What follows belongs to an exercise in optimizing a design on an open flow for small area and a short achievable clock period; a production flow would make more cautious choices. Where RTL was checked, it was by simulation tests only, not by an equivalence proof against the original. Not every run is shown, and edits may drop behaviour that the tests do not exercise. Function not checked in runs 2 to 9: the RTL went through the layout flow alone. Power figures rest on the tool's default switching activity, not on a simulated workload.

**Run 1: I/O nets highlighted**

Drawn at 4 px/um.
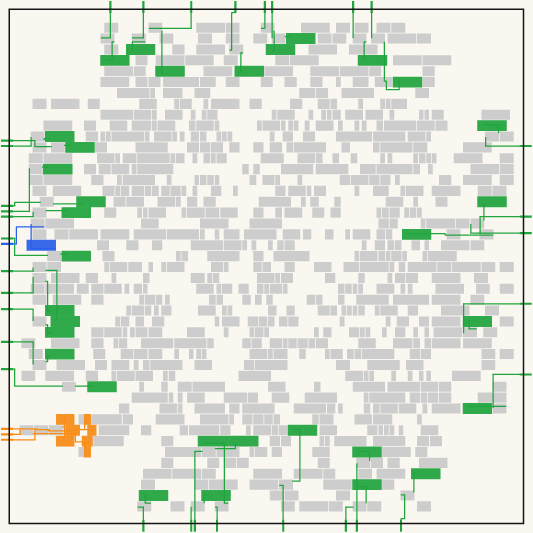
**Run 1: a small window of the routed layout**

Region (54, 80) to (74, 100) um. Cells in grey, sequential cells in the stronger grey; small squares are vias.
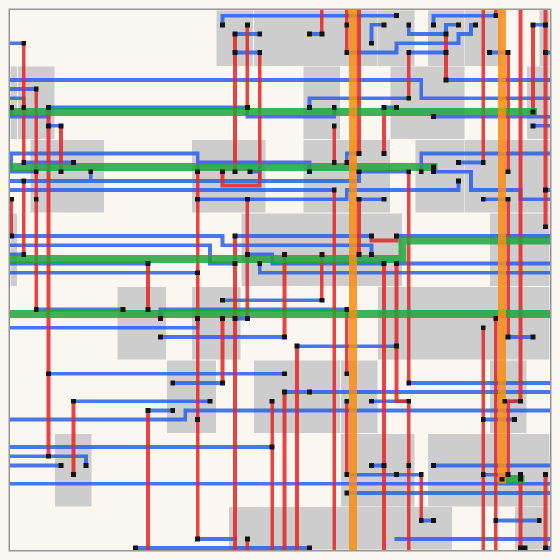
**Run 1: clock distribution**

Drawn at 4 px/um.
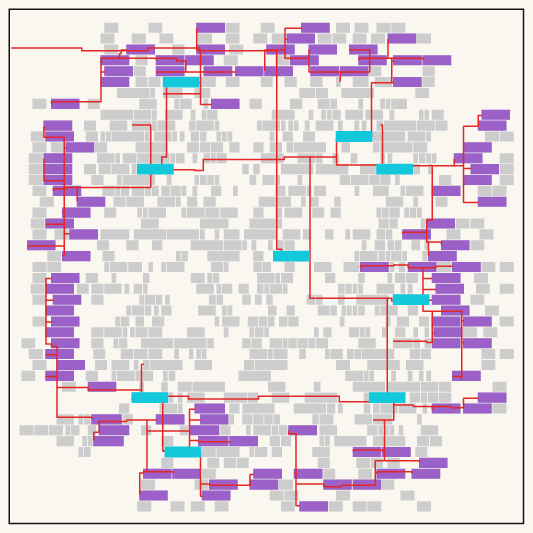
**Run 1: sequential cells coloured by netlist name**

Drawn at 6 px/um.
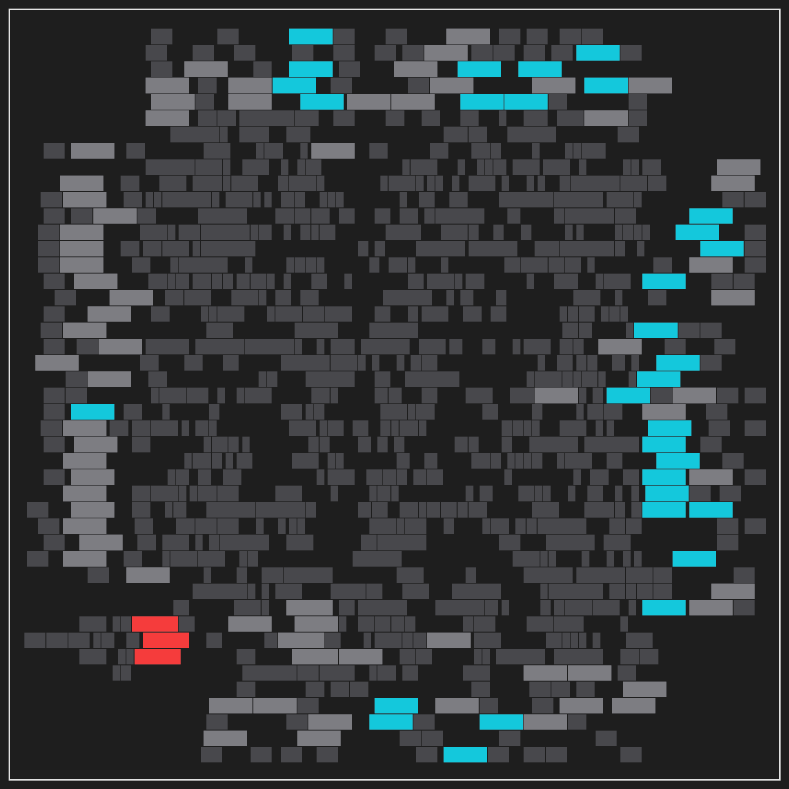
## flow/config.mk

```make
export PLATFORM = sky130hd
export DESIGN_NAME = alu_top
export DESIGN_NICKNAME = alu_top
export VERILOG_FILES = /design/flow/design.v
export SDC_FILE = /design/flow/constraint.sdc
export NUM_CORES = 4
export LEC_CHECK = 0
export CAP_MARGIN = 20
export CORE_MARGIN = 2
export CORE_UTILIZATION = 40
export SLEW_MARGIN = 20
```

## flow/constraint.sdc

```tcl
create_clock -name core_clock -period 14.5 [get_ports {clk}]
set_input_delay 2.9000 -clock core_clock [delete_from_list [all_inputs] [get_ports {clk}]]
set_output_delay 2.9000 -clock core_clock [all_outputs]
set_load 0.01 [all_outputs]
```

## flow/design.v

```verilog
module alu_top(clk, a, b, op, out, carry_out, over_flow, zero);
input clk;
input [31:0] a, b;
input [2:0] op;
output reg [31:0] out;
output reg carry_out, over_flow, zero;
reg [31:0] a_r, b_r;
reg [2:0] op_r;
wire [31:0] alu_out;
wire alu_carry_out, alu_over_flow, alu_zero;
ALU alu_core(a_r, b_r, op_r, alu_out, alu_carry_out, alu_over_flow, alu_zero);
always @(posedge clk) begin
	a_r <= a;
	b_r <= b;
	op_r <= op;
	out <= alu_out;
	carry_out <= alu_carry_out;
	over_flow <= alu_over_flow;
	zero <= alu_zero;
end
endmodule

module xorgate(a, b, out);
output[31:0] out;
input wire[31:0] a, b;
generate  
genvar index;
for (index = 0; index<32; index = index + 1)
	begin: xorgen
		xor xor1(out[index], a[index], b[index]);
	end
endgenerate
endmodule
module andgate(a, b, out);
output[31:0] out;
input[31:0] a, b;
generate  
genvar index;
for (index = 0; index<32; index = index + 1)
	begin: andgen
		and and1(out[index], a[index], b[index]);  
	end
endgenerate
endmodule
module orgate(a, b, out);
output[31:0] out;
input[31:0] a, b;
generate  
genvar index;
for (index = 0; index<32; index = index + 1)
	begin: orgen
		or or1(out[index], a[index], b[index]);
	end
endgenerate
endmodule
module adder(sum, carryout, a, b, carryin);
output sum, carryout;
input a, b, carryin;
xor sumbit(sum, a, b, carryin);
and bc(b_c, b, carryin);
and ac(a_c, a, carryin);
and ab(a_b, a, b);
or cout(carryout, b_c, a_c, a_b);
endmodule
module adder32Bit(addo, carryout, over_flow, A, B, carry_in);
output[31:0] addo;  
output carryout;  
output over_flow;  
input[31:0] A;  
input[31:0] B;  
input carry_in;
wire[31:0] carry_oarray;
adder adder_init (addo[0], carry_oarray[0], A[0], B[0], carry_in);
adder adder1 (addo[1], carry_oarray[1], A[1], B[1], carry_oarray[0]);
generate  
genvar index;
for (index = 2; index<32; index = index + 1)
	begin: add32b
	adder addergen (addo[index], carry_oarray[index], A[index], B[index], carry_oarray[index-1]);
	end
endgenerate
assign carryout = carry_oarray[31];
wire abxor, abcoutxor;
xor xor1(abxor, A[31], B[31]);
xor xor2(abcoutxor, carryout, abxor);
xor xor3(over_flow, addo[31], abcoutxor);
endmodule 
module slt(sum, overflow, slto);
input[31:0] sum;
input overflow;
output slto;
xor slt_xor(slto, sum[31], overflow);
endmodule
module structuralMultiplexer(out, mux_command, ando, oro, xoro, addo, slto);
output[31:0] out;
input[2:0] mux_command;  
input[31:0] ando;  
input[31:0] oro;  
input[31:0] xoro;  
input[31:0] addo;  
input slto;  
wire[2:0] inv_command;
wire[31:0] enableand, enableor, enablexor, enableadd;  
wire enableslt;  
not notCommand0(inv_command[0], mux_command[0]);  
not notCommand1(inv_command[1], mux_command[1]);
not notCommand2(inv_command[2], mux_command[2]);
and slt_and(enableslt, slto, inv_command[2], mux_command[1], inv_command[0]);
generate
genvar index;
for (index = 0; index<32; index = index + 1)
	begin: muxgen 
		and ando_and(enableand[index], ando[index], inv_command[2], mux_command[1], mux_command[0]);  
		and oro_and(enableor[index], oro[index], mux_command[2], inv_command[1], inv_command[0]);  
		and xoro_and(enablexor[index], xoro[index], inv_command[2], inv_command[1], mux_command[0]);  
		and addo_and(enableadd[index], addo[index], inv_command[2], inv_command[1], inv_command[0]);  
		or or1(out[index], enableand[index],  enableor[index], enablexor[index], enableadd[index], enableslt);  
	end
endgenerate
endmodule
module LUT(mux_command, a_inv, b_inv, carry_in, allow_overflow, addr);
output reg[2:0] mux_command;
output reg a_inv;
output reg b_inv;
output reg carry_in;
output reg allow_overflow;
input[2:0] addr;
always @ (addr) begin
	case(addr)
	3'd0: begin mux_command = 3'b000; a_inv = 0; b_inv = 0; carry_in = 0; allow_overflow = 1; end  
	3'd1: begin mux_command = 3'b000; a_inv = 0; b_inv = 1; carry_in = 1; allow_overflow = 1; end  
	3'd2: begin mux_command = 3'b001; a_inv = 0; b_inv = 0; carry_in = 0; allow_overflow = 1; end  
	3'd3: begin mux_command = 3'b010; a_inv = 0; b_inv = 1; carry_in = 1; allow_overflow = 0; end  
	3'd4: begin mux_command = 3'b011; a_inv = 0; b_inv = 0; carry_in = 0; allow_overflow = 1; end  
	3'd6: begin mux_command = 3'b011; a_inv = 1; b_inv = 1; carry_in = 0; allow_overflow = 1; end  
	3'd7: begin mux_command = 3'b100; a_inv = 0; b_inv = 0; carry_in = 0; allow_overflow = 1; end  
	3'd5: begin mux_command = 3'b100; a_inv = 1; b_inv = 1; carry_in = 0; allow_overflow = 1; end  
default: $display("Please check inputs");
endcase
end
endmodule
module ALU(a, b, addr, out, carry_out, over_flow, zero);
input[31:0] a, b;
input[2:0] addr;  
output[31:0] out;
output carry_out, over_flow, zero;
wire carry_in, b_inv;  
wire a_inv, allow_overflow;  
wire[2:0] mux_command;
wire[31:0] A, B;  
wire[31:0] addo, xoro, ando, oro;
wire slto;
LUT lookuptable(mux_command, a_inv, b_inv, carry_in, allow_overflow, addr);
generate
genvar index;
for (index = 0; index<32; index = index + 1)
	begin: abinv_gen
		xor a_invgen(A[index], a[index], a_inv);  
		xor b_invgen(B[index], b[index], b_inv);  
	end
endgenerate
andgate and_gate(A, B, ando);  
orgate or_gate(A, B, oro);  
xorgate xor_gate(A, B, xoro);  
adder32Bit add_gate(addo, carry_out, over_flow, A, B, carry_in);  
slt slt_gate(addo, over_flow, slto);
and allowoverflow_and(overflow, over_flow, allow_overflow);
structuralMultiplexer mux_structure(out, mux_command, ando, oro, xoro, addo, slto);
wire[31:0] equal;
generate  
genvar index1;
for (index1 = 0; index1 <32; index1 = index1+1)begin
                nor nor1(equal[index1], out[index1], 0);
end
endgenerate
and and1(zero, equal[0], equal[1], equal[2], equal[3],equal[4],equal[5],equal[6],equal[7],equal[8],equal[9],equal[10],equal[11],equal[12],equal[13],equal[14],equal[15],equal[16],equal[17],equal[18],equal[19],equal[20],equal[21],equal[22],equal[23],equal[24],equal[25],equal[26],equal[27],equal[28],equal[29],equal[30],equal[31]);
endmodule
```

## flow/run.sh

```bash
#!/bin/bash
# synth_recipe.tcl (not shown) runs the flow's synth.tcl, then flattens the netlist and writes it again
# the make line also repeats each setting of config.mk as NAME=value (left out here)
make -C /OpenROAD-flow-scripts/flow DESIGN_CONFIG=/design/flow/config.mk WORK_HOME=/design/flow/orfs CLKGATE_MAP_FILE= SYNTH_SCRIPT=/design/flow/synth_recipe.tcl finish
```

==> impl_metrics.env, run 1 <==
export IMPL_status="finished clean"
export IMPL_ys_seq_elements=105
export IMPL_clk_path_buf_depth=2
export IMPL_grt_max_degree=66
export IMPL_cts_clk_slew_worst_paths_ns=0.06
export IMPL_endpoint="zero"
export IMPL_vias=4679
export IMPL_postRouteAntennaNets=0
export IMPL_dp_cells=922
export IMPL_cts_buffers=9
export IMPL_r2r_slack_ns=0.42
export IMPL_cts_root_buffer="clkbuf_16"
export IMPL_first_pass_iters=5
export IMPL_critPathMostFrequentCell="fa_2"
export IMPL_dp_slack_ns=-0.459
export IMPL_final_nets=912
export IMPL_timing_slew_headroom_pct=38.3
export IMPL_maxSlewViolCount=0
export IMPL_routedWlPerCell_um=16.8
export IMPL_clock_sinks=105
export IMPL_num_rows=45
export IMPL_syn_inst=641
export IMPL_final_common_cell="clkdlybuf4s50_1"
export IMPL_drv_cap=0
export IMPL_diodes=0
export IMPL_clock_latency_ns=0.35
export IMPL_ys_types=60
export IMPL_dieWidth_um=128
export IMPL_path_max_fanout=3
export IMPL_synth_ff_type="dfxtp_1"
export IMPL_dr_first_iter_drc_count=466
export IMPL_skew_ns=0.00574
export IMPL_finalSetupViolCount=0
export IMPL_final_cells=938
export IMPL_grt_antenna_before_repair=0
export IMPL_synth_edff_count=0
export IMPL_drc=0
export IMPL_synth_warnings=6
export IMPL_dieArea_mm2=0.0164
export IMPL_routed_wl_mm=15.8
export IMPL_worstPathArrival_ns=14.38
export IMPL_period_share_pct=97.1
export IMPL_grt_overflow_total=0
export IMPL_synth_avg_cell_area_um2=9.62
export IMPL_portBuffers=102
export IMPL_power_density_mw_per_mm2=131
export IMPL_grt_usage_pct=19.8
export IMPL_cts_tree="yes"
export IMPL_grt_pass1_vias=4801
export IMPL_leakagePower_uw=0.00361
export IMPL_cp_slowest_cell="mux4_2"
export IMPL_r2r_start="alu_core.a_inv"
export IMPL_worst_pin_slew_ns=0.926
export IMPL_peakVddDrop_mv=0.0643
export IMPL_r2r_end="zero"
export IMPL_die_h_um=128
export IMPL_areaGrowthSynthToFinish_pct=27.8
export IMPL_hold_slack_ns=0.920
export IMPL_dp_hpwl_mm=11.9
export IMPL_grt_pass1_wl_mm=24.7
export IMPL_viasPerCell=4.99
export IMPL_max_stage_delay_ns=0.46
export IMPL_reg2reg_depth=41
export IMPL_layout_drive_gt1_share_pct=14.1
export IMPL_ios=103
export IMPL_crit_start="alu_core.a_inv"
export IMPL_gp_congestion=0.868
export IMPL_synth_nets=808
export IMPL_finalCriticalPeriod_ns=14.08
export IMPL_synthArstFlopShare_pct=0
export IMPL_n_fill_cell=1390
export IMPL_core_area_mm2=0.0151
export IMPL_start_util_pct=40.7
export IMPL_layout_setup_ws_ns=0.417
export IMPL_hold_violations=0
export IMPL_seq_area_frac_synth_pct=34.1
export IMPL_synth_area_mm2=0.00617
export IMPL_htreeDepth=3
export IMPL_hp_class="flop to flop"
export IMPL_fmax_mhz=71.0
export IMPL_critPathCaptureType="flop"
export IMPL_cts_hold_buf=0
export IMPL_required_ns=14.79
export IMPL_start_kind="flop"
export IMPL_critPathKind="flop to flop"
export IMPL_layout_common_cells="clkdlybuf4s50_1 (102), dfxtp_1 (99), inv_1 (78), ha_1 (66), xor2_1 (62)"
About 'I/O nets highlighted':
- orange: `op` (bits 3; direction input; edge left; end cells 9; wire 61.6 um)
- green: `a` (bits 32; direction input; edge 11 left, 8 bottom, 8 top, 5 right; end cells 32; wire 551 um)
- blue: `carry_out` (bits 1; direction output; edge left; end cells 1; wire 24.4 um)

About 'a small window of the routed layout':
- orange: met4
- blue: met1
- green: met3
- red: met2
- cells with their middle in the window: 25
- sequential cells in the window: 0
- most frequent: nand2_1 (6), inv_1 (3)

About 'clock distribution':
- red: clock wires (length 1,240 um)
- purple: flip-flops (count 105)
- cyan: cells driving clock nets (count 9)
- routed clock nets: 10

About 'sequential cells coloured by netlist name':
- red: `alu_core.mux_structure.mux_command` (sequential cells 3)
- cyan: `out` (sequential cells 32)

run 1: report_power, final:
group,leakage (uW),internal (uW),switching [uW],total (uW)
Sequential,0.000886,331,12.4,343
Combinational,0.00257,219,234,453
Clock,0.000149,135,101,236
run 1: layout make-up:
cell class	count	area, um^2	area share [%]
Tap cell	188	235	2.98
Inverter	79	297	3.76
Multi-Input combinational cell	419	3710	47.0
Timing Repair Buffer	131	1240	15.7
Clock buffer	14	284	3.60
Sequential cell	105	2110	26.8
Clock inverter	2	10.0	0.127
run 1: flip-flops by register name (all words and copies together) (netlist names):
signal and cells:
a_r 32, b_r 32, out 32, alu_core.mux_structure.mux_command 3
alu_core.a_inv 1, alu_core.add_gate.adder_init.carryin 1, alu_core.b_inv 1, carry_out 1
over_flow 1, zero 1
run 1: Yosys cell counts, types with 3 or more instances:
master,n,area (um^2)
a211oi_1,3,22.5
a21oi_1,6,30.0
a221oi_1,3,26.3
a222oi_1,7,70.1
a22oi_1,8,60.1
a31oi_1,5,31.3
buf_1,10,37.5
buf_2,9,45.0
clkbuf_1,17,63.8
dfxtp_1,105,2100
fa_1,33,661
ha_1,66,826
inv_1,78,293
mux2_2,6,67.6
mux4_2,5,113
nand2_1,55,206
nand2b_1,9,56.3
nand3_1,8,40.0
nand4_1,5,31.3
nor2_1,32,120
nor2b_1,5,31.3
nor3_1,3,15.0
o21a_1,5,37.5
o21ai_0,45,225
o31a_1,3,26.3
or2_2,4,25.0
xor2_1,64,561
run 1: cell families (layout without fill, tap and decap cells):
family | count (synthesis) | in the layout | synth area share [%]
AO/OA/AOI/OAI | 107 | 107 | 11.5
buffers and inverters | 117 | 226 | 7.48
XOR/XNOR | 65 | 65 | 9.23
flip-flops | 105 | 105 | 34.1
adder cells (fa/ha/maj) | 99 | 99 | 24.1
AND/OR/NAND/NOR | 133 | 133 | 10.0
multiplexers | 15 | 15 | 3.61
run 1: through the flow:
step | TNS (ns) | util (%) | total power (uW) | cell area, um^2
2_1_floorplan | 0 | - | 607 | 6240
6_report | 0 | 52.0 | 1030 | 7880
5_1_grt | -0.00574 | 52.0 | 1100 | 7880
4_1_cts | 0 | 52.0 | 1040 | 7870
3_5_place_dp | -1.15 | 49.8 | 794 | 7540
3_3_place_gp | -0.305 | 49.8 | 790 | 7540
run 1: worst min-delay path by stage:
stage	startpoint	end	slack (ns)	cells past startpoint
after global placement	a_r[25]	out[25]	0.89	5
after detailed placement	a_r[3]	out[3]	0.88	5
after CTS	a_r[25]	out[25]	0.92	5
after global routing	a_r[3]	out[3]	0.95	5
after floorplan	alu_core.mux_structure.mux_command[0]	out[9]	0.66	4
final	a_r[25]	out[25]	0.92	5
run 1: critical path: cells and delay by family (launching register included):
family	cells	cell delay (ns)
AO/OA/AOI/OAI	2	0.58
XOR/XNOR	1	0.15
adder cells (fa/ha/maj)	32	11.87
buffers and inverters	3	0.24
flip-flops	1	0.34
multiplexers	1	0.46
AND/OR/NAND/NOR	2	0.38
run 1: layer usage:
metal / track usage, % / share of wire [%]
met1: 26.8 / 46
met2: 31.8 / 47
met3: 4.17 / 5.9
met4: 6.27 / 1.9
met5: 0 / 0
run 1: timing repair:
item | CTS | global route
endpoints found under the hold margin | 0 | 0
setup buffers | 0 | 0
pin swaps | 3 | 10
setup endpoints to repair | 15 | 8
gates resized for setup | 14 | 4
==> run 2: changes to the inputs <==
==> flow/design.v (replaced) <==
module alu_top(clk, a, b, op, out, carry_out, over_flow, zero);
input clk;
input [31:0] a, b;
input [2:0] op;
output reg [31:0] out;
output reg carry_out, over_flow, zero;
reg [31:0] a_r, b_r;
reg [2:0] op_r;
wire [31:0] alu_out;
wire alu_carry_out, alu_over_flow, alu_zero;
ALU alu_core(a_r, b_r, op_r, alu_out, alu_carry_out, alu_over_flow, alu_zero);
always @(posedge clk) begin
	a_r <= a;
	b_r <= b;
	op_r <= op;
	out <= alu_out;
	carry_out <= alu_carry_out;
	over_flow <= alu_over_flow;
	zero <= alu_zero;
end
endmodule

module ALU(a, b, addr, out, carry_out, over_flow, zero);
input [31:0] a, b;
input [2:0] addr;
output [31:0] out;
output carry_out, over_flow, zero;
wire op0 = (addr == 3'd0), op1 = (addr == 3'd1), op2 = (addr == 3'd2), op3 = (addr == 3'd3);
wire op4 = (addr == 3'd4), op5 = (addr == 3'd5), op6 = (addr == 3'd6), op7 = (addr == 3'd7);
wire bi  = op1 | op3;
wire inv = op5 | op6;
wire ci  = bi | inv;
wire ep  = op0 | op1 | op2 | op6 | op7;
wire eg  = addr[2];
wire ec  = op0 | op1;
wire [31:0] B = b ^ {32{bi}};
wire [31:0] p = a ^ B;
wire [31:0] g = a & B;
reg [31:0] G, P;
integer l, i;
always @(*) begin
	G = g;
	P = p;
	G[0] = g[0] | (p[0] & ci);
	for (l = 0; l < 5; l = l + 1)
		for (i = (2 << l) - 1; i < 32; i = i + (2 << l)) begin
			G[i] = G[i] | (P[i] & G[i - (1 << l)]);
			P[i] = P[i] & P[i - (1 << l)];
		end
	for (l = 3; l >= 0; l = l - 1)
		for (i = 3 * (1 << l) - 1; i < 32; i = i + (2 << l)) begin
			G[i] = G[i] | (P[i] & G[i - (1 << l)]);
			P[i] = P[i] & P[i - (1 << l)];
		end
end
wire [31:0] c = {G[30:0], ci};
wire c32 = G[31];
assign carry_out = c32 ^ inv;
assign over_flow = c[31] ^ c32;
wire slt = p[31] ^ c32;
wire k = (op3 & slt) | inv;
assign out = ((p & {32{ep}}) | (g & {32{eg}})) ^ ((c & {32{ec}}) | {32{k}});
assign zero = ~|out;
endmodule
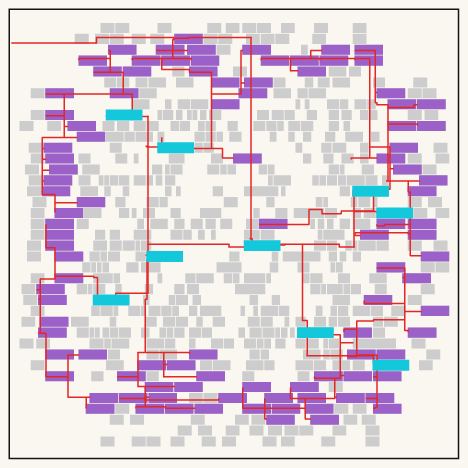
**Above:** run 2 (clock distribution).
Drawn at 4 px/um.
- red: clock wires (length 1,160 um)
- cyan: cells driving clock nets (count 9)
- purple: flip-flops (count 102)
- flops lie: widely spread
- routed clock nets: 10

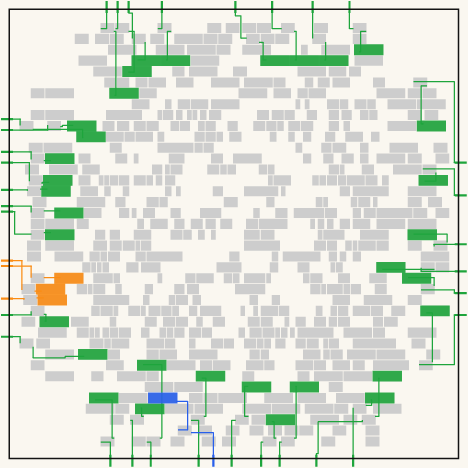
**Above:** run 2 (I/O nets highlighted).
Drawn at 4 px/um.
IO Port Bufs: 102
IO Pins: 103

==> run 2 against run 1 <==
Final cell count is 27% lower. Flip-flop and latch count is 3 lower. Via count is 22% lower. First-iteration DRC count is 58% lower. Register-to-register slack better by 9.0 ns. Worst setup slack better by 9.0 ns. Clock skew is 0.0024 ns higher. Critical endpoint unchanged. Largest power group is now sequential cells.
==> impl_metrics.env, run 2 <==
export IMPL_status="finished clean"
export IMPL_start_kind="flop"
export IMPL_synthArstFlopShare_pct=0
export IMPL_path_max_fanout=41
export IMPL_start_util_pct=40.8
export IMPL_hold_path_depth=2
export IMPL_period_share_pct=35.0
export IMPL_fmax_mhz=197
export IMPL_clock_latency_ns=0.34
export IMPL_worst_pin_slew_ns=1.02
export IMPL_htreeDepth=3
export IMPL_seq_area_frac_synth_pct=43.8
export IMPL_dp_hpwl_mm=8.34
export IMPL_gp_congestion=0.810
export IMPL_r2r_slack_ns=9.42
export IMPL_synth_warnings=2
export IMPL_crit_cells=14
export IMPL_cts_buffers=9
export IMPL_hp_class="flop to flop"
export IMPL_layout_drive_gt1_share_pct=9.36
export IMPL_core_area_mm2=0.0114
export IMPL_synth_edff_count=0
export IMPL_dieWidth_um=112
export IMPL_leakagePower_uw=0.00244
export IMPL_route_met2_wl_mm=5.23
export IMPL_grt_antenna_before_repair=0
export IMPL_top_layer_used="met4"
export IMPL_synth_most_common_cell="dfxtp_1"
export IMPL_routedWlPerCell_um=16.2
export IMPL_cts_setup_buffers=0
export IMPL_critPathKind="flop to flop"
export IMPL_hold_violations=0
export IMPL_diodes=0
export IMPL_synthTopCellsByCount="dfxtp_1 (102), xnor2_1 (47), ha_1 (32)"
export IMPL_synth_ff_type="dfxtp_1"
export IMPL_cts_hold_buf=0
export IMPL_wl_met1_mm=4.99
export IMPL_ys_seq_elements=102
export IMPL_final_nets=640
export IMPL_cts_root_buffer="clkbuf_16"
export IMPL_timing_slew_headroom_pct=31.9
export IMPL_required_ns=14.78
export IMPL_hold_end="out[0]"
export IMPL_reg_top3="a_r: 32 flops, b_r: 32 flops, out: 32 flops"
export IMPL_drv_cap=0
export IMPL_maxSlewViolCount=0
export IMPL_wl_met3_um=656
export IMPL_synth_nets=544
export IMPL_dp_slack_ns=9.47
export IMPL_first_pass_iters=4
export IMPL_routed_wl_mm=11.1
export IMPL_finalCriticalPeriod_ns=5.08
export IMPL_layout_common_cells="dfxtp_1 (102), clkdlybuf4s50_1 (102), xnor2_1 (47), ha_1 (32), a22oi_1 (31)"
export IMPL_finalSetupViolCount=0
export IMPL_path_delay_family="simple AND/OR/NAND/NOR gates"
export IMPL_crit_buf_inv=1
export IMPL_ys_types=68
export IMPL_cts_repair_resized=0
export IMPL_r2r_start="op_r[2]"
export IMPL_critPathCaptureType="flop"
export IMPL_max_stage_delay_ns=0.89
export IMPL_cp_slowest_cell="nand2b_2"
export IMPL_skew_ns=0.00816
export IMPL_worstPathArrival_ns=5.36
export IMPL_drc=0
export IMPL_dr_first_iter_drc_count=198
export IMPL_n_fill_cell=1045
export IMPL_layout_setup_ws_ns=9.42
export IMPL_r2r_end="zero"
export IMPL_yosys_area_top_type_share_pct=43.8
export IMPL_die_h_um=112
export IMPL_cp_cell_sequence="buf_4 -> nand2b_2 -> xnor2_1 -> ha_1 -> and3_4 -> and2_4 -> a221oi_4 -> o221ai_2 -> a22oi_4 -> nor2_2 -> xor2_1 -> or4_1 -> nor4_1 -> and4b_1"
export IMPL_syn_inst=444
export IMPL_viasPerCell=5.32
export IMPL_postRouteAntennaNets=0
export IMPL_grt_max_degree=42
export IMPL_synth_avg_cell_area_um2=10.5
export IMPL_synth_area_mm2=0.00466
export IMPL_fin_tns_setup_ns=0
export IMPL_power_density_mw_per_mm2=134
export IMPL_areaGrowthSynthToFinish_pct=30.6
export IMPL_vias=3659
export IMPL_peakVddDrop_mv=0.101
export IMPL_grt_usage_pct=18.2
export IMPL_reg2reg_depth=14
export IMPL_grt_pass1_wl_mm=18.3
export IMPL_hold_start="op_r[0]"
export IMPL_cts_tree="yes"
export IMPL_grt_overflow_total=0
export IMPL_synth_area_leaders="dfxtp_1 (44%), xnor2_1 (8.8%), ha_1 (8.6%), a22oi_1 (5.0%), a21oi_1 (2.9%)"
export IMPL_post_synth_top_area_cell="dfxtp_1"
export IMPL_dieArea_mm2=0.0125
export IMPL_num_rows=39
export IMPL_clk_path_buf_depth=2
export IMPL_grt_pass1_vias=3742
export IMPL_cts_clk_slew_worst_paths_ns=0.06
export IMPL_rsz0062_at_grt="no"
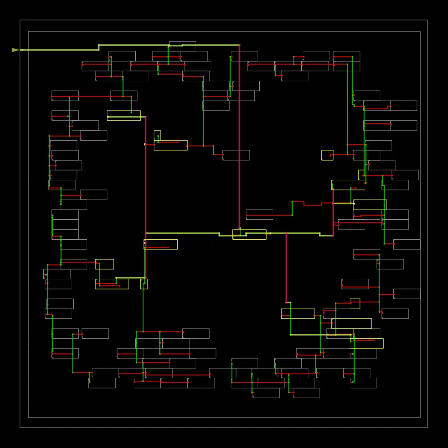
**Above:** run 2 (clock nets).
clk sinks: 102
total clock network power: 238 uW

[run 2: layer usage]
metal	vias to the layer above	track usage [%]
li1	1824	-
met4	0	7.15
met3	24	4.41
met5	-	0
met2	117	29.7
met1	1694	23.4
[run 2: area by class of cell]
type | instances | area, um^2 | share of cell area (%)
multi-input cells | 316 | 2500 | 41.0
flip-flops and latches | 102 | 2040 | 33.6
repair buffers | 105 | 1040 | 17.1
clock buffers | 10 | 239 | 3.93
well taps | 143 | 179 | 2.94
clock inverters | 6 | 61.3 | 1.01
inverters | 6 | 22.5 | 0.370
[run 2: through the flow]
step,total power (uW),util [%],cell area [um^2],std cells,hold slack [ns]
finish,818,53.3,6080,688,0.756
global route,861,53.3,6080,688,0.812
CTS,826,53.3,6080,688,0.758
detailed placement,585,50.7,5780,672,0.747
global placement,585,50.7,5780,672,0.741
floorplan,478,-,4660,444,0.654
[run 2: worst min-delay path, stage by stage, from the launching register on]
cell and delay, ns:
dfxtp_1 0.41, a21oi_1 0.16, a21oi_1 0.11
[run 2: worst max path at each step]
stage          startpoint   end  slack (ns)
2_1_floorplan     op_r[2]  zero        9.80
3_3_place_gp      op_r[2]  zero        9.62
3_5_place_dp      op_r[2]  zero        9.47
4_1_cts           op_r[2]  zero        9.42
5_1_grt           op_r[2]  zero        9.04
6_report          op_r[2]  zero        9.42
[run 2: cell families (layout without fill, tap and decap cells)]
logic type                 Yosys count  count (layout)  synth area share, %
and+or+nand+nor                     96              96                 12.3
muxes                                2               2                0.430
buffers and inverters               26             127                 2.74
AOI/OAI and AO/OA                  126             126                 20.9
adders and majority gates           32              32                 8.59
DFF                                102             102                 43.8
xor gates and xnor gates            60              60                 11.3
[run 2: where the power goes]
part	leakage [uW]	switching, uW	internal, uW
registers	0.000860	12.5	318
logic	0.00143	122	127
clock network	0.000148	100	138
==> run 3: changes to the inputs <==
==> flow/flow/run.sh (new file) <==
#!/bin/bash
export BUFFER_PORTS_ARGS="-buffer_cell sky130_fd_sc_hd__buf_1"
export SETUP_SLACK_MARGIN=10.8
bash standard.sh > standard.log 2>&1
==> flow/standard.sh (new file) <==
#!/bin/bash
# synth_recipe.tcl (not shown) runs the flow's synth.tcl, then flattens the netlist and writes it again
# the make line also repeats each setting of config.mk as NAME=value (left out here)
make -C /OpenROAD-flow-scripts/flow DESIGN_CONFIG=/design/flow/config.mk WORK_HOME=/design/flow/orfs CLKGATE_MAP_FILE= SYNTH_SCRIPT=/design/flow/synth_recipe.tcl "${@:-finish}"
removed: flow/run.sh
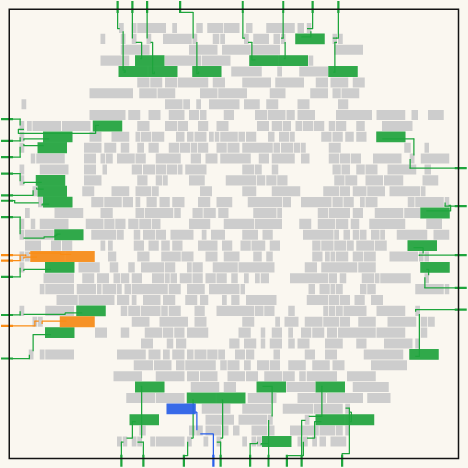
**Above:** run 3 (I/O nets highlighted).
Drawn at 4 px/um.
- orange: `op` (bits 3; direction input; edge left; end cells 3; wire 35.7 um)
- blue: `carry_out` (bits 1; direction output; edge bottom; end cells 1; wire 13.7 um)
- green: `a` (bits 32; direction input; edge 10 left, 9 bottom, 8 top, 5 right; end cells 32; wire 469 um)

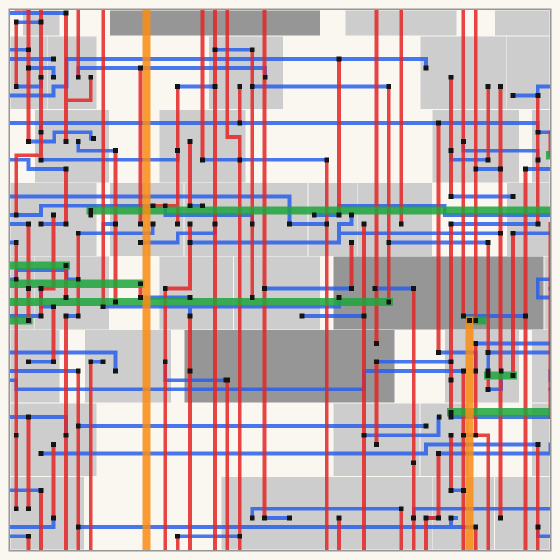
**Above:** run 3 (a small window of the routed layout).
Region (46, 68) to (66, 88) um. Cells in grey, sequential cells in the stronger grey; small squares are vias.
- red: met2
- blue: met1
- green: met3
- orange: met4
- sequential cells in the window: 2
- cells with their middle in the window: 30
- most frequent: buf_4 (5), a21oi_1 (4)
- netlist names of flops here include: `out` (2)

==> run 3 against run 2 <==
Non-clock buffer count up 35. Final area up 2.6%. Hold slack better by 0.024 ns. Critical endpoint unchanged. Still clean on timing, DRC and antenna.
==> impl_metrics.env, run 3 <==
export IMPL_r2r_start="op_r[2]"
export IMPL_yosys_area_top_type_share_pct=43.8
export IMPL_skew_ns=0.00862
export IMPL_path_delay_family="simple AND/OR/NAND/NOR gates"
export IMPL_clock_latency_ns=0.35
export IMPL_power_density_mw_per_mm2=135
export IMPL_grt_antenna_before_repair=0
export IMPL_reg2reg_depth=14
export IMPL_dp_hpwl_mm=8.02
export IMPL_synth_avg_cell_area_um2=10.5
export IMPL_critPathCaptureType="flop"
export IMPL_routedWlPerCell_um=16.8
export IMPL_synth_ff_type="dfxtp_1"
export IMPL_portBuffers=102
export IMPL_core_area_mm2=0.0114
export IMPL_r2r_end="zero"
export IMPL_htreeDepth=3
export IMPL_cts_clk_slew_worst_paths_ns=0.07
export IMPL_finalCriticalPeriod_ns=3.73
export IMPL_clock_sinks=102
export IMPL_drv_cap=0
export IMPL_viasPerCell=5.38
export IMPL_die_h_um=112
export IMPL_clk_path_buf_depth=2
export IMPL_synth_most_common_cell="dfxtp_1"
export IMPL_r2r_slack_ns=10.77
export IMPL_num_rows=39
export IMPL_synth_area_mm2=0.00466
export IMPL_max_stage_delay_ns=0.55
export IMPL_cts_buffers=9
export IMPL_post_synth_top_area_cell="dfxtp_1"
export IMPL_maxSlewViolCount=0
export IMPL_critPathKind="flop to flop"
export IMPL_layout_common_cells="dfxtp_1 (85), buf_1 (67), xnor2_1 (43), a22oi_1 (31)"
export IMPL_hp_class="flop to flop"
export IMPL_leakagePower_uw=0.00259
export IMPL_hold_violations=0
export IMPL_ios=103
export IMPL_fin_tns_setup_ns=0
export IMPL_hold_start="a_r[29]"
export IMPL_reg_top3="a_r: 32 flops, b_r: 32 flops, out: 32 flops"
export IMPL_final_common_cell="dfxtp_1"
export IMPL_vias=3897
export IMPL_final_nets=677
export IMPL_ys_seq_elements=102
export IMPL_syn_inst=444
export IMPL_grt_max_degree=22
export IMPL_dieArea_mm2=0.0125
export IMPL_ys_types=68
export IMPL_peakVddDrop_mv=0.103
export IMPL_timing_slew_headroom_pct=36.3
export IMPL_dieWidth_um=112
export IMPL_drc=0
export IMPL_required_ns=14.79
export IMPL_path_max_fanout=7
export IMPL_grt_usage_pct=19.1
export IMPL_synth_nets=544
export IMPL_dr_first_iter_drc_count=296
export IMPL_crit_buf_inv=1
export IMPL_synth_edff_count=0
export IMPL_postRouteAntennaNets=0
export IMPL_finalSetupViolCount=0
export IMPL_synthArstFlopShare_pct=0
export IMPL_synth_warnings=2
export IMPL_grt_overflow_total=0
export IMPL_postLayoutCoreUtil_pct=54.7
export IMPL_crit_cells=14
export IMPL_areaGrowthSynthToFinish_pct=34.0
export IMPL_hold_path_depth=3
export IMPL_gp_congestion=0.864
export IMPL_diodes=0
export IMPL_worstPathArrival_ns=4.02
export IMPL_start_kind="flop"
export IMPL_fmax_mhz=268
export IMPL_grt_pass1_vias=3871
export IMPL_synth_area_leaders="dfxtp_1 (44%), xnor2_1 (8.8%), ha_1 (8.6%), a22oi_1 (5.0%), a21oi_1 (2.9%)"
export IMPL_grt_pass1_wl_mm=18.8
export IMPL_cp_slowest_cell="or4_4"
export IMPL_hold_end="out[29]"
export IMPL_cts_root_buffer="clkbuf_16"
export IMPL_rsz0062_at_grt="yes"
export IMPL_routed_wl_mm=12.2
export IMPL_status="finished clean"
export IMPL_cts_hold_buf=0
export IMPL_cts_tree="yes"
export IMPL_first_pass_iters=5
export IMPL_worst_pin_slew_ns=0.937
export IMPL_synthTopCellsByCount="dfxtp_1 (102), xnor2_1 (47), ha_1 (32)"
export IMPL_cp_cell_sequence="nand2b_4 -> clkbuf_16 -> xnor2_2 -> ha_1 -> and3_4 -> and2_4 -> a221oi_4 -> o221ai_4 -> a22o_4 -> o21ai_0 -> xnor2_1 -> or4_4 -> nor4_4 -> and4b_1"
export IMPL_seq_area_frac_synth_pct=43.8
export IMPL_period_share_pct=25.7
export IMPL_start_util_pct=40.8
export IMPL_layout_drive_gt1_share_pct=29.0
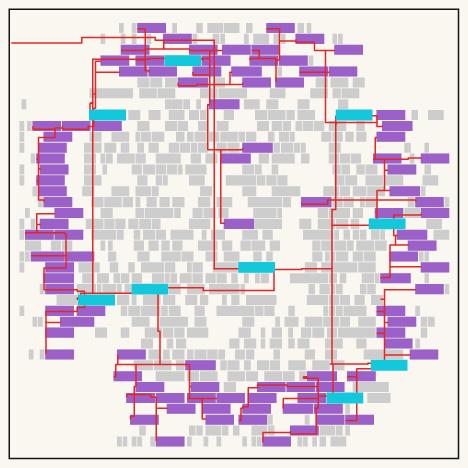
**Above:** run 3 (clock distribution).
Drawn at 4 px/um.
- cyan: cells driving clock nets (count 9)
- purple: flip-flops (count 102)
- red: clock wires (length 1,120 um)
- routed clock nets: 10
- flops lie: widely spread

[run 3: what timing repair did]
action / 4_1_cts / 5_1_grt
setup endpoints to repair: 70 / 26
setup buffers: 24 / 11
hold endpoints to repair: 0 / 0
resized for setup: 66 / 43
pin swaps: 8 / 29
gates cloned: 2 / 1
[run 3: area by class of cell]
| cell class | count | area [um^2] |
|---|---|---|
| Fill cell | 1015 | 5170 |
| Multi-Input combinational cell | 318 | 2770 |
| Sequential cell | 102 | 2070 |
| Timing Repair Buffer | 140 | 888 |
| Clock buffer | 12 | 267 |
| Tap cell | 143 | 179 |
| Clock inverter | 4 | 51.3 |
| Inverter | 6 | 22.5 |
[run 3: power breakdown]
group	internal [uW]	switching, uW
Combinational	125	138
Sequential	320	14.6
Clock	148	99.8
[run 3: cells by family after synthesis]
| logic type | after synthesis | synth area share [%] |
|---|---|---|
| DFF | 102 | 43.8 |
| muxes | 2 | 0.430 |
| buffers and inverters | 26 | 2.74 |
| adders and majority gates | 32 | 8.59 |
| and+or+nand+nor | 96 | 12.3 |
| AOI/OAI and AO/OA | 126 | 20.9 |
| xor gates and xnor gates | 60 | 11.3 |
[run 3: metrics by stage]
step                total power (uW)  instance area (um^2)  hold WS, ns  worst slack, ns  std cells
floorplan                        482                  4750        0.662            10.67        444
global route                     887                  6240        0.809            10.62        725
CTS                              821                  5910        0.786            10.77        713
detailed placement               539                  5160        0.780             9.66        671
finish                           845                  6240        0.780            10.77        725
global placement                 538                  5160        0.783             9.81        671
[run 3: worst max path at each step]
| stage | slack, ns | start | to |
|---|---|---|---|
| global route | 10.62 | op_r[2] | zero |
| global placement | 9.81 | op_r[2] | zero |
| finish | 10.77 | op_r[2] | zero |
| floorplan | 10.67 | op_r[2] | zero |
| CTS | 10.77 | zero | zero |
| detailed placement | 9.66 | op_r[2] | zero |
[run 3: metal layers]
layer | global-route usage, % | part of all wire (%) | vias up | wire length, um
met3 | 4.84 | 5.7 | 23 | 690
met5 | 0 | 0 | - | 0
met2 | 31.1 | 48 | 138 | 5830
met4 | 8.86 | 3.0 | 0 | 362
met1 | 24.0 | 43 | 1834 | 5280
li1 | - | - | 1902 | -
[run 3: worst register-to-register path, delay by kind of cell, from the launching register on]
kind	cells	cell delay, ns
AOI/OAI and AO/OA	4	0.94
DFF	1	0.36
buffers and inverters	1	0.19
xor gates and xnor gates	2	0.28
and+or+nand+nor	6	1.58
adders and majority gates	1	0.33
==> run 4: changes to the inputs <==
==> flow/flow/run.sh (replaced) <==
#!/bin/bash
export BUFFER_PORTS_ARGS="-buffer_cell sky130_fd_sc_hd__buf_1"
bash standard.sh > standard.log 2>&1
--- a/flow/config.mk
+++ b/flow/config.mk
@@ -6,4 +6,5 @@
 export NUM_CORES = 4
 export LEC_CHECK = 0
+export ABC_CLOCK_PERIOD_IN_PS = 3000
 export CAP_MARGIN = 20
 export CORE_MARGIN = 2
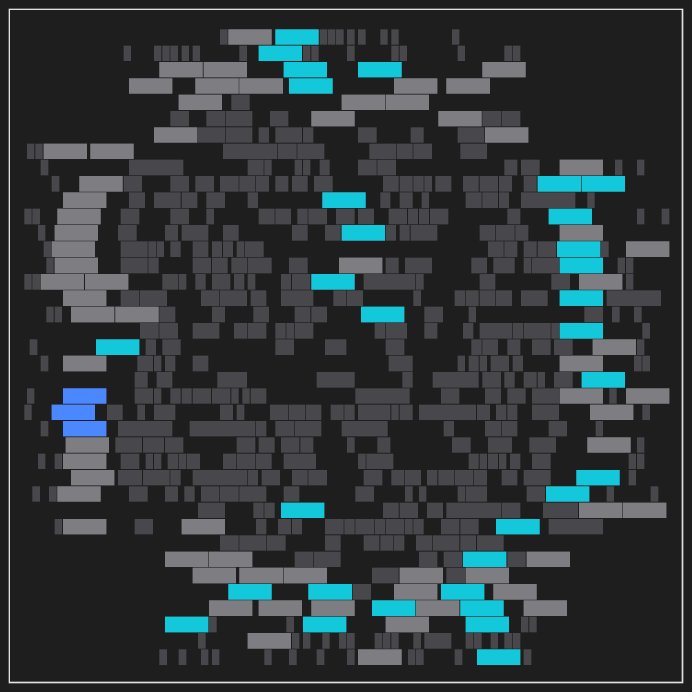
**Above:** run 4 (sequential cells coloured by netlist name).
Drawn at 6 px/um.
- cyan: `out` (sequential cells 32)
- blue: `op_r` (sequential cells 3)
- not coloured: 67

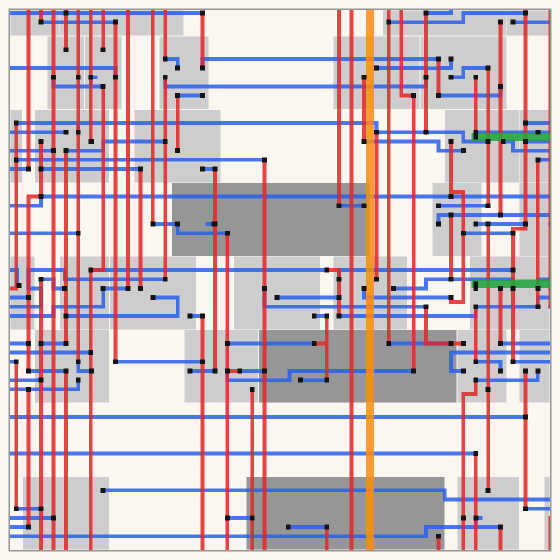
**Above:** run 4 (a small window of the routed layout).
Region (46, 68) to (66, 88) um. Cells in grey, sequential cells in the stronger grey; small squares are vias.

==> run 4 against run 3 <==
Non-clock buffer count decreased by 35. Wire length decreased by 10%. Total power decreased by 7.6%. Die area unchanged. Final cell count decreased by 5.1%. Count of clock-buffer cells in the layout decreased by 3. Largest power group unchanged. Highest routed layer unchanged.
==> impl_metrics.env, run 4 <==
export IMPL_ys_types=68
export IMPL_combPwrFrac_pct=26.0
export IMPL_cts_tree="yes"
export IMPL_critPathCaptureType="flop"
export IMPL_hold_path_depth=2
export IMPL_synthArstFlopShare_pct=0
export IMPL_power_frac_seq_pct=42.4
export IMPL_rsz0062_at_grt="no"
export IMPL_diodes=0
export IMPL_r2r_end="zero"
export IMPL_synth_xor_area_share_pct=11.3
export IMPL_portBuffers=102
export IMPL_fin_tns_setup_ns=0
export IMPL_htreeDepth=3
export IMPL_postLayoutCoreUtil_pct=47.8
export IMPL_synth_area_mm2=0.00466
export IMPL_seq_area_frac_synth_pct=43.8
export IMPL_final_nets=640
export IMPL_clk_path_buf_depth=2
export IMPL_timing_slew_headroom_pct=32.1
export IMPL_vias=3625
export IMPL_swShare_pct=31.1
export IMPL_grt_pass1_wl_mm=17.9
export IMPL_r2r_start="op_r[2]"
export IMPL_dp_slack_ns=9.52
export IMPL_cts_clk_slew_worst_paths_ns=0.07
export IMPL_cp_slowest_cell="nand2b_2"
export IMPL_required_ns=14.80
export IMPL_dp_hpwl_mm=8.15
export IMPL_ys_seq_elements=102
export IMPL_synth_warnings=2
export IMPL_syn_inst=444
export IMPL_total_power_uw=781
export IMPL_cts_setup_buffers=0
export IMPL_synth_nets=544
export IMPL_cp_cell_sequence="buf_4 -> nand2b_2 -> xnor2_1 -> ha_1 -> a21o_1 -> a21oi_1 -> and4bb_2 -> o221ai_2 -> a22oi_4 -> nor2_2 -> xor2_1 -> or4_1 -> nor4_1 -> and4b_1"
export IMPL_cts_root_buffer="clkbuf_16"
export IMPL_dieArea_mm2=0.0125
export IMPL_dieWidth_um=112
export IMPL_layout_common_cells="dfxtp_1 (102), buf_1 (102), xnor2_1 (47), ha_1 (32), a22oi_1 (31)"
export IMPL_gp_congestion=0.830
export IMPL_critPathKind="flop to flop"
export IMPL_power_density_mw_per_mm2=143
export IMPL_synth_avg_cell_area_um2=10.5
export IMPL_r2r_slack_ns=9.52
export IMPL_routedWlPerCell_um=15.9
export IMPL_path_delay_family="simple AND/OR/NAND/NOR gates"
export IMPL_period_share_pct=34.4
export IMPL_postRouteAntennaNets=0
export IMPL_finalCriticalPeriod_ns=4.98
export IMPL_viasPerCell=5.27
export IMPL_grt_max_degree=42
export IMPL_routed_wl_mm=10.9
export IMPL_post_synth_top_area_cell="dfxtp_1"
export IMPL_start_util_pct=40.8
export IMPL_p_int_uw=538
export IMPL_first_pass_iters=5
export IMPL_grt_pass1_vias=3630
export IMPL_pwr_share_clk_pct=31.7
export IMPL_cts_hold_buf=0
export IMPL_peakVddDrop_mv=0.113
export IMPL_cts_repair_resized=0
export IMPL_clock_sinks=102
export IMPL_synth_edff_count=0
export IMPL_synth_adder_area_share_pct=8.59
export IMPL_crit_buf_inv=1
export IMPL_leakagePower_uw=0.00216
export IMPL_start_kind="flop"
export IMPL_synth_simple_area_share_pct=12.3
export IMPL_grt_usage_pct=18.1
export IMPL_max_stage_delay_ns=0.89
export IMPL_areaGrowthSynthToFinish_pct=17.2
export IMPL_cts_buffers=9
export IMPL_hold_end="out[0]"
export IMPL_worstPathArrival_ns=5.28
export IMPL_path_max_fanout=41
export IMPL_drv_cap=0
export IMPL_synth_area_leaders="dfxtp_1 (44%), xnor2_1 (8.8%), ha_1 (8.6%), a22oi_1 (5.0%), a21oi_1 (2.9%)"
export IMPL_die_h_um=112
export IMPL_reg2reg_depth=14
export IMPL_final_cells=688
export IMPL_finalSetupViolCount=0
export IMPL_core_area_mm2=0.0114
export IMPL_fmax_mhz=201
export IMPL_worst_pin_slew_ns=1.02
export IMPL_maxSlewViolCount=0
export IMPL_status="finished clean"
export IMPL_num_rows=39
export IMPL_skew_ns=0.0107
export IMPL_drc=0
export IMPL_yosys_area_top_type_share_pct=43.8
export IMPL_grt_overflow_total=0
export IMPL_hold_violations=0
export IMPL_dr_first_iter_drc_count=202
export IMPL_grt_antenna_before_repair=0
export IMPL_synthMuxAreaShare_pct=0.430
export IMPL_synth_compound_area_share_pct=20.9
export IMPL_p_sw_uw=243
export IMPL_synth_ff_type="dfxtp_1"
export IMPL_ios=103
export IMPL_reg_top3="a_r: 32 flops, b_r: 32 flops, out: 32 flops"
export IMPL_hold_start="op_r[0]"
export IMPL_hp_class="flop to flop"
export IMPL_synth_top_family_by_area="compound AO/OA/AOI/OAI gates"
export IMPL_synth_most_common_cell="dfxtp_1"
export IMPL_layout_setup_ws_ns=9.52
export IMPL_crit_cells=14
export IMPL_layout_drive_gt1_share_pct=9.36
export IMPL_synthTopCellsByCount="dfxtp_1 (102), xnor2_1 (47), ha_1 (32)"
export IMPL_dp_cells=672
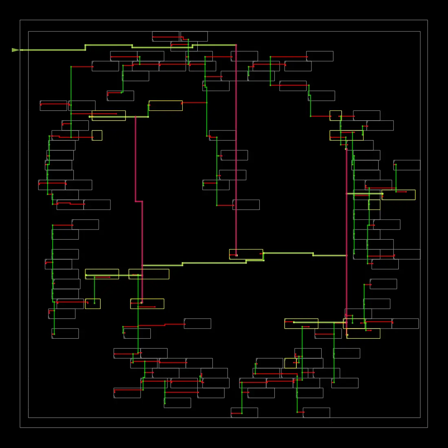
**Above:** run 4 (clock nets).
clock latency on the worst-skew pair: 0.36 ns
clock buffers: 9

## run 4: cell counts after synthesis
No cell type changed its count.
## run 4: area by class of cell
type / instances / area, um^2
inverter: 6 / 22.5
fill: 1108 / 5960
tap: 143 / 179
multi-input combinational: 316 / 2500
timing repair buffer: 105 / 405
sequential: 102 / 2040
clock buffer: 9 / 225
clock inverter: 7 / 91.3
## run 4: worst reg2reg max path, cell delays in order (launching register included)
cell and delay (ns):
dfxtp_1 0.31, buf_4 0.39, nand2b_2 0.90, xnor2_1 0.20, ha_1 0.32, a21o_1 0.24
a21oi_1 0.23, and4bb_2 0.28, o221ai_2 0.14, a22oi_4 0.62, nor2_2 0.10, xor2_1 0.19
or4_1 0.53, nor4_1 0.26, and4b_1 0.23
## run 4: routing by layer
metal  share of wire [%]  wire [um]  GRT usage, %  up-vias
li1                    -          -             -     1836
met4                 1.5        161          6.42        0
met2                  48       5280          29.5      108
met5                   0          0             0        -
met3                 5.1        554          4.68       11
met1                  45       4950          23.2     1670
## run 4: stage by stage
| step | hold slack (ns) | cell area, um^2 |
|---|---|---|
| global route | 0.858 | 5460 |
| floorplan | 0.654 | 4660 |
| global placement | 0.750 | 5150 |
| finish | 0.760 | 5460 |
| detailed placement | 0.754 | 5150 |
| CTS | 0.760 | 5460 |
## run 4: power groups by stage
stage / clock network, uW / registers (uW) / logic [uW]
global route: 266 / 335 / 224
finish: 247 / 331 / 203
detailed placement: 0 / 338 / 201
global placement: 0 / 337 / 200
CTS: 254 / 332 / 203
floorplan: 0 / 349 / 129
## run 4: logic make-up after synthesis
group | Yosys count
AO/OA/AOI/OAI | 126
flip-flops | 102
AND/OR/NAND/NOR | 96
XOR/XNOR | 60
adder cells (fa/ha/maj) | 32
buffers and inverters | 26
multiplexers | 2
## run 4: how the worst max path moves through the flow
stage / slack [ns] / to / start
after global placement: 9.66 / zero / op_r[2]
after detailed placement: 9.52 / zero / op_r[2]
final: 9.52 / zero / op_r[2]
after global routing: 9.08 / zero / op_r[2]
after CTS: 9.51 / zero / op_r[2]
after floorplan: 9.80 / zero / op_r[2]
==> run 5: changes to the inputs <==
--- a/flow/design.v
+++ b/flow/design.v
@@ -60,5 +60,8 @@
 wire slt = p[31] ^ c32;
 wire k = (op3 & slt) | inv;
-assign out = ((p & {32{ep}}) | (g & {32{eg}})) ^ ((c & {32{ec}}) | {32{k}});
-assign zero = ~|out;
+wire [31:0] L = (p & {32{ep}}) | (g & {32{eg}});
+assign out = L ^ ((c & {32{ec}}) | {32{k}});
+wire [31:0] t = {a[30:0] | B[30:0], ci};
+wire [31:0] zt = L ^ ((t & {32{ec}}) | {32{inv}});
+assign zero = ~|zt & ~(op3 & slt);
 endmodule
==> flow/flow/run.sh (replaced) <==
#!/bin/bash
export BUFFER_PORTS_ARGS="-buffer_cell sky130_fd_sc_hd__buf_1"
export SETUP_SLACK_MARGIN=10.8
bash standard.sh > standard.log 2>&1
--- a/flow/config.mk
+++ b/flow/config.mk
@@ -6,7 +6,7 @@
 export NUM_CORES = 4
 export LEC_CHECK = 0
-export ABC_CLOCK_PERIOD_IN_PS = 3000
 export CAP_MARGIN = 20
 export CORE_MARGIN = 2
 export CORE_UTILIZATION = 40
+export CTS_BUF_LIST = sky130_fd_sc_hd__clkbuf_4 sky130_fd_sc_hd__clkbuf_8
 export SLEW_MARGIN = 20
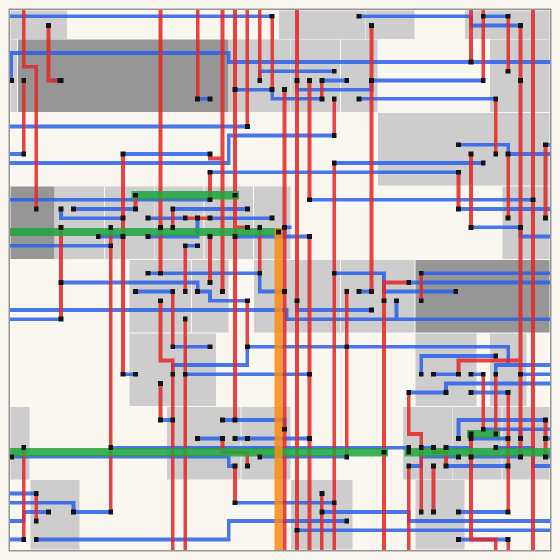
**Above:** run 5 (a small window of the routed layout).
Region (54, 79) to (74, 99) um. Cells in grey, sequential cells in the stronger grey; small squares are vias.
- red: met2
- blue: met1
- orange: met4
- green: met3
- cells with their middle in the window: 28
- netlist names of flops here include: `out` (2)
- sequential cells in the window: 2
- most frequent: o21ai_0 (6), nor3_1 (5), nor2_1 (4)

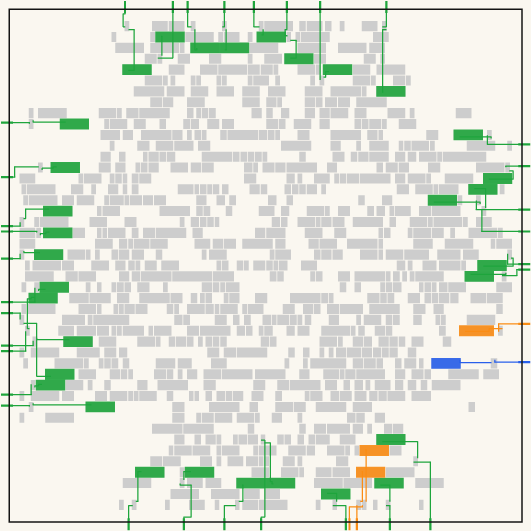
**Above:** run 5 (I/O nets highlighted).
Drawn at 4 px/um.
- orange: `op` (bits 3; direction input; edge 2 bottom, 1 right; end cells 3; wire 48.4 um)
- green: `a` (bits 32; direction input; edge 11 left, 8 top, 7 bottom, 6 right; end cells 32; wire 511 um)
- blue: `carry_out` (bits 1; direction output; edge right; end cells 1; wire 15.2 um)

==> run 5 against run 4 <==
Total power grew 6.8%. Critical path type is now flop to output port. Largest cell class unchanged. Still clean on timing, DRC and antenna. Final cell count grew 43%. Sequential share of layout area shrank 9.2 points. Global-route usage grew 2.3 points. Critical path depth shrank 13. First-iteration DRC count grew 140%. Fmax grew 32%. Worst setup slack gained 1.2 ns. Clock skew grew 0.0092 ns. Via count grew 44%.
==> impl_metrics.env, run 5 <==
export IMPL_leakagePower_uw=0.00325
export IMPL_maxSlewViolCount=0
export IMPL_seq_area_frac_synth_pct=33.3
export IMPL_skew_ns=0.0199
export IMPL_cp_slowest_cell="dfxtp_2"
export IMPL_final_common_cell="dfxtp_1"
export IMPL_synthTopCellsByCount="dfxtp_1 (102), inv_1 (67), ha_1 (63)"
export IMPL_power_density_mw_per_mm2=113
export IMPL_path_max_fanout=1
export IMPL_grt_usage_pct=20.4
export IMPL_crit_buf_inv=1
export IMPL_grt_overflow_total=0
export IMPL_period_share_pct=26.1
export IMPL_grt_max_degree=58
export IMPL_pwr_share_clk_pct=23.0
export IMPL_ys_seq_elements=102
export IMPL_reg2reg_depth=17
export IMPL_gp_congestion=0.833
export IMPL_worst_pin_slew_ns=1.13
export IMPL_cts_tree="yes"
export IMPL_synth_warnings=2
export IMPL_cp_cell_sequence="buf_6"
export IMPL_r2r_slack_ns=10.95
export IMPL_grt_pass1_vias=4813
export IMPL_hold_start="op_r[0]"
export IMPL_seq_area_mm2=0.00208
export IMPL_cts_hold_buf=0
export IMPL_multi_input_area_mm2=0.00384
export IMPL_r2r_start="op_r[2]"
export IMPL_fin_tns_setup_ns=0
export IMPL_hp_class="flop to flop"
export IMPL_dieArea_mm2=0.0163
export IMPL_hold_path_depth=1
export IMPL_ys_types=59
export IMPL_r2r_end="out[26]"
export IMPL_p_int_uw=552
export IMPL_worstPathArrival_ns=0.88
export IMPL_ios=103
export IMPL_layout_drive_gt1_share_pct=18.7
export IMPL_routed_wl_mm=16.7
export IMPL_cts_root_buffer="clkbuf_8"
export IMPL_viasPerCell=5.31
export IMPL_dp_hpwl_mm=11.5
export IMPL_total_power_uw=834
export IMPL_layout_common_cells="dfxtp_1 (71), inv_1 (67), buf_1 (67), ha_1 (58), xor2_1 (49)"
export IMPL_vias=5233
export IMPL_start_kind="flop"
export IMPL_critPathKind="flop to output port"
export IMPL_areaGrowthSynthToFinish_pct=20.5
export IMPL_synth_most_common_cell="dfxtp_1"
export IMPL_num_rows=45
export IMPL_dr_first_iter_drc_count=477
export IMPL_first_pass_iters=5
export IMPL_drv_cap=0
export IMPL_synthArstFlopShare_pct=0
export IMPL_synth_nets=833
export IMPL_cts_buffers=9
export IMPL_grt_pass1_wl_mm=25.7
export IMPL_drc=0
export IMPL_postRouteAntennaNets=0
export IMPL_power_frac_seq_pct=41.8
export IMPL_synth_ff_type="dfxtp_1"
export IMPL_start_util_pct=40.6
export IMPL_htreeDepth=3
export IMPL_core_area_mm2=0.0151
export IMPL_finalCriticalPeriod_ns=3.78
export IMPL_hold_violations=0
export IMPL_reg_top3="a_r: 32 flops, b_r: 32 flops, out: 32 flops"
export IMPL_grt_antenna_before_repair=0
export IMPL_finalSetupViolCount=0
export IMPL_timing_slew_headroom_pct=24.4
export IMPL_peakVddDrop_mv=0.0740
export IMPL_final_nets=925
export IMPL_portBuffers=102
export IMPL_syn_inst=702
export IMPL_fmax_mhz=264
export IMPL_status="finished clean"
export IMPL_clock_sinks=102
export IMPL_n_fill_cell=1474
export IMPL_dieWidth_um=128
export IMPL_rsz0062_at_grt="yes"
export IMPL_p_sw_uw=283
export IMPL_post_synth_top_area_cell="dfxtp_1"
export IMPL_required_ns=11.60
export IMPL_clk_path_buf_depth=2
export IMPL_synth_area_mm2=0.00613
export IMPL_hold_end="out[0]"
export IMPL_path_delay_family="flip-flops"
export IMPL_yosys_area_top_type_share_pct=33.3
export IMPL_diodes=0
export IMPL_synth_area_leaders="dfxtp_1 (33%), ha_1 (13%), xor2_1 (7.6%), inv_1 (4.1%), o21ai_0 (3.5%)"
export IMPL_swShare_pct=33.9
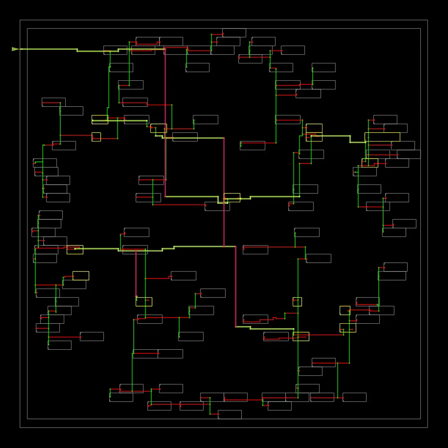
**Above:** run 5 (clock nets).
clock latency on the worst-skew pair: 0.40 ns
FF+latch count: 102
total clock network power: 192 uW
clock buffers: 11

## run 5: worst max-delay path by stage
stage          startpoint  endpoint  slack [ns]  depth (start not counted)
2_1_floorplan     op_r[2]   out[25]       10.82                         19
3_3_place_gp      op_r[0]   out[10]        9.55                         13
3_5_place_dp      op_r[0]   out[18]        9.44                         13
4_1_cts           out[20]   out[20]       10.71                          1
5_1_grt           out[16]   out[16]       10.69                          1
6_report          out[20]   out[20]       10.72                          1
## run 5: power by group through the flow
| stage | Clock, uW | Combinational (uW) | Sequential (uW) |
|---|---|---|---|
| 2_1_floorplan | 0 | 164 | 349 |
| 3_3_place_gp | 0 | 240 | 346 |
| 3_5_place_dp | 0 | 241 | 345 |
| 4_1_cts | 198 | 281 | 349 |
| 5_1_grt | 208 | 320 | 352 |
| 6_report | 192 | 293 | 349 |
## run 5: cell families after synthesis
| group | Yosys count | share of synthesized area, % |
|---|---|---|
| buf+inv | 100 | 7.08 |
| mux | 6 | 1.10 |
| xor+xnor | 70 | 10.0 |
| flops | 102 | 33.3 |
| simple gates | 164 | 13.3 |
| fa+ha+maj | 63 | 12.9 |
| compound gates | 197 | 22.3 |
## run 5: metal layers
layer  global-route usage (%)  vias to the layer above  share of wire (%)
li1                         -                     2632                  -
met1                     27.7                     2419                 47
met2                     32.2                      160                 46
met3                     4.80                       22                5.6
met4                     5.95                        0                1.7
met5                        0                        -                  0
## run 5: cell type report
class                           count  area share (%)
Multi-Input combinational cell    501            52.0
Sequential cell                   102            28.2
Timing Repair Buffer              113            10.4
Inverter                           67            3.41
Tap cell                          188            3.19
Clock buffer                       11            2.05
Clock inverter                      4           0.729
## run 5: metrics by stage
stage | instance area, um^2 | std cells | util (%) | setup slack [ns]
after floorplan | 6140 | 702 | - | 10.82
after global placement | 6620 | 965 | 43.9 | 9.55
after detailed placement | 6620 | 965 | 43.9 | 9.44
after CTS | 7200 | 986 | 47.7 | 10.71
after global routing | 7380 | 986 | 48.9 | 10.69
final | 7380 | 986 | 48.9 | 10.72
## run 5: timing repair
action                                  in CTS  in global routing
endpoints found under the setup margin      70                 70
setup buffers                                5                  0
gates cloned                                 1                  0
pin swaps                                    3                  5
resized for setup                          109                 38
==> run 6: changes to the inputs <==
--- a/flow/config.mk
+++ b/flow/config.mk
@@ -9,4 +9,3 @@
 export CORE_MARGIN = 2
 export CORE_UTILIZATION = 40
-export CTS_BUF_LIST = sky130_fd_sc_hd__clkbuf_4 sky130_fd_sc_hd__clkbuf_8
 export SLEW_MARGIN = 20
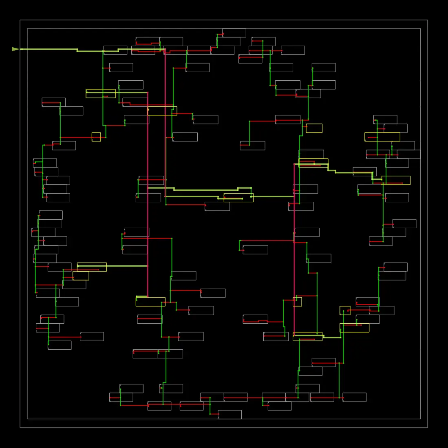
**Above:** run 6 (clock nets).
Post-Route Skew: 0.0150 ns
CTS buffer count: 9

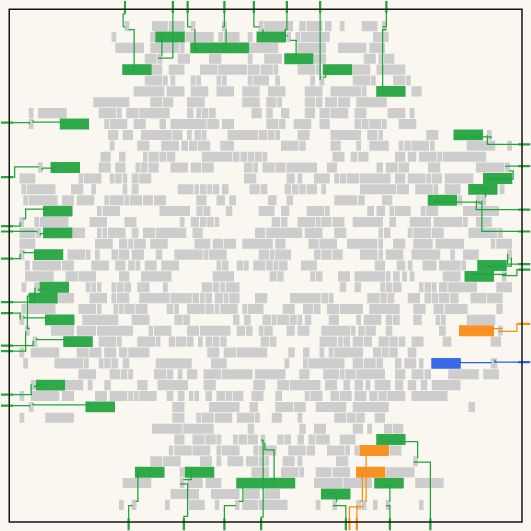
**Above:** run 6 (I/O nets highlighted).
Drawn at 4 px/um.
- blue: `carry_out` (bits 1; direction output; edge right; end cells 1; wire 15.2 um)
- orange: `op` (bits 3; direction input; edge 2 bottom, 1 right; end cells 3; wire 48.4 um)
- green: `a` (bits 32; direction input; edge 11 left, 8 top, 7 bottom, 6 right; end cells 32; wire 496 um)

==> run 6 against run 5 <==
Register-to-register slack got worse by 0.03 ns. Fmax increased by 1.4%. First-iteration DRC count is 8.4% lower. Worst setup slack better by 0.054 ns. Still clean. Global-route usage grew 0.097 points.
==> impl_metrics.env, run 6 <==
export IMPL_grt_usage_pct=20.5
export IMPL_synth_nets=833
export IMPL_ios=103
export IMPL_path_max_fanout=1
export IMPL_num_rows=45
export IMPL_post_synth_top_area_cell="dfxtp_1"
export IMPL_clk_path_buf_depth=2
export IMPL_grt_pass1_wl_mm=25.8
export IMPL_worstPathArrival_ns=0.83
export IMPL_cp_cell_sequence="buf_6"
export IMPL_layout_setup_ws_ns=10.77
export IMPL_hold_violations=0
export IMPL_dieWidth_um=128
export IMPL_synthTopCellsByCount="dfxtp_1 (102), inv_1 (67), ha_1 (63)"
export IMPL_hold_slack_ns=0.686
export IMPL_fmax_mhz=268
export IMPL_yosys_area_top_type_share_pct=33.3
export IMPL_synth_ff_type="dfxtp_1"
export IMPL_crit_cells=1
export IMPL_cts_clk_slew_worst_paths_ns=0.07
export IMPL_vias=5320
export IMPL_grt_pass1_vias=4905
export IMPL_p_int_uw=607
export IMPL_hold_start="op_r[0]"
export IMPL_grt_max_degree=58
export IMPL_maxSlewViolCount=0
export IMPL_path_delay_family="flip-flops"
export IMPL_worst_pin_slew_ns=1.18
export IMPL_fin_tns_setup_ns=0
export IMPL_drv_cap=0
export IMPL_endpoint="out[20]"
export IMPL_p_sw_uw=291
export IMPL_clock_sinks=102
export IMPL_leakagePower_uw=0.00333
export IMPL_synth_avg_cell_area_um2=8.73
export IMPL_layout_drive_gt1_share_pct=19.0
export IMPL_critPathCaptureType="output port"
export IMPL_r2r_start="op_r[2]"
export IMPL_status="finished clean"
export IMPL_hp_class="flop to flop"
export IMPL_combPwrFrac_pct=32.9
export IMPL_critPathKind="flop to output port"
export IMPL_diodes=0
export IMPL_finalSetupViolCount=0
export IMPL_crit_buf_inv=1
export IMPL_postRouteAntennaNets=0
export IMPL_final_common_cell="dfxtp_1"
export IMPL_portBuffers=102
export IMPL_synth_warnings=2
export IMPL_ys_seq_elements=102
export IMPL_ys_types=59
export IMPL_max_stage_delay_ns=0.36
export IMPL_required_ns=11.60
export IMPL_rsz0062_at_grt="yes"
export IMPL_routed_wl_mm=16.9
export IMPL_dp_slack_ns=9.44
export IMPL_power_density_mw_per_mm2=119
export IMPL_cp_slowest_cell="dfxtp_2"
export IMPL_period_share_pct=25.7
export IMPL_start_util_pct=40.6
export IMPL_viasPerCell=5.36
export IMPL_synth_edff_count=0
export IMPL_drc=0
export IMPL_reg_top3="a_r: 32 flops, b_r: 32 flops, out: 32 flops"
export IMPL_seq_area_frac_synth_pct=33.3
export IMPL_layout_common_cells="dfxtp_1 (71), inv_1 (67), buf_1 (67), ha_1 (58), xor2_1 (49)"
export IMPL_swShare_pct=32.4
export IMPL_crit_start="out[20]"
export IMPL_htreeDepth=3
export IMPL_grt_overflow_total=0
export IMPL_synth_area_mm2=0.00613
export IMPL_synth_area_leaders="dfxtp_1 (33%), ha_1 (13%), xor2_1 (7.6%), inv_1 (4.1%), o21ai_0 (3.5%)"
export IMPL_r2r_end="zero"
export IMPL_first_pass_iters=6
export IMPL_syn_inst=702
export IMPL_pwr_share_clk_pct=28.3
export IMPL_start_kind="flop"
export IMPL_synthArstFlopShare_pct=0
export IMPL_finalCriticalPeriod_ns=3.73
export IMPL_core_area_mm2=0.0151
export IMPL_synth_most_common_cell="dfxtp_1"
export IMPL_dieArea_mm2=0.0163
export IMPL_cts_root_buffer="clkbuf_16"
export IMPL_timing_slew_headroom_pct=21.2
export IMPL_cts_hold_buf=0
export IMPL_areaGrowthSynthToFinish_pct=22.6
export IMPL_gp_congestion=0.833
export IMPL_r2r_slack_ns=10.92
export IMPL_reg2reg_depth=16
export IMPL_power_frac_seq_pct=38.8
export IMPL_routedWlPerCell_um=17.1
export IMPL_cts_tree="yes"
export IMPL_grt_antenna_before_repair=0
export IMPL_peakVddDrop_mv=0.0684
export IMPL_final_nets=931
export IMPL_die_h_um=128
export IMPL_dp_hpwl_mm=11.5
export IMPL_dr_first_iter_drc_count=437
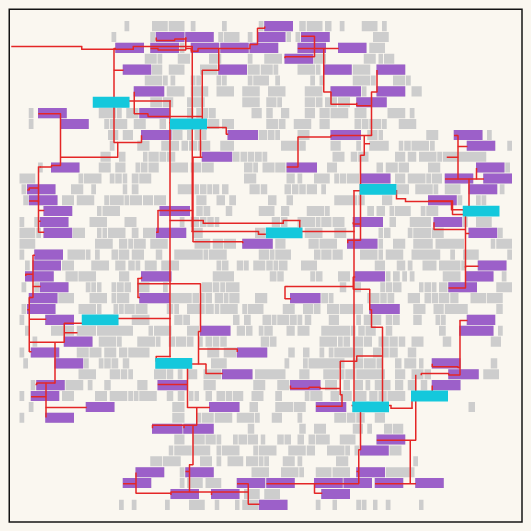
**Above:** run 6 (clock distribution).
Drawn at 4 px/um.
total clock network power: 254 uW
clock latency on the worst-skew pair: 0.36 ns

==> run 6: power groups by stage <==
stage,sequential [uW],clock [uW],combinational (uW)
floorplan,349,0,164
global placement,346,0,240
detailed placement,345,0,241
CTS,349,260,281
global route,351,270,322
finish,348,254,295
==> run 6: area by class of cell <==
type	count	area, um^2
Fill cell	1469	7570
Multi-Input combinational cell	501	3820
Sequential cell	102	2080
Tap cell	188	235
Clock inverter	4	53.8
Inverter	67	251
Timing Repair Buffer	119	817
Clock buffer	11	253
==> run 6: repair_timing <==
action / in CTS / in global routing
pin swaps: 5 / 4
gates resized for setup: 110 / 33
buffers inserted: 7 / 4
gates cloned: 1 / 0
endpoints found under the setup margin: 70 / 67
==> run 6: routing by layer <==
metal	up-vias	GRT usage [%]	wire length, um	share of wire [%]
met5	-	0	0	0
met3	31	4.05	1200	7.1
met2	225	32.6	7670	45
met4	0	6.98	380	2.2
met1	2418	27.8	7700	45
li1	2646	-	-	-
==> run 6: cell families after synthesis <==
kind of cell | synth area share [%]
buffers and inverters | 7.08
adder cells (fa/ha/maj) | 12.9
flip-flops | 33.3
XOR/XNOR | 10.0
AO/OA/AOI/OAI | 22.3
multiplexers | 1.10
AND/OR/NAND/NOR | 13.3
==> run 6: worst min path at each step <==
stage	end	slack [ns]	depth (start not counted)
global route	out[31]	0.74	2
CTS	out[0]	0.62	1
floorplan	out[31]	0.70	3
finish	out[31]	0.69	2
detailed placement	out[0]	0.79	1
global placement	out[0]	0.75	1
==> run 6: through the flow <==
step	util (%)	cell area, um^2	cells	total power (uW)
after floorplan	-	6140	702	513
after global placement	43.9	6620	965	586
after detailed placement	43.9	6620	965	586
after CTS	48.6	7330	988	890
after global routing	49.8	7520	992	943
final	49.8	7520	992	897
==> run 6: worst min-delay path: cells and delay by family, from the launching register on <==
family | cells | cell delay, ns
and+or+nand+nor | 1 | 0.09
AOI/OAI and AO/OA | 1 | 0.14
DFF | 1 | 0.39
==> run 7: too many edits to list; what changed since run 6 <==
flow/design.v: 67 -> 657 lines; modules unchanged: 1
  lf_aoi21: new, 5 lines
  lf_inv: new, 5 lines
  lf_nand2: new, 5 lines
  lf_nand4: new, 5 lines
  lf_nor2: new, 5 lines
  lf_nor4: new, 5 lines
  lf_oai21: new, 5 lines
  lf_oai22: new, 5 lines
  lf_xnor2: new, 5 lines
  lf_xor2: new, 5 lines
  ALU: edited, 45 -> 585 lines
==> module lf_inv as of run 7 <==
module lf_inv(a, y);
input a;
output y;
assign y = ~a;
endmodule
==> module lf_nand4 as of run 7 <==
module lf_nand4(a, b, c, d, y);
input a, b, c, d;
output y;
assign y = ~(a & b & c & d);
endmodule
==> module lf_nor4 as of run 7 <==
module lf_nor4(a, b, c, d, y);
input a, b, c, d;
output y;
assign y = ~(a | b | c | d);
endmodule
==> module lf_xnor2 as of run 7 <==
module lf_xnor2(a, b, y);
input a, b;
output y;
assign y = ~(a ^ b);
endmodule
==> module lf_aoi21 as of run 7 <==
module lf_aoi21(a, b, c, y);
input a, b, c;
output y;
assign y = ~((a & b) | c);
endmodule
==> module lf_nand2 as of run 7 <==
module lf_nand2(a, b, y);
input a, b;
output y;
assign y = ~(a & b);
endmodule
==> module lf_oai22 as of run 7 <==
module lf_oai22(a, b, c, d, y);
input a, b, c, d;
output y;
assign y = ~((a | b) & (c | d));
endmodule
==> module lf_oai21 as of run 7 <==
module lf_oai21(a, b, c, y);
input a, b, c;
output y;
assign y = ~((a | b) & c);
endmodule
==> module lf_xor2 as of run 7 <==
module lf_xor2(a, b, y);
input a, b;
output y;
assign y = a ^ b;
endmodule
==> module lf_nor2 as of run 7 <==
module lf_nor2(a, b, y);
input a, b;
output y;
assign y = ~(a | b);
endmodule
==> flow/flow/run.sh (replaced) <==
#!/bin/bash
# The standard layout (standard.sh) with three changes to how it is made:
#  - the port buffers are sky130 buf_1 rather than the resizer's default pick;
#  - before floorplanning every combinational cell is set to drive strength 1
#    (flow/downsize.tcl), so only the resizer's timing repair sizes cells up;
#  - the timing repair aims at a setup slack margin of SETUP_MARGIN ns.
# Each tool's output goes to ORFS's own per-step logs under orfs/logs; make's
# output goes to standard.log.
export BUFFER_PORTS_ARGS="-buffer_cell sky130_fd_sc_hd__buf_1"
export SETUP_SLACK_MARGIN=${SETUP_MARGIN:-10.7}
export PRE_FLOORPLAN_TCL=$PWD/flow/downsize.tcl
bash standard.sh > standard.log 2>&1
==> flow/flow/downsize.tcl (new file) <==
# Start placement from the smallest drive of every combinational cell that
# synthesis sized up; the timing repair later in the flow sizes up again only
# the cells on paths that need it. Flip-flops are left as synthesis made them.
set db [ord::get_db]
set n 0
foreach inst [[ord::get_db_block] getInsts] {
  set m [[$inst getMaster] getName]
  if {[regexp {^(sky130_fd_sc_hd__([a-z0-9]+))_([0-9]+)$} $m -> base kind sz] && $sz > 1
      && ![string match df* $kind] && ![string match sdf* $kind] && ![string match dl* $kind]} {
    set nm [$db findMaster ${base}_1]
    if {$nm ne "NULL"} {
      $inst swapMaster $nm
      incr n
    }
  }
}
puts "downsize.tcl: $n cells set to drive strength 1"
--- a/flow/config.mk
+++ b/flow/config.mk
@@ -10,2 +10,3 @@
 export CORE_UTILIZATION = 40
 export SLEW_MARGIN = 20
+export SYNTH_HIERARCHICAL = 1
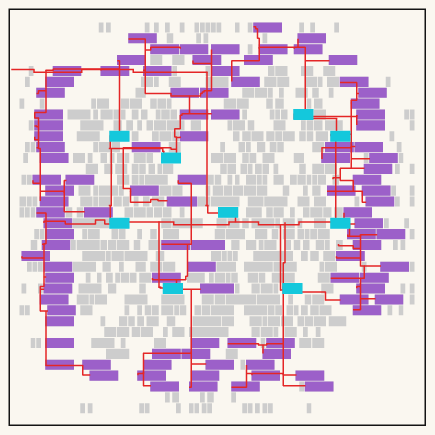
**Above:** run 7 (clock distribution).
Drawn at 4 px/um.
Post-Route Skew: 0.0135 ns
total clock network power: 147 uW
Clock Power Share: 20.9%

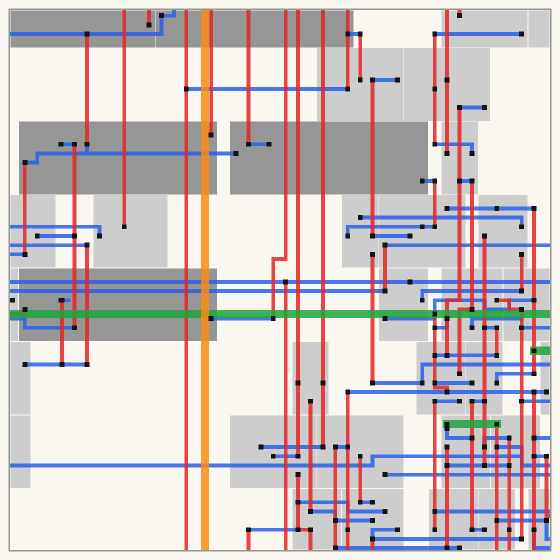
**Above:** run 7 (a small window of the routed layout).
Region (42, 63) to (62, 83) um. Cells in grey, sequential cells in the stronger grey; small squares are vias.

==> run 7 against run 6 <==
Still clean on timing, DRC and antenna. Flip-flop and latch count did not move. Final cell count shrank 30%. Fmax decreased by 1.2%. Wire length is 46% lower. Synthesized cell count fell by 41%. Worst setup slack worse by 0.044 ns. Register-to-register slack got worse by 0.18 ns. Final area is 30% lower. First-iteration DRC count down 77%. Count of clock-buffer cells in the layout is 2 lower. Sequential power decreased by 3%. Global-route usage is 3.7 points lower.
==> impl_metrics.env, run 7 <==
export IMPL_routedWlPerCell_um=13.2
export IMPL_dp_hpwl_mm=6.41
export IMPL_path_delay_family="flip-flops"
export IMPL_cp_slowest_cell="dfxtp_1"
export IMPL_start_util_pct=41.0
export IMPL_final_common_cell="dfxtp_1"
export IMPL_grt_pass1_wl_mm=14.6
export IMPL_power_frac_seq_pct=48.0
export IMPL_grt_overflow_total=0
export IMPL_critPathCaptureType="output port"
export IMPL_clock_latency_ns=0.36
export IMPL_clk_path_buf_depth=2
export IMPL_cts_clk_slew_worst_paths_ns=0.09
export IMPL_required_ns=11.60
export IMPL_timing_slew_headroom_pct=31.6
export IMPL_htreeDepth=3
export IMPL_crit_cells=1
export IMPL_critPathKind="flop to output port"
export IMPL_dr_first_iter_drc_count=99
export IMPL_leakagePower_uw=0.00203
export IMPL_first_pass_iters=4
export IMPL_core_area_mm2=0.00968
export IMPL_reg_top3="a_r: 32 flops, b_r: 32 flops, out: 32 flops"
export IMPL_combPwrFrac_pct=31.1
export IMPL_grt_pass1_vias=3249
export IMPL_layout_common_cells="dfxtp_1 (99), buf_1 (95), xnor2_1 (49), o21ai_1 (46), nand2_1 (43)"
export IMPL_period_share_pct=26.0
export IMPL_synth_nets=485
export IMPL_grt_max_degree=34
export IMPL_p_int_uw=472
export IMPL_hold_path_depth=3
export IMPL_drv_cap=0
export IMPL_drc=0
export IMPL_finalSetupViolCount=0
export IMPL_multi_input_area_mm2=0.00220
export IMPL_gp_congestion=0.847
export IMPL_clock_sinks=102
export IMPL_hold_slack_ns=0.667
export IMPL_cp_cell_sequence="clkbuf_2"
export IMPL_die_h_um=104
export IMPL_layout_drive_gt1_share_pct=15.4
export IMPL_ios=103
export IMPL_worstPathArrival_ns=0.87
export IMPL_seq_area_mm2=0.00205
export IMPL_worst_pin_slew_ns=1.02
export IMPL_peakVddDrop_mv=0.0559
export IMPL_reg2reg_depth=19
export IMPL_cts_buffers=9
export IMPL_p_sw_uw=230
export IMPL_hp_class="flop to flop"
export IMPL_cts_hold_buf=0
export IMPL_diodes=0
export IMPL_grt_usage_pct=16.8
export IMPL_max_stage_delay_ns=0.37
export IMPL_dieWidth_um=104
export IMPL_final_nets=625
export IMPL_portBuffers=102
export IMPL_syn_inst=417
export IMPL_dieArea_mm2=0.0107
export IMPL_status="finished clean"
export IMPL_vias=3331
export IMPL_start_kind="flop"
export IMPL_rsz0062_at_grt="yes"
export IMPL_fmax_mhz=265
export IMPL_cts_tree="yes"
export IMPL_routed_wl_mm=9.10
export IMPL_postRouteAntennaNets=0
export IMPL_total_power_uw=702
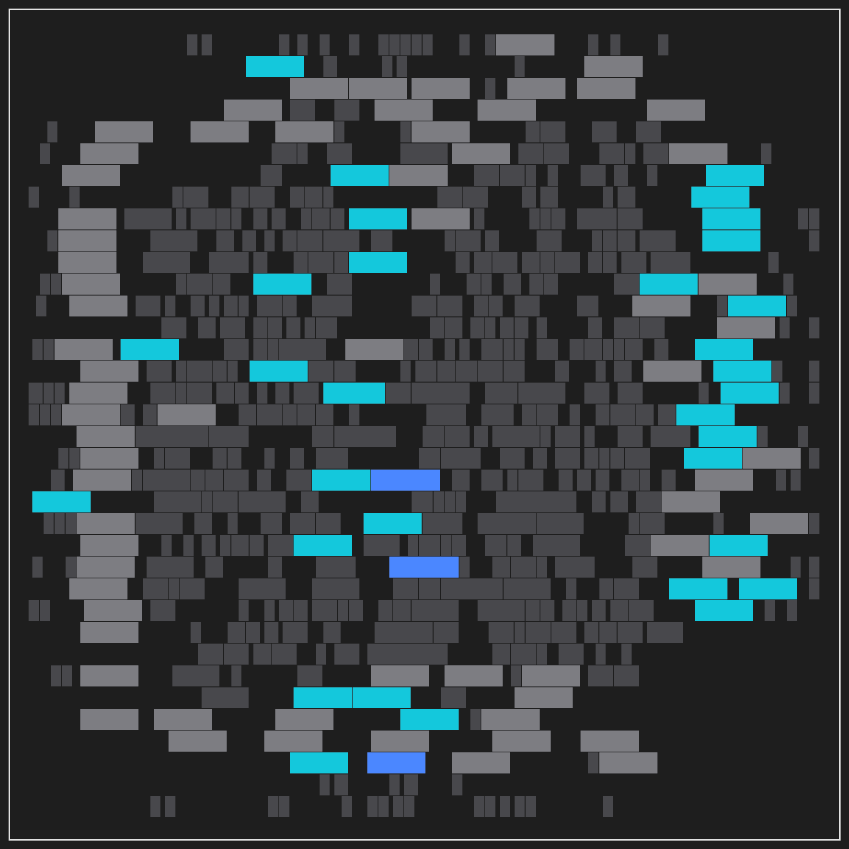
**Above:** run 7 (sequential cells coloured by netlist name).
Drawn at 8 px/um.
- blue: `op_r` (sequential cells 3)
- cyan: `out` (sequential cells 32)

## run 7: power by group through the flow
stage,logic [uW],registers (uW),clock network (uW)
2_1_floorplan,111,355,0
3_3_place_gp,177,344,0
3_5_place_dp,179,343,0
4_1_cts,191,337,151
5_1_grt,239,341,163
6_report,219,337,147
## run 7: per-stage QoR
stage                     util [%]  instance area, um^2  setup slack (ns)
final                         54.4                 5270             10.73
after global routing          54.4                 5270             10.56
after CTS                     50.4                 4880             10.70
after detailed placement      47.4                 4590              9.59
after global placement        47.4                 4590              9.73
after floorplan                  -                 4020             10.58
## run 7: area by class of cell
| cell class | instances | area share (%) |
|---|---|---|
| Sequential cell | 102 | 38.9 |
| Tap cell | 133 | 3.16 |
| Inverter | 13 | 0.927 |
| Clock inverter | 4 | 0.523 |
| Timing Repair Buffer | 128 | 12.4 |
| Multi-Input combinational cell | 303 | 41.7 |
| Clock buffer | 9 | 2.35 |
## run 7: worst paths after layout
| check | endpoint | start |
|---|---|---|
| worst max-delay path | zero | zero |
| worst min-delay path | out[9] | a_r[9] |
| worst max register to register | zero | op_r[0] |
| worst min register to register | out[9] | a_r[9] |
## run 7: metal layers
layer  share of wire, %  wire [um]  global-route usage, %
met1                 43       3930                   21.2
met2                 49       4460                   27.7
met3                6.3        572                   4.28
met4                1.6        144                   6.18
met5                  0          0                      0
## run 7: repair_timing
item,in CTS,in global routing
buffers inserted,5,18
gates cloned,1,1
pin swaps,3,25
endpoints found under the setup margin,34,8
resized for setup,12,45
==> run 8: changes to the inputs <==
--- a/flow/design.v
+++ b/flow/design.v
@@ -31,4 +31,14 @@
 assign y = ~a;
 endmodule
+module lf_mux2(s, a, b, y);
+input s, a, b;
+output y;
+assign y = s ? b : a;
+endmodule
+module lf_mux2i(s, a, b, y);
+input s, a, b;
+output y;
+assign y = ~(s ? b : a);
+endmodule
 module lf_nand2(a, b, y);
 input a, b;
@@ -85,36 +95,36 @@
 wire ec  = (addr == 3'd0) | (addr == 3'd1);
 wire ecn = ~ec;
-wire B_1;
-wire B_2;
-wire B_3;
-wire B_4;
-wire B_5;
-wire B_6;
-wire B_7;
-wire B_8;
-wire B_9;
-wire B_10;
-wire B_11;
-wire B_12;
-wire B_13;
-wire B_14;
-wire B_15;
-wire B_16;
-wire B_17;
-wire B_18;
-wire B_19;
-wire B_20;
-wire B_21;
-wire B_22;
-wire B_23;
-wire B_24;
-wire B_25;
-wire B_26;
-wire B_27;
-wire B_28;
-wire B_29;
-wire B_30;
-wire B_31;
-wire B_32;
+wire q_1;
+wire q_2;
+wire q_3;
+wire q_4;
+wire q_5;
+wire q_6;
+wire q_7;
+wire q_8;
+wire q_9;
+wire q_10;
+wire q_11;
+wire q_12;
+wire q_13;
+wire q_14;
+wire q_15;
+wire q_16;
+wire q_17;
+wire q_18;
+wire q_19;
+wire q_20;
+wire q_21;
+wire q_22;
+wire q_23;
+wire q_24;
+wire q_25;
+wire q_26;
+wire q_27;
+wire q_28;
+wire q_29;
+wire q_30;
+wire q_31;
+wire q_32;
 wire pn_33;
 wire pn_34;
@@ -349,109 +359,110 @@
 wire z_263;
 wire z_264;
+wire k, kn, mb0;
 wire c31 = G_191;
 wire c32 = G_155;
 wire p31 = ~pn_64;
-wire slt = p31 ^ c32;
+wire k1 = (op3 & ~p31) | inv;
+wire k0 = (op3 & p31) | inv;
+wire m1 = (ec & ci) | k1;
+wire m0 = (ec & ci) | k0;
 assign carry_out = c32 ^ inv;
 assign over_flow = c31 ^ c32;
-wire k  = (op3 & slt) | inv;
-wire kn = ~k;
-wire m0 = (ec & ci) | k;   
-  lf_xor2 u0 (.a(b[0]), .b(bi), .y(B_1));
-  lf_xor2 u1 (.a(b[1]), .b(bi), .y(B_2));
-  lf_xor2 u2 (.a(b[2]), .b(bi), .y(B_3));
-  lf_xor2 u3 (.a(b[3]), .b(bi), .y(B_4));
-  lf_xor2 u4 (.a(b[4]), .b(bi), .y(B_5));
-  lf_xor2 u5 (.a(b[5]), .b(bi), .y(B_6));
-  lf_xor2 u6 (.a(b[6]), .b(bi), .y(B_7));
-  lf_xor2 u7 (.a(b[7]), .b(bi), .y(B_8));
-  lf_xor2 u8 (.a(b[8]), .b(bi), .y(B_9));
-  lf_xor2 u9 (.a(b[9]), .b(bi), .y(B_10));
-  lf_xor2 u10 (.a(b[10]), .b(bi), .y(B_11));
-  lf_xor2 u11 (.a(b[11]), .b(bi), .y(B_12));
-  lf_xor2 u12 (.a(b[12]), .b(bi), .y(B_13));
-  lf_xor2 u13 (.a(b[13]), .b(bi), .y(B_14));
-  lf_xor2 u14 (.a(b[14]), .b(bi), .y(B_15));
-  lf_xor2 u15 (.a(b[15]), .b(bi), .y(B_16));
-  lf_xor2 u16 (.a(b[16]), .b(bi), .y(B_17));
-  lf_xor2 u17 (.a(b[17]), .b(bi), .y(B_18));
-  lf_xor2 u18 (.a(b[18]), .b(bi), .y(B_19));
-  lf_xor2 u19 (.a(b[19]), .b(bi), .y(B_20));
-  lf_xor2 u20 (.a(b[20]), .b(bi), .y(B_21));
-  lf_xor2 u21 (.a(b[21]), .b(bi), .y(B_22));
-  lf_xor2 u22 (.a(b[22]), .b(bi), .y(B_23));
-  lf_xor2 u23 (.a(b[23]), .b(bi), .y(B_24));
-  lf_xor2 u24 (.a(b[24]), .b(bi), .y(B_25));
-  lf_xor2 u25 (.a(b[25]), .b(bi), .y(B_26));
-  lf_xor2 u26 (.a(b[26]), .b(bi), .y(B_27));
-  lf_xor2 u27 (.a(b[27]), .b(bi), .y(B_28));
-  lf_xor2 u28 (.a(b[28]), .b(bi), .y(B_29));
-  lf_xor2 u29 (.a(b[29]), .b(bi), .y(B_30));
-  lf_xor2 u30 (.a(b[30]), .b(bi), .y(B_31));
-  lf_xor2 u31 (.a(b[31]), .b(bi), .y(B_32));
-  lf_xnor2 u32 (.a(a[0]), .b(B_1), .y(pn_33));
-  lf_xnor2 u33 (.a(a[1]), .b(B_2), .y(pn_34));
-  lf_xnor2 u34 (.a(a[2]), .b(B_3), .y(pn_35));
-  lf_xnor2 u35 (.a(a[3]), .b(B_4), .y(pn_36));
-  lf_xnor2 u36 (.a(a[4]), .b(B_5), .y(pn_37));
-  lf_xnor2 u37 (.a(a[5]), .b(B_6), .y(pn_38));
-  lf_xnor2 u38 (.a(a[6]), .b(B_7), .y(pn_39));
-  lf_xnor2 u39 (.a(a[7]), .b(B_8), .y(pn_40));
-  lf_xnor2 u40 (.a(a[8]), .b(B_9), .y(pn_41));
-  lf_xnor2 u41 (.a(a[9]), .b(B_10), .y(pn_42));
-  lf_xnor2 u42 (.a(a[10]), .b(B_11), .y(pn_43));
-  lf_xnor2 u43 (.a(a[11]), .b(B_12), .y(pn_44));
-  lf_xnor2 u44 (.a(a[12]), .b(B_13), .y(pn_45));
-  lf_xnor2 u45 (.a(a[13]), .b(B_14), .y(pn_46));
-  lf_xnor2 u46 (.a(a[14]), .b(B_15), .y(pn_47));
-  lf_xnor2 u47 (.a(a[15]), .b(B_16), .y(pn_48));
-  lf_xnor2 u48 (.a(a[16]), .b(B_17), .y(pn_49));
-  lf_xnor2 u49 (.a(a[17]), .b(B_18), .y(pn_50));
-  lf_xnor2 u50 (.a(a[18]), .b(B_19), .y(pn_51));
-  lf_xnor2 u51 (.a(a[19]), .b(B_20), .y(pn_52));
-  lf_xnor2 u52 (.a(a[20]), .b(B_21), .y(pn_53));
-  lf_xnor2 u53 (.a(a[21]), .b(B_22), .y(pn_54));
-  lf_xnor2 u54 (.a(a[22]), .b(B_23), .y(pn_55));
-  lf_xnor2 u55 (.a(a[23]), .b(B_24), .y(pn_56));
-  lf_xnor2 u56 (.a(a[24]), .b(B_25), .y(pn_57));
-  lf_xnor2 u57 (.a(a[25]), .b(B_26), .y(pn_58));
-  lf_xnor2 u58 (.a(a[26]), .b(B_27), .y(pn_59));
-  lf_xnor2 u59 (.a(a[27]), .b(B_28), .y(pn_60));
-  lf_xnor2 u60 (.a(a[28]), .b(B_29), .y(pn_61));
-  lf_xnor2 u61 (.a(a[29]), .b(B_30), .y(pn_62));
-  lf_xnor2 u62 (.a(a[30]), .b(B_31), .y(pn_63));
-  lf_xnor2 u63 (.a(a[31]), .b(B_32), .y(pn_64));
-  lf_nand2 u64 (.a(a[0]), .b(B_1), .y(gn_65));
-  lf_nand2 u65 (.a(a[1]), .b(B_2), .y(gn_66));
-  lf_nand2 u66 (.a(a[2]), .b(B_3), .y(gn_67));
-  lf_nand2 u67 (.a(a[3]), .b(B_4), .y(gn_68));
-  lf_nand2 u68 (.a(a[4]), .b(B_5), .y(gn_69));
-  lf_nand2 u69 (.a(a[5]), .b(B_6), .y(gn_70));
-  lf_nand2 u70 (.a(a[6]), .b(B_7), .y(gn_71));
-  lf_nand2 u71 (.a(a[7]), .b(B_8), .y(gn_72));
-  lf_nand2 u72 (.a(a[8]), .b(B_9), .y(gn_73));
-  lf_nand2 u73 (.a(a[9]), .b(B_10), .y(gn_74));
-  lf_nand2 u74 (.a(a[10]), .b(B_11), .y(gn_75));
-  lf_nand2 u75 (.a(a[11]), .b(B_12), .y(gn_76));
-  lf_nand2 u76 (.a(a[12]), .b(B_13), .y(gn_77));
-  lf_nand2 u77 (.a(a[13]), .b(B_14), .y(gn_78));
-  lf_nand2 u78 (.a(a[14]), .b(B_15), .y(gn_79));
-  lf_nand2 u79 (.a(a[15]), .b(B_16), .y(gn_80));
-  lf_nand2 u80 (.a(a[16]), .b(B_17), .y(gn_81));
-  lf_nand2 u81 (.a(a[17]), .b(B_18), .y(gn_82));
-  lf_nand2 u82 (.a(a[18]), .b(B_19), .y(gn_83));
-  lf_nand2 u83 (.a(a[19]), .b(B_20), .y(gn_84));
-  lf_nand2 u84 (.a(a[20]), .b(B_21), .y(gn_85));
-  lf_nand2 u85 (.a(a[21]), .b(B_22), .y(gn_86));
-  lf_nand2 u86 (.a(a[22]), .b(B_23), .y(gn_87));
-  lf_nand2 u87 (.a(a[23]), .b(B_24), .y(gn_88));
-  lf_nand2 u88 (.a(a[24]), .b(B_25), .y(gn_89));
-  lf_nand2 u89 (.a(a[25]), .b(B_26), .y(gn_90));
-  lf_nand2 u90 (.a(a[26]), .b(B_27), .y(gn_91));
-  lf_nand2 u91 (.a(a[27]), .b(B_28), .y(gn_92));
-  lf_nand2 u92 (.a(a[28]), .b(B_29), .y(gn_93));
-  lf_nand2 u93 (.a(a[29]), .b(B_30), .y(gn_94));
-  lf_nand2 u94 (.a(a[30]), .b(B_31), .y(gn_95));
-  lf_nand2 u95 (.a(a[31]), .b(B_32), .y(gn_96));
+  lf_xnor2 u0 (.a(a[0]), .b(b[0]), .y(q_1));
+  lf_xnor2 u1 (.a(a[1]), .b(b[1]), .y(q_2));
+  lf_xnor2 u2 (.a(a[2]), .b(b[2]), .y(q_3));
+  lf_xnor2 u3 (.a(a[3]), .b(b[3]), .y(q_4));
+  lf_xnor2 u4 (.a(a[4]), .b(b[4]), .y(q_5));
+  lf_xnor2 u5 (.a(a[5]), .b(b[5]), .y(q_6));
+  lf_xnor2 u6 (.a(a[6]), .b(b[6]), .y(q_7));
+  lf_xnor2 u7 (.a(a[7]), .b(b[7]), .y(q_8));
+  lf_xnor2 u8 (.a(a[8]), .b(b[8]), .y(q_9));
+  lf_xnor2 u9 (.a(a[9]), .b(b[9]), .y(q_10));
+  lf_xnor2 u10 (.a(a[10]), .b(b[10]), .y(q_11));
+  lf_xnor2 u11 (.a(a[11]), .b(b[11]), .y(q_12));
+  lf_xnor2 u12 (.a(a[12]), .b(b[12]), .y(q_13));
+  lf_xnor2 u13 (.a(a[13]), .b(b[13]), .y(q_14));
+  lf_xnor2 u14 (.a(a[14]), .b(b[14]), .y(q_15));
+  lf_xnor2 u15 (.a(a[15]), .b(b[15]), .y(q_16));
+  lf_xnor2 u16 (.a(a[16]), .b(b[16]), .y(q_17));
+  lf_xnor2 u17 (.a(a[17]), .b(b[17]), .y(q_18));
+  lf_xnor2 u18 (.a(a[18]), .b(b[18]), .y(q_19));
+  lf_xnor2 u19 (.a(a[19]), .b(b[19]), .y(q_20));
+  lf_xnor2 u20 (.a(a[20]), .b(b[20]), .y(q_21));
+  lf_xnor2 u21 (.a(a[21]), .b(b[21]), .y(q_22));
+  lf_xnor2 u22 (.a(a[22]), .b(b[22]), .y(q_23));
+  lf_xnor2 u23 (.a(a[23]), .b(b[23]), .y(q_24));
+  lf_xnor2 u24 (.a(a[24]), .b(b[24]), .y(q_25));
+  lf_xnor2 u25 (.a(a[25]), .b(b[25]), .y(q_26));
+  lf_xnor2 u26 (.a(a[26]), .b(b[26]), .y(q_27));
+  lf_xnor2 u27 (.a(a[27]), .b(b[27]), .y(q_28));
+  lf_xnor2 u28 (.a(a[28]), .b(b[28]), .y(q_29));
+  lf_xnor2 u29 (.a(a[29]), .b(b[29]), .y(q_30));
+  lf_xnor2 u30 (.a(a[30]), .b(b[30]), .y(q_31));
+  lf_xnor2 u31 (.a(a[31]), .b(b[31]), .y(q_32));
+  lf_xor2 u32 (.a(q_1), .b(bi), .y(pn_33));
+  lf_xor2 u33 (.a(q_2), .b(bi), .y(pn_34));
+  lf_xor2 u34 (.a(q_3), .b(bi), .y(pn_35));
+  lf_xor2 u35 (.a(q_4), .b(bi), .y(pn_36));
+  lf_xor2 u36 (.a(q_5), .b(bi), .y(pn_37));
+  lf_xor2 u37 (.a(q_6), .b(bi), .y(pn_38));
+  lf_xor2 u38 (.a(q_7), .b(bi), .y(pn_39));
+  lf_xor2 u39 (.a(q_8), .b(bi), .y(pn_40));
+  lf_xor2 u40 (.a(q_9), .b(bi), .y(pn_41));
+  lf_xor2 u41 (.a(q_10), .b(bi), .y(pn_42));
+  lf_xor2 u42 (.a(q_11), .b(bi), .y(pn_43));
+  lf_xor2 u43 (.a(q_12), .b(bi), .y(pn_44));
+  lf_xor2 u44 (.a(q_13), .b(bi), .y(pn_45));
+  lf_xor2 u45 (.a(q_14), .b(bi), .y(pn_46));
+  lf_xor2 u46 (.a(q_15), .b(bi), .y(pn_47));
+  lf_xor2 u47 (.a(q_16), .b(bi), .y(pn_48));
+  lf_xor2 u48 (.a(q_17), .b(bi), .y(pn_49));
+  lf_xor2 u49 (.a(q_18), .b(bi), .y(pn_50));
+  lf_xor2 u50 (.a(q_19), .b(bi), .y(pn_51));
+  lf_xor2 u51 (.a(q_20), .b(bi), .y(pn_52));
+  lf_xor2 u52 (.a(q_21), .b(bi), .y(pn_53));
+  lf_xor2 u53 (.a(q_22), .b(bi), .y(pn_54));
+  lf_xor2 u54 (.a(q_23), .b(bi), .y(pn_55));
+  lf_xor2 u55 (.a(q_24), .b(bi), .y(pn_56));
+  lf_xor2 u56 (.a(q_25), .b(bi), .y(pn_57));
+  lf_xor2 u57 (.a(q_26), .b(bi), .y(pn_58));
+  lf_xor2 u58 (.a(q_27), .b(bi), .y(pn_59));
+  lf_xor2 u59 (.a(q_28), .b(bi), .y(pn_60));
+  lf_xor2 u60 (.a(q_29), .b(bi), .y(pn_61));
+  lf_xor2 u61 (.a(q_30), .b(bi), .y(pn_62));
+  lf_xor2 u62 (.a(q_31), .b(bi), .y(pn_63));
+  lf_xor2 u63 (.a(q_32), .b(bi), .y(pn_64));
+  lf_nand2 u64 (.a(a[0]), .b(pn_33), .y(gn_65));
+  lf_nand2 u65 (.a(a[1]), .b(pn_34), .y(gn_66));
+  lf_nand2 u66 (.a(a[2]), .b(pn_35), .y(gn_67));
+  lf_nand2 u67 (.a(a[3]), .b(pn_36), .y(gn_68));
+  lf_nand2 u68 (.a(a[4]), .b(pn_37), .y(gn_69));
+  lf_nand2 u69 (.a(a[5]), .b(pn_38), .y(gn_70));
+  lf_nand2 u70 (.a(a[6]), .b(pn_39), .y(gn_71));
+  lf_nand2 u71 (.a(a[7]), .b(pn_40), .y(gn_72));
+  lf_nand2 u72 (.a(a[8]), .b(pn_41), .y(gn_73));
+  lf_nand2 u73 (.a(a[9]), .b(pn_42), .y(gn_74));
+  lf_nand2 u74 (.a(a[10]), .b(pn_43), .y(gn_75));
+  lf_nand2 u75 (.a(a[11]), .b(pn_44), .y(gn_76));
+  lf_nand2 u76 (.a(a[12]), .b(pn_45), .y(gn_77));
+  lf_nand2 u77 (.a(a[13]), .b(pn_46), .y(gn_78));
+  lf_nand2 u78 (.a(a[14]), .b(pn_47), .y(gn_79));
+  lf_nand2 u79 (.a(a[15]), .b(pn_48), .y(gn_80));
+  lf_nand2 u80 (.a(a[16]), .b(pn_49), .y(gn_81));
+  lf_nand2 u81 (.a(a[17]), .b(pn_50), .y(gn_82));
+  lf_nand2 u82 (.a(a[18]), .b(pn_51), .y(gn_83));
+  lf_nand2 u83 (.a(a[19]), .b(pn_52), .y(gn_84));
+  lf_nand2 u84 (.a(a[20]), .b(pn_53), .y(gn_85));
+  lf_nand2 u85 (.a(a[21]), .b(pn_54), .y(gn_86));
+  lf_nand2 u86 (.a(a[22]), .b(pn_55), .y(gn_87));
+  lf_nand2 u87 (.a(a[23]), .b(pn_56), .y(gn_88));
+  lf_nand2 u88 (.a(a[24]), .b(pn_57), .y(gn_89));
+  lf_nand2 u89 (.a(a[25]), .b(pn_58), .y(gn_90));
+  lf_nand2 u90 (.a(a[26]), .b(pn_59), .y(gn_91));
+  lf_nand2 u91 (.a(a[27]), .b(pn_60), .y(gn_92));
+  lf_nand2 u92 (.a(a[28]), .b(pn_61), .y(gn_93));
+  lf_nand2 u93 (.a(a[29]), .b(pn_62), .y(gn_94));
+  lf_nand2 u94 (.a(a[30]), .b(pn_63), .y(gn_95));
+  lf_nand2 u95 (.a(a[31]), .b(pn_64), .y(gn_96));
   lf_oai21 u96 (.a(pn_33), .b(cin_n), .c(gn_65), .y(G_97));
   lf_inv u97 (.a(G_97), .y(i_98));
@@ -550,5 +561,5 @@
   lf_oai21 u190 (.a(pn_63), .b(G_171), .c(gn_95), .y(G_191));
   lf_oai22 u191 (.a(pn_33), .b(epn), .c(gn_65), .d(egn), .y(L_192));
-  lf_xor2 u192 (.a(L_192), .b(m0), .y(out[0]));
+  lf_xor2 u192 (.a(L_192), .b(mb0), .y(out[0]));
   lf_oai22 u193 (.a(pn_34), .b(epn), .c(gn_66), .d(egn), .y(L_193));
   lf_aoi21 u194 (.a(G_97), .b(ec), .c(k), .y(M_194));
@@ -655,3 +666,6 @@
   lf_nand4 u295 (.a(z_259), .b(z_260), .c(z_261), .d(z_262), .y(z_264));
   lf_nor2 u296 (.a(z_263), .b(z_264), .y(zero));
+lf_mux2 uk (.s(c32), .a(k0), .b(k1), .y(k));
+lf_mux2i ukn (.s(c32), .a(k0), .b(k1), .y(kn));
+lf_mux2 um (.s(c32), .a(m0), .b(m1), .y(mb0));   
 endmodule
--- a/flow/flow/run.sh
+++ b/flow/flow/run.sh
@@ -8,5 +8,5 @@
 # output goes to standard.log.
 export BUFFER_PORTS_ARGS="-buffer_cell sky130_fd_sc_hd__buf_1"
-export SETUP_SLACK_MARGIN=${SETUP_MARGIN:-10.7}
+export SETUP_SLACK_MARGIN=${SETUP_MARGIN:-10.5}
 export PRE_FLOORPLAN_TCL=$PWD/flow/downsize.tcl
 bash standard.sh > standard.log 2>&1
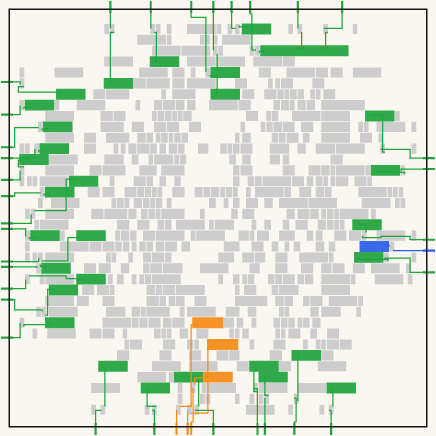
**Above:** run 8 (I/O nets highlighted).
Drawn at 4 px/um.
- blue: `carry_out` (bits 1; direction output; edge right; end cells 1; wire 8.90 um)
- green: `a` (bits 32; direction input; edge 13 left, 8 top, 7 bottom, 4 right; end cells 32; wire 478 um)
- orange: `op` (bits 3; direction input; edge bottom; end cells 3; wire 69.6 um)

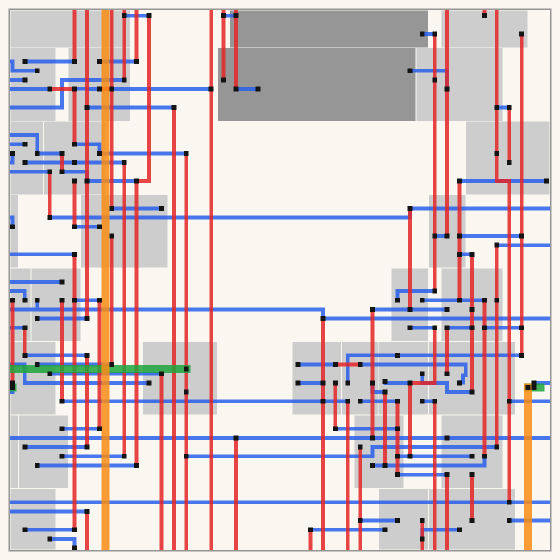
**Above:** run 8 (a small window of the routed layout).
Region (42, 63) to (62, 83) um. Cells in grey, sequential cells in the stronger grey; small squares are vias.
- orange: met4
- blue: met1
- red: met2
- green: met3
- netlist names of flops here include: `a_r` (1), `b_r` (1)
- cells with their middle in the window: 26
- most frequent: o21ai_1 (5), o22ai_1 (4), xor2_1 (4)
- sequential cells in the window: 2

==> run 8 against run 7 <==
Fmax shrank 0.62%. Synthesized cell count increased by 1.2%. Largest power group unchanged. Global-route usage is 0.092 points higher. Sequential power increased by 3%. First-iteration DRC count increased by 36%.
==> impl_metrics.env, run 8 <==
export IMPL_start_kind="flop"
export IMPL_rsz0062_at_grt="no"
export IMPL_dr_first_iter_drc_count=135
export IMPL_cts_root_buffer="clkbuf_8"
export IMPL_fin_tns_setup_ns=0
export IMPL_layout_common_cells="buf_1 (102), dfxtp_1 (100), xnor2_1 (54), o21ai_1 (47), nand2_1 (43)"
export IMPL_critPathKind="flop to output port"
export IMPL_grt_max_degree=34
export IMPL_finalCriticalPeriod_ns=3.80
export IMPL_dieWidth_um=104
export IMPL_viasPerCell=4.83
export IMPL_drc=0
export IMPL_fmax_mhz=263
export IMPL_hold_slack_ns=0.648
export IMPL_clock_latency_ns=0.37
export IMPL_cts_buffers=9
export IMPL_num_rows=36
export IMPL_grt_pass1_wl_mm=14.8
export IMPL_hold_start="op_r[2]"
export IMPL_status="finished clean"
export IMPL_max_stage_delay_ns=0.36
export IMPL_reg_top3="a_r: 32 flops, b_r: 32 flops, out: 32 flops"
export IMPL_start_util_pct=41.1
export IMPL_crit_buf_inv=1
export IMPL_routedWlPerCell_um=13.4
export IMPL_period_share_pct=26.2
export IMPL_postRouteAntennaNets=0
export IMPL_skew_ns=0.00862
export IMPL_worst_pin_slew_ns=1.08
export IMPL_cp_slowest_cell="dfxtp_1"
export IMPL_grt_pass1_vias=3206
export IMPL_critPathCaptureType="output port"
export IMPL_path_max_fanout=1
export IMPL_cts_clk_slew_worst_paths_ns=0.10
export IMPL_dieArea_mm2=0.0108
export IMPL_grt_antenna_before_repair=0
export IMPL_first_pass_iters=4
export IMPL_final_common_cell="buf_1"
export IMPL_required_ns=11.60
export IMPL_path_delay_family="flip-flops"
export IMPL_die_h_um=104
export IMPL_clock_sinks=102
export IMPL_seq_area_mm2=0.00204
export IMPL_ios=103
export IMPL_final_nets=610
export IMPL_crit_start="out[12]"
export IMPL_leakagePower_uw=0.00189
export IMPL_routed_wl_mm=9.12
export IMPL_hp_class="flop to flop"
export IMPL_synth_warnings=7
export IMPL_portBuffers=102
export IMPL_core_area_mm2=0.00973
export IMPL_cts_tree="yes"
export IMPL_grt_overflow_total=0
export IMPL_dp_hpwl_mm=6.49
export IMPL_cp_cell_sequence="buf_1"
export IMPL_hold_violations=0
export IMPL_timing_slew_headroom_pct=28.2
export IMPL_cts_hold_buf=0
export IMPL_syn_inst=422
export IMPL_maxSlewViolCount=0
export IMPL_htreeDepth=3
export IMPL_gp_congestion=0.854
export IMPL_drv_cap=0
export IMPL_peakVddDrop_mv=0.0794
export IMPL_power_density_mw_per_mm2=152
export IMPL_worstPathArrival_ns=0.90
export IMPL_postLayoutCoreUtil_pct=50.9
export IMPL_diodes=0
export IMPL_r2r_start="op_r[2]"
export IMPL_layout_drive_gt1_share_pct=7.86
export IMPL_vias=3285
export IMPL_r2r_slack_ns=10.71
export IMPL_grt_usage_pct=16.9
export IMPL_multi_input_area_mm2=0.00204
export IMPL_finalSetupViolCount=0
export IMPL_clk_path_buf_depth=2
export IMPL_n_fill_cell=923
export IMPL_synth_nets=490
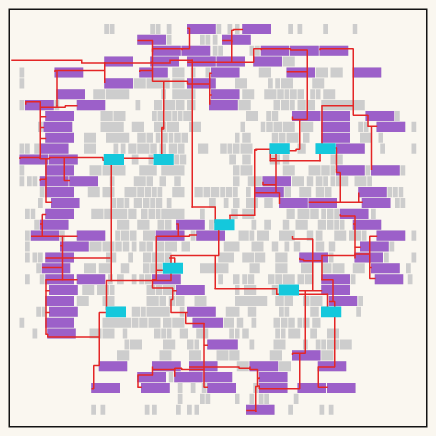
**Above:** run 8 (clock distribution).
Drawn at 4 px/um.
- red: clock wires (length 1,090 um)
- cyan: cells driving clock nets (count 9)
- purple: flip-flops (count 102)
- routed clock nets: 10

-- run 8: report_power, final --
group | leakage (uW) | total [uW] | internal, uW | switching [uW]
combinational | 0.000930 | 227 | 86.2 | 141
sequential | 0.000860 | 348 | 329 | 19.5
clock | 0.0000948 | 179 | 81.4 | 97.2
-- run 8: area by class of cell --
type,instances,area share (%)
clock buffer,10,2.58
clock inverter,6,1.41
inverter,14,1.06
multi-input combinational,307,41.2
sequential,102,41.3
tap,133,3.36
timing repair buffer,108,9.14
-- run 8: metal layers --
metal	track usage [%]	part of all wire (%)	up-vias	routed length (um)
met1	20.7	45	1492	4120
met4	4.34	1.1	0	97
li1	-	-	1689	-
met2	28.6	48	96	4360
met5	0	0	-	0
met3	5.51	5.9	8	537
-- run 8: worst paths after layout --
kind | endpoint | cells past startpoint
worst max-delay path | out[12] | 1
worst min register to register | carry_out | 2
worst min-delay path | carry_out | 2
worst max register to register | zero | 17
-- run 8: repair_timing --
action,in CTS,in global routing
pin swaps,1,1
endpoints found under the setup margin,32,1
resized for setup,7,17
cloned,1,0
buffers inserted,5,0
hold endpoints to repair,0,0
-- run 8: stage by stage --
stage	total power, uW	cell area, um^2	worst slack [ns]	instances
6_report	754	4960	10.70	680
5_1_grt	797	4960	10.51	680
4_1_cts	750	4860	10.55	680
3_5_place_dp	566	4560	9.58	658
3_3_place_gp	565	4560	9.76	658
2_1_floorplan	497	4000	10.58	422
==> run 9: changes to the inputs <==
--- a/flow/flow/run.sh
+++ b/flow/flow/run.sh
@@ -8,5 +8,5 @@
 # output goes to standard.log.
 export BUFFER_PORTS_ARGS="-buffer_cell sky130_fd_sc_hd__buf_1"
-export SETUP_SLACK_MARGIN=${SETUP_MARGIN:-10.5}
+export SETUP_SLACK_MARGIN=${SETUP_MARGIN:-10.7}
 export PRE_FLOORPLAN_TCL=$PWD/flow/downsize.tcl
 bash standard.sh > standard.log 2>&1
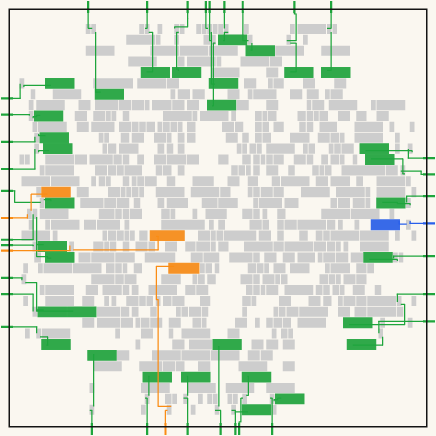
**Above:** run 9 (I/O nets highlighted).
Drawn at 4 px/um.
- green: `a` (bits 32; direction input; edge 10 left, 9 top, 7 bottom, 6 right; end cells 32; wire 493 um)
- orange: `op` (bits 3; direction input; edge 2 left, 1 bottom; end cells 3; wire 101 um)
- blue: `carry_out` (bits 1; direction output; edge right; end cells 1; wire 6.50 um)

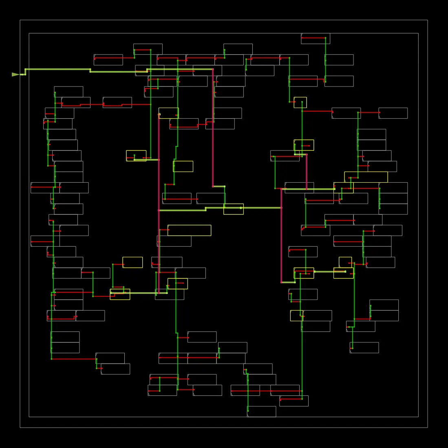
**Above:** run 9 (clock nets).
total clock network power: 204 uW
clock latency on the worst-skew pair: 0.37 ns
Post-Route Skew: 0.0135 ns

==> run 9 against run 8 <==
Hold slack worse by 0.0082 ns. Fmax is 0.57% higher. Non-clock buffer count is 13 higher. Wire length is 5.7% higher. Via count is 4.8% higher. Clock skew is 0.0049 ns higher. Sequential power hardly changed. First-iteration DRC count is 8.9% lower. Critical endpoint is now out[4]. Largest cell class is now multi-input combinational cells. Largest power group unchanged.
==> impl_metrics.env, run 9 <==
export IMPL_portBuffers=102
export IMPL_grt_overflow_total=0
export IMPL_combPwrFrac_pct=31.1
export IMPL_routed_wl_mm=9.64
export IMPL_dp_cells=658
export IMPL_critPathCaptureType="output port"
export IMPL_fin_tns_setup_ns=0
export IMPL_rsz0062_at_grt="yes"
export IMPL_cp_cell_sequence="clkbuf_2"
export IMPL_start_kind="flop"
export IMPL_timing_slew_headroom_pct=26.2
export IMPL_peakVddDrop_mv=0.0598
export IMPL_dp_hpwl_mm=6.37
export IMPL_fmax_mhz=265
export IMPL_hp_class="flop to flop"
export IMPL_grt_antenna_before_repair=0
export IMPL_gp_congestion=0.857
export IMPL_maxSlewViolCount=0
export IMPL_status="finished clean"
export IMPL_power_density_mw_per_mm2=153
export IMPL_worstPathArrival_ns=0.88
export IMPL_htreeDepth=3
export IMPL_required_ns=11.60
export IMPL_diodes=0
export IMPL_dieWidth_um=104
export IMPL_hold_violations=0
export IMPL_cp_slowest_cell="dfxtp_1"
export IMPL_vias=3443
export IMPL_cts_tree="yes"
export IMPL_layout_common_cells="dfxtp_1 (99), buf_1 (94), xnor2_1 (54), o21ai_1 (45), nand2_1 (43)"
export IMPL_pwr_share_clk_pct=25.5
export IMPL_max_stage_delay_ns=0.36
export IMPL_clock_sinks=102
export IMPL_path_delay_family="flip-flops"
export IMPL_dieArea_mm2=0.0108
export IMPL_drc=0
export IMPL_finalSetupViolCount=0
export IMPL_final_nets=625
export IMPL_finalCriticalPeriod_ns=3.78
export IMPL_critPathKind="flop to output port"
export IMPL_synth_nets=490
export IMPL_cts_hold_buf=0
export IMPL_reg_top3="a_r: 32 flops, b_r: 32 flops, out: 32 flops"
export IMPL_num_rows=36
export IMPL_drv_cap=0
export IMPL_final_cells=695
export IMPL_power_frac_seq_pct=43.4
export IMPL_ios=103
export IMPL_worst_pin_slew_ns=1.11
export IMPL_grt_pass1_wl_mm=15.2
export IMPL_syn_inst=422
export IMPL_cts_root_buffer="clkbuf_8"
export IMPL_layout_drive_gt1_share_pct=14.4
export IMPL_crit_buf_inv=1
export IMPL_leakagePower_uw=0.00203
export IMPL_p_sw_uw=265
export IMPL_n_fill_cell=937
export IMPL_grt_pass1_vias=3292
export IMPL_clk_path_buf_depth=2
export IMPL_grt_max_degree=34
export IMPL_cts_clk_slew_worst_paths_ns=0.10
export IMPL_p_int_uw=535
export IMPL_routedWlPerCell_um=13.9
export IMPL_start_util_pct=41.1
export IMPL_seq_area_mm2=0.00205
export IMPL_swShare_pct=33.2
export IMPL_core_area_mm2=0.00973
export IMPL_path_max_fanout=1
export IMPL_period_share_pct=26.0
export IMPL_synth_warnings=7
export IMPL_first_pass_iters=4
export IMPL_multi_input_area_mm2=0.00216
export IMPL_cts_buffers=9
export IMPL_viasPerCell=4.95
export IMPL_dr_first_iter_drc_count=123
export IMPL_die_h_um=104
export IMPL_postRouteAntennaNets=0
export IMPL_grt_usage_pct=17.3
export IMPL_final_common_cell="dfxtp_1"
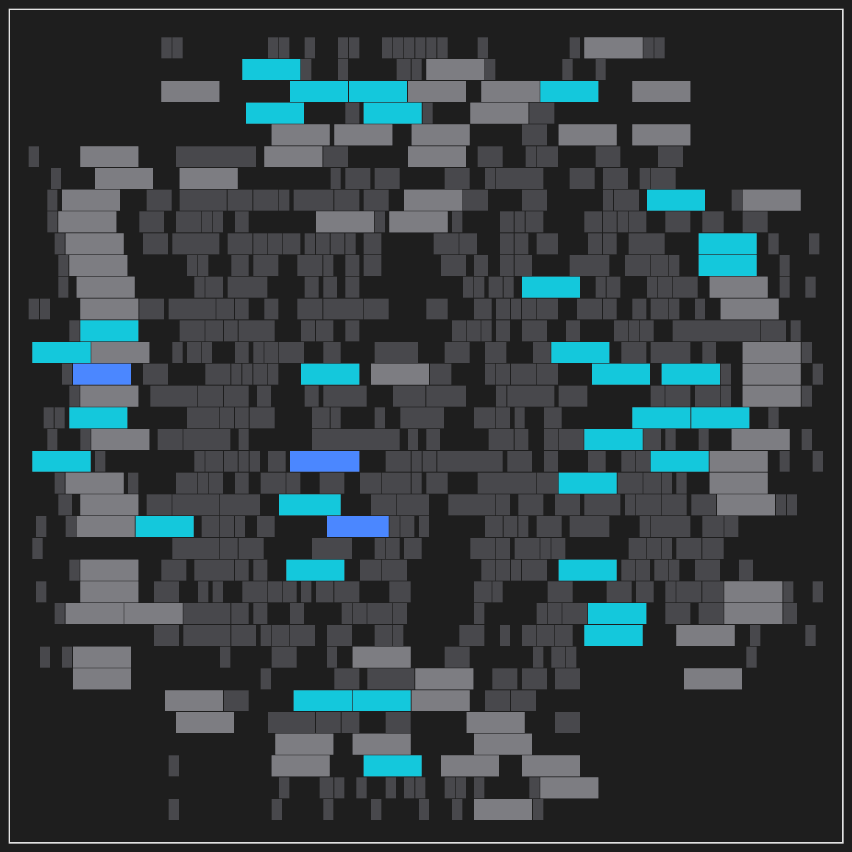
**Above:** run 9 (sequential cells coloured by netlist name).
Drawn at 8 px/um.
- blue: `op_r` (sequential cells 3)
- cyan: `out` (sequential cells 32; where widely spread)
- not coloured: 67

-- run 9: final cells by class --
class	instances	area share [%]
timing repair buffer	121	10.6
sequential	102	39.3
clock inverter	5	1.65
tap	133	3.19
clock buffer	11	2.90
inverter	14	1.01
multi-input combinational	309	41.3
-- run 9: repair_timing --
| item | CTS | global route |
|---|---|---|
| setup endpoints to repair | 34 | 8 |
| gates resized for setup | 11 | 40 |
| pin swaps | 2 | 5 |
| cloned | 1 | 2 |
| buffers inserted | 7 | 11 |
-- run 9: metal layers --
layer	vias up	share of wire [%]	global-route usage (%)
met3	17	5.9	4.26
met4	0	2.0	6.37
met1	1599	43	21.6
li1	1721	-	-
met2	106	49	28.9
met5	-	0	0
-- run 9: power groups by stage --
| stage | sequential, uW | combinational (uW) | clock, uW |
|---|---|---|---|
| after floorplan | 370 | 128 | 0 |
| after global placement | 354 | 211 | 0 |
| after detailed placement | 353 | 213 | 0 |
| after CTS | 347 | 223 | 208 |
| after global routing | 352 | 271 | 220 |
| final | 348 | 249 | 204 |
-- run 9: path summary, 6_finish.rpt --
kind,from,to,slack [ns],cells past startpoint
setup / recovery,out[4],out[4],10.72,1
hold / removal,op_r[2],carry_out,0.64,2
setup reg to reg,op_r[2],zero,10.85,17
hold reg to reg,op_r[2],carry_out,0.64,2
-- run 9: stage by stage --
stage / instance area (um^2) / setup slack (ns) / hold slack, ns / utilization [%] / total power, uW
floorplan: 4010 / 10.73 / 0.528 / - / 498
global placement: 4570 / 10.05 / 0.601 / 47.0 / 565
detailed placement: 4570 / 9.78 / 0.613 / 47.0 / 567
CTS: 4910 / 10.70 / 0.669 / 50.5 / 779
global route: 5220 / 10.62 / 0.681 / 53.6 / 842
finish: 5220 / 10.72 / 0.640 / 53.6 / 801

==> gallery <==
Clock distribution.
Drawn at 4 px/um.
Plate I
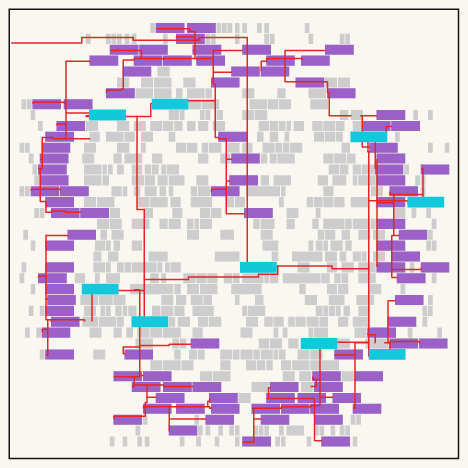
Plate II
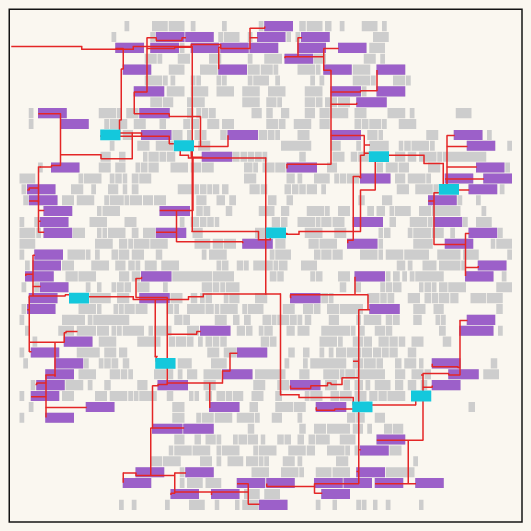
Plate III
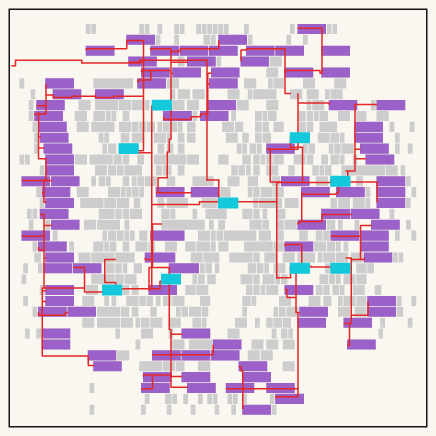
run 4 -> Plate I
run 9 -> Plate III
run 5 -> Plate II
Of these, largest die: Plate II
Of these, smallest die: Plate III


==> notes/layouts.md <==
Pictures saved along the way, in no particular order.

A small window of the routed layout.
picture 1
Region (54, 79) to (74, 99) um. Cells in grey, sequential cells in the stronger grey; small squares are vias.
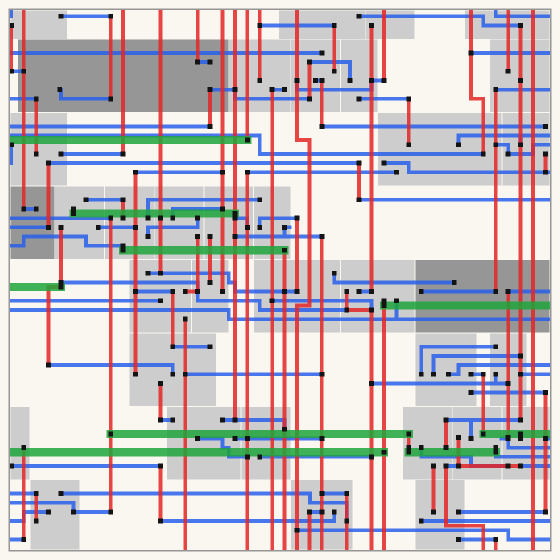
picture 2
Region (42, 63) to (62, 83) um. Cells in grey, sequential cells in the stronger grey; small squares are vias.
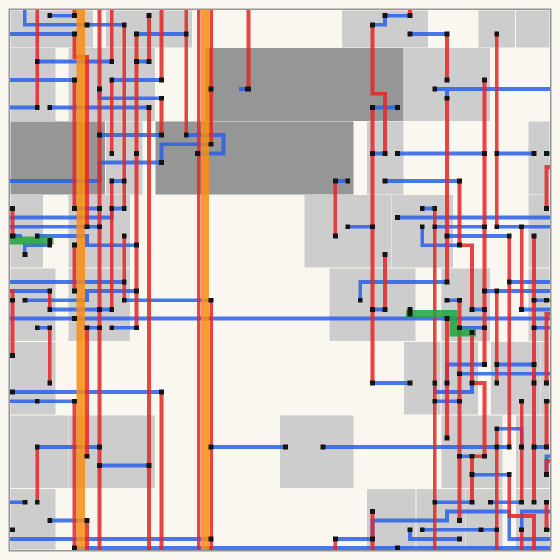
picture 3
Region (46, 68) to (66, 88) um. Cells in grey, sequential cells in the stronger grey; small squares are vias.
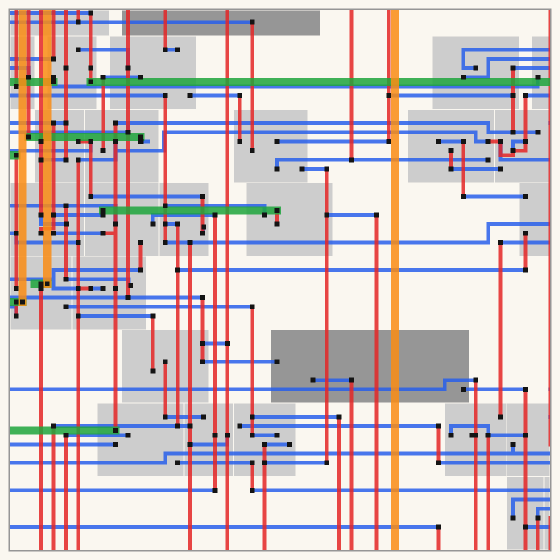
picture 3: run 2
picture 2: run 9
picture 1: run 6

Key to picture 1:
- blue: met1
- red: met2
- green: met3
- cells with their middle in the window: 29
- netlist names of flops here include: `out` (2)
- sequential cells in the window: 2
- most frequent: o21ai_0 (6), nor3_1 (5), nor2_1 (4)

## separate check: timing with driven ports
No port has a modelled driver above. Below, the same layouts with a new extraction and two added sets of constraints.
Step 1 sets driving cells, clkbuf_16 on the clock port and buf_2 on the other inputs (assumed; they add their load-dependent delay and slew).
Step 2 moves the port delays by t, midway between the first and last clock arrival at a register: inputs arrive t later, outputs are due t later. That takes back most of the time a late clock gives input paths.
Three values: ideal, step 1, step 2; two values: the first two.
run	t, ns	slack for setup (ns)	worst setup path after step 2	pins driven straight from the clock port
run 1	0.392	0.417 / 0.417 / 0.417	register to register	1
run 2	0.380	9.419 / 9.419 / 9.419	register to register	1
run 3	0.389	10.770 / 10.748 / 10.770	register to register	1
run 4	0.394	9.516 / 9.516 / 9.516	register to register	1
run 5	0.432	10.715 / 10.677 / 10.951	register to register	1
run 6	0.400	10.769 / 10.725 / 10.923	register to register	1
run 7	0.388	10.726 / 10.694 / 10.740	register to register	1
run 8	0.395	10.702 / 10.669 / 10.710	register to register	1
run 9	0.393	10.724 / 10.693 / 10.846	register to register	1
After both steps every run listed still meets setup and hold.
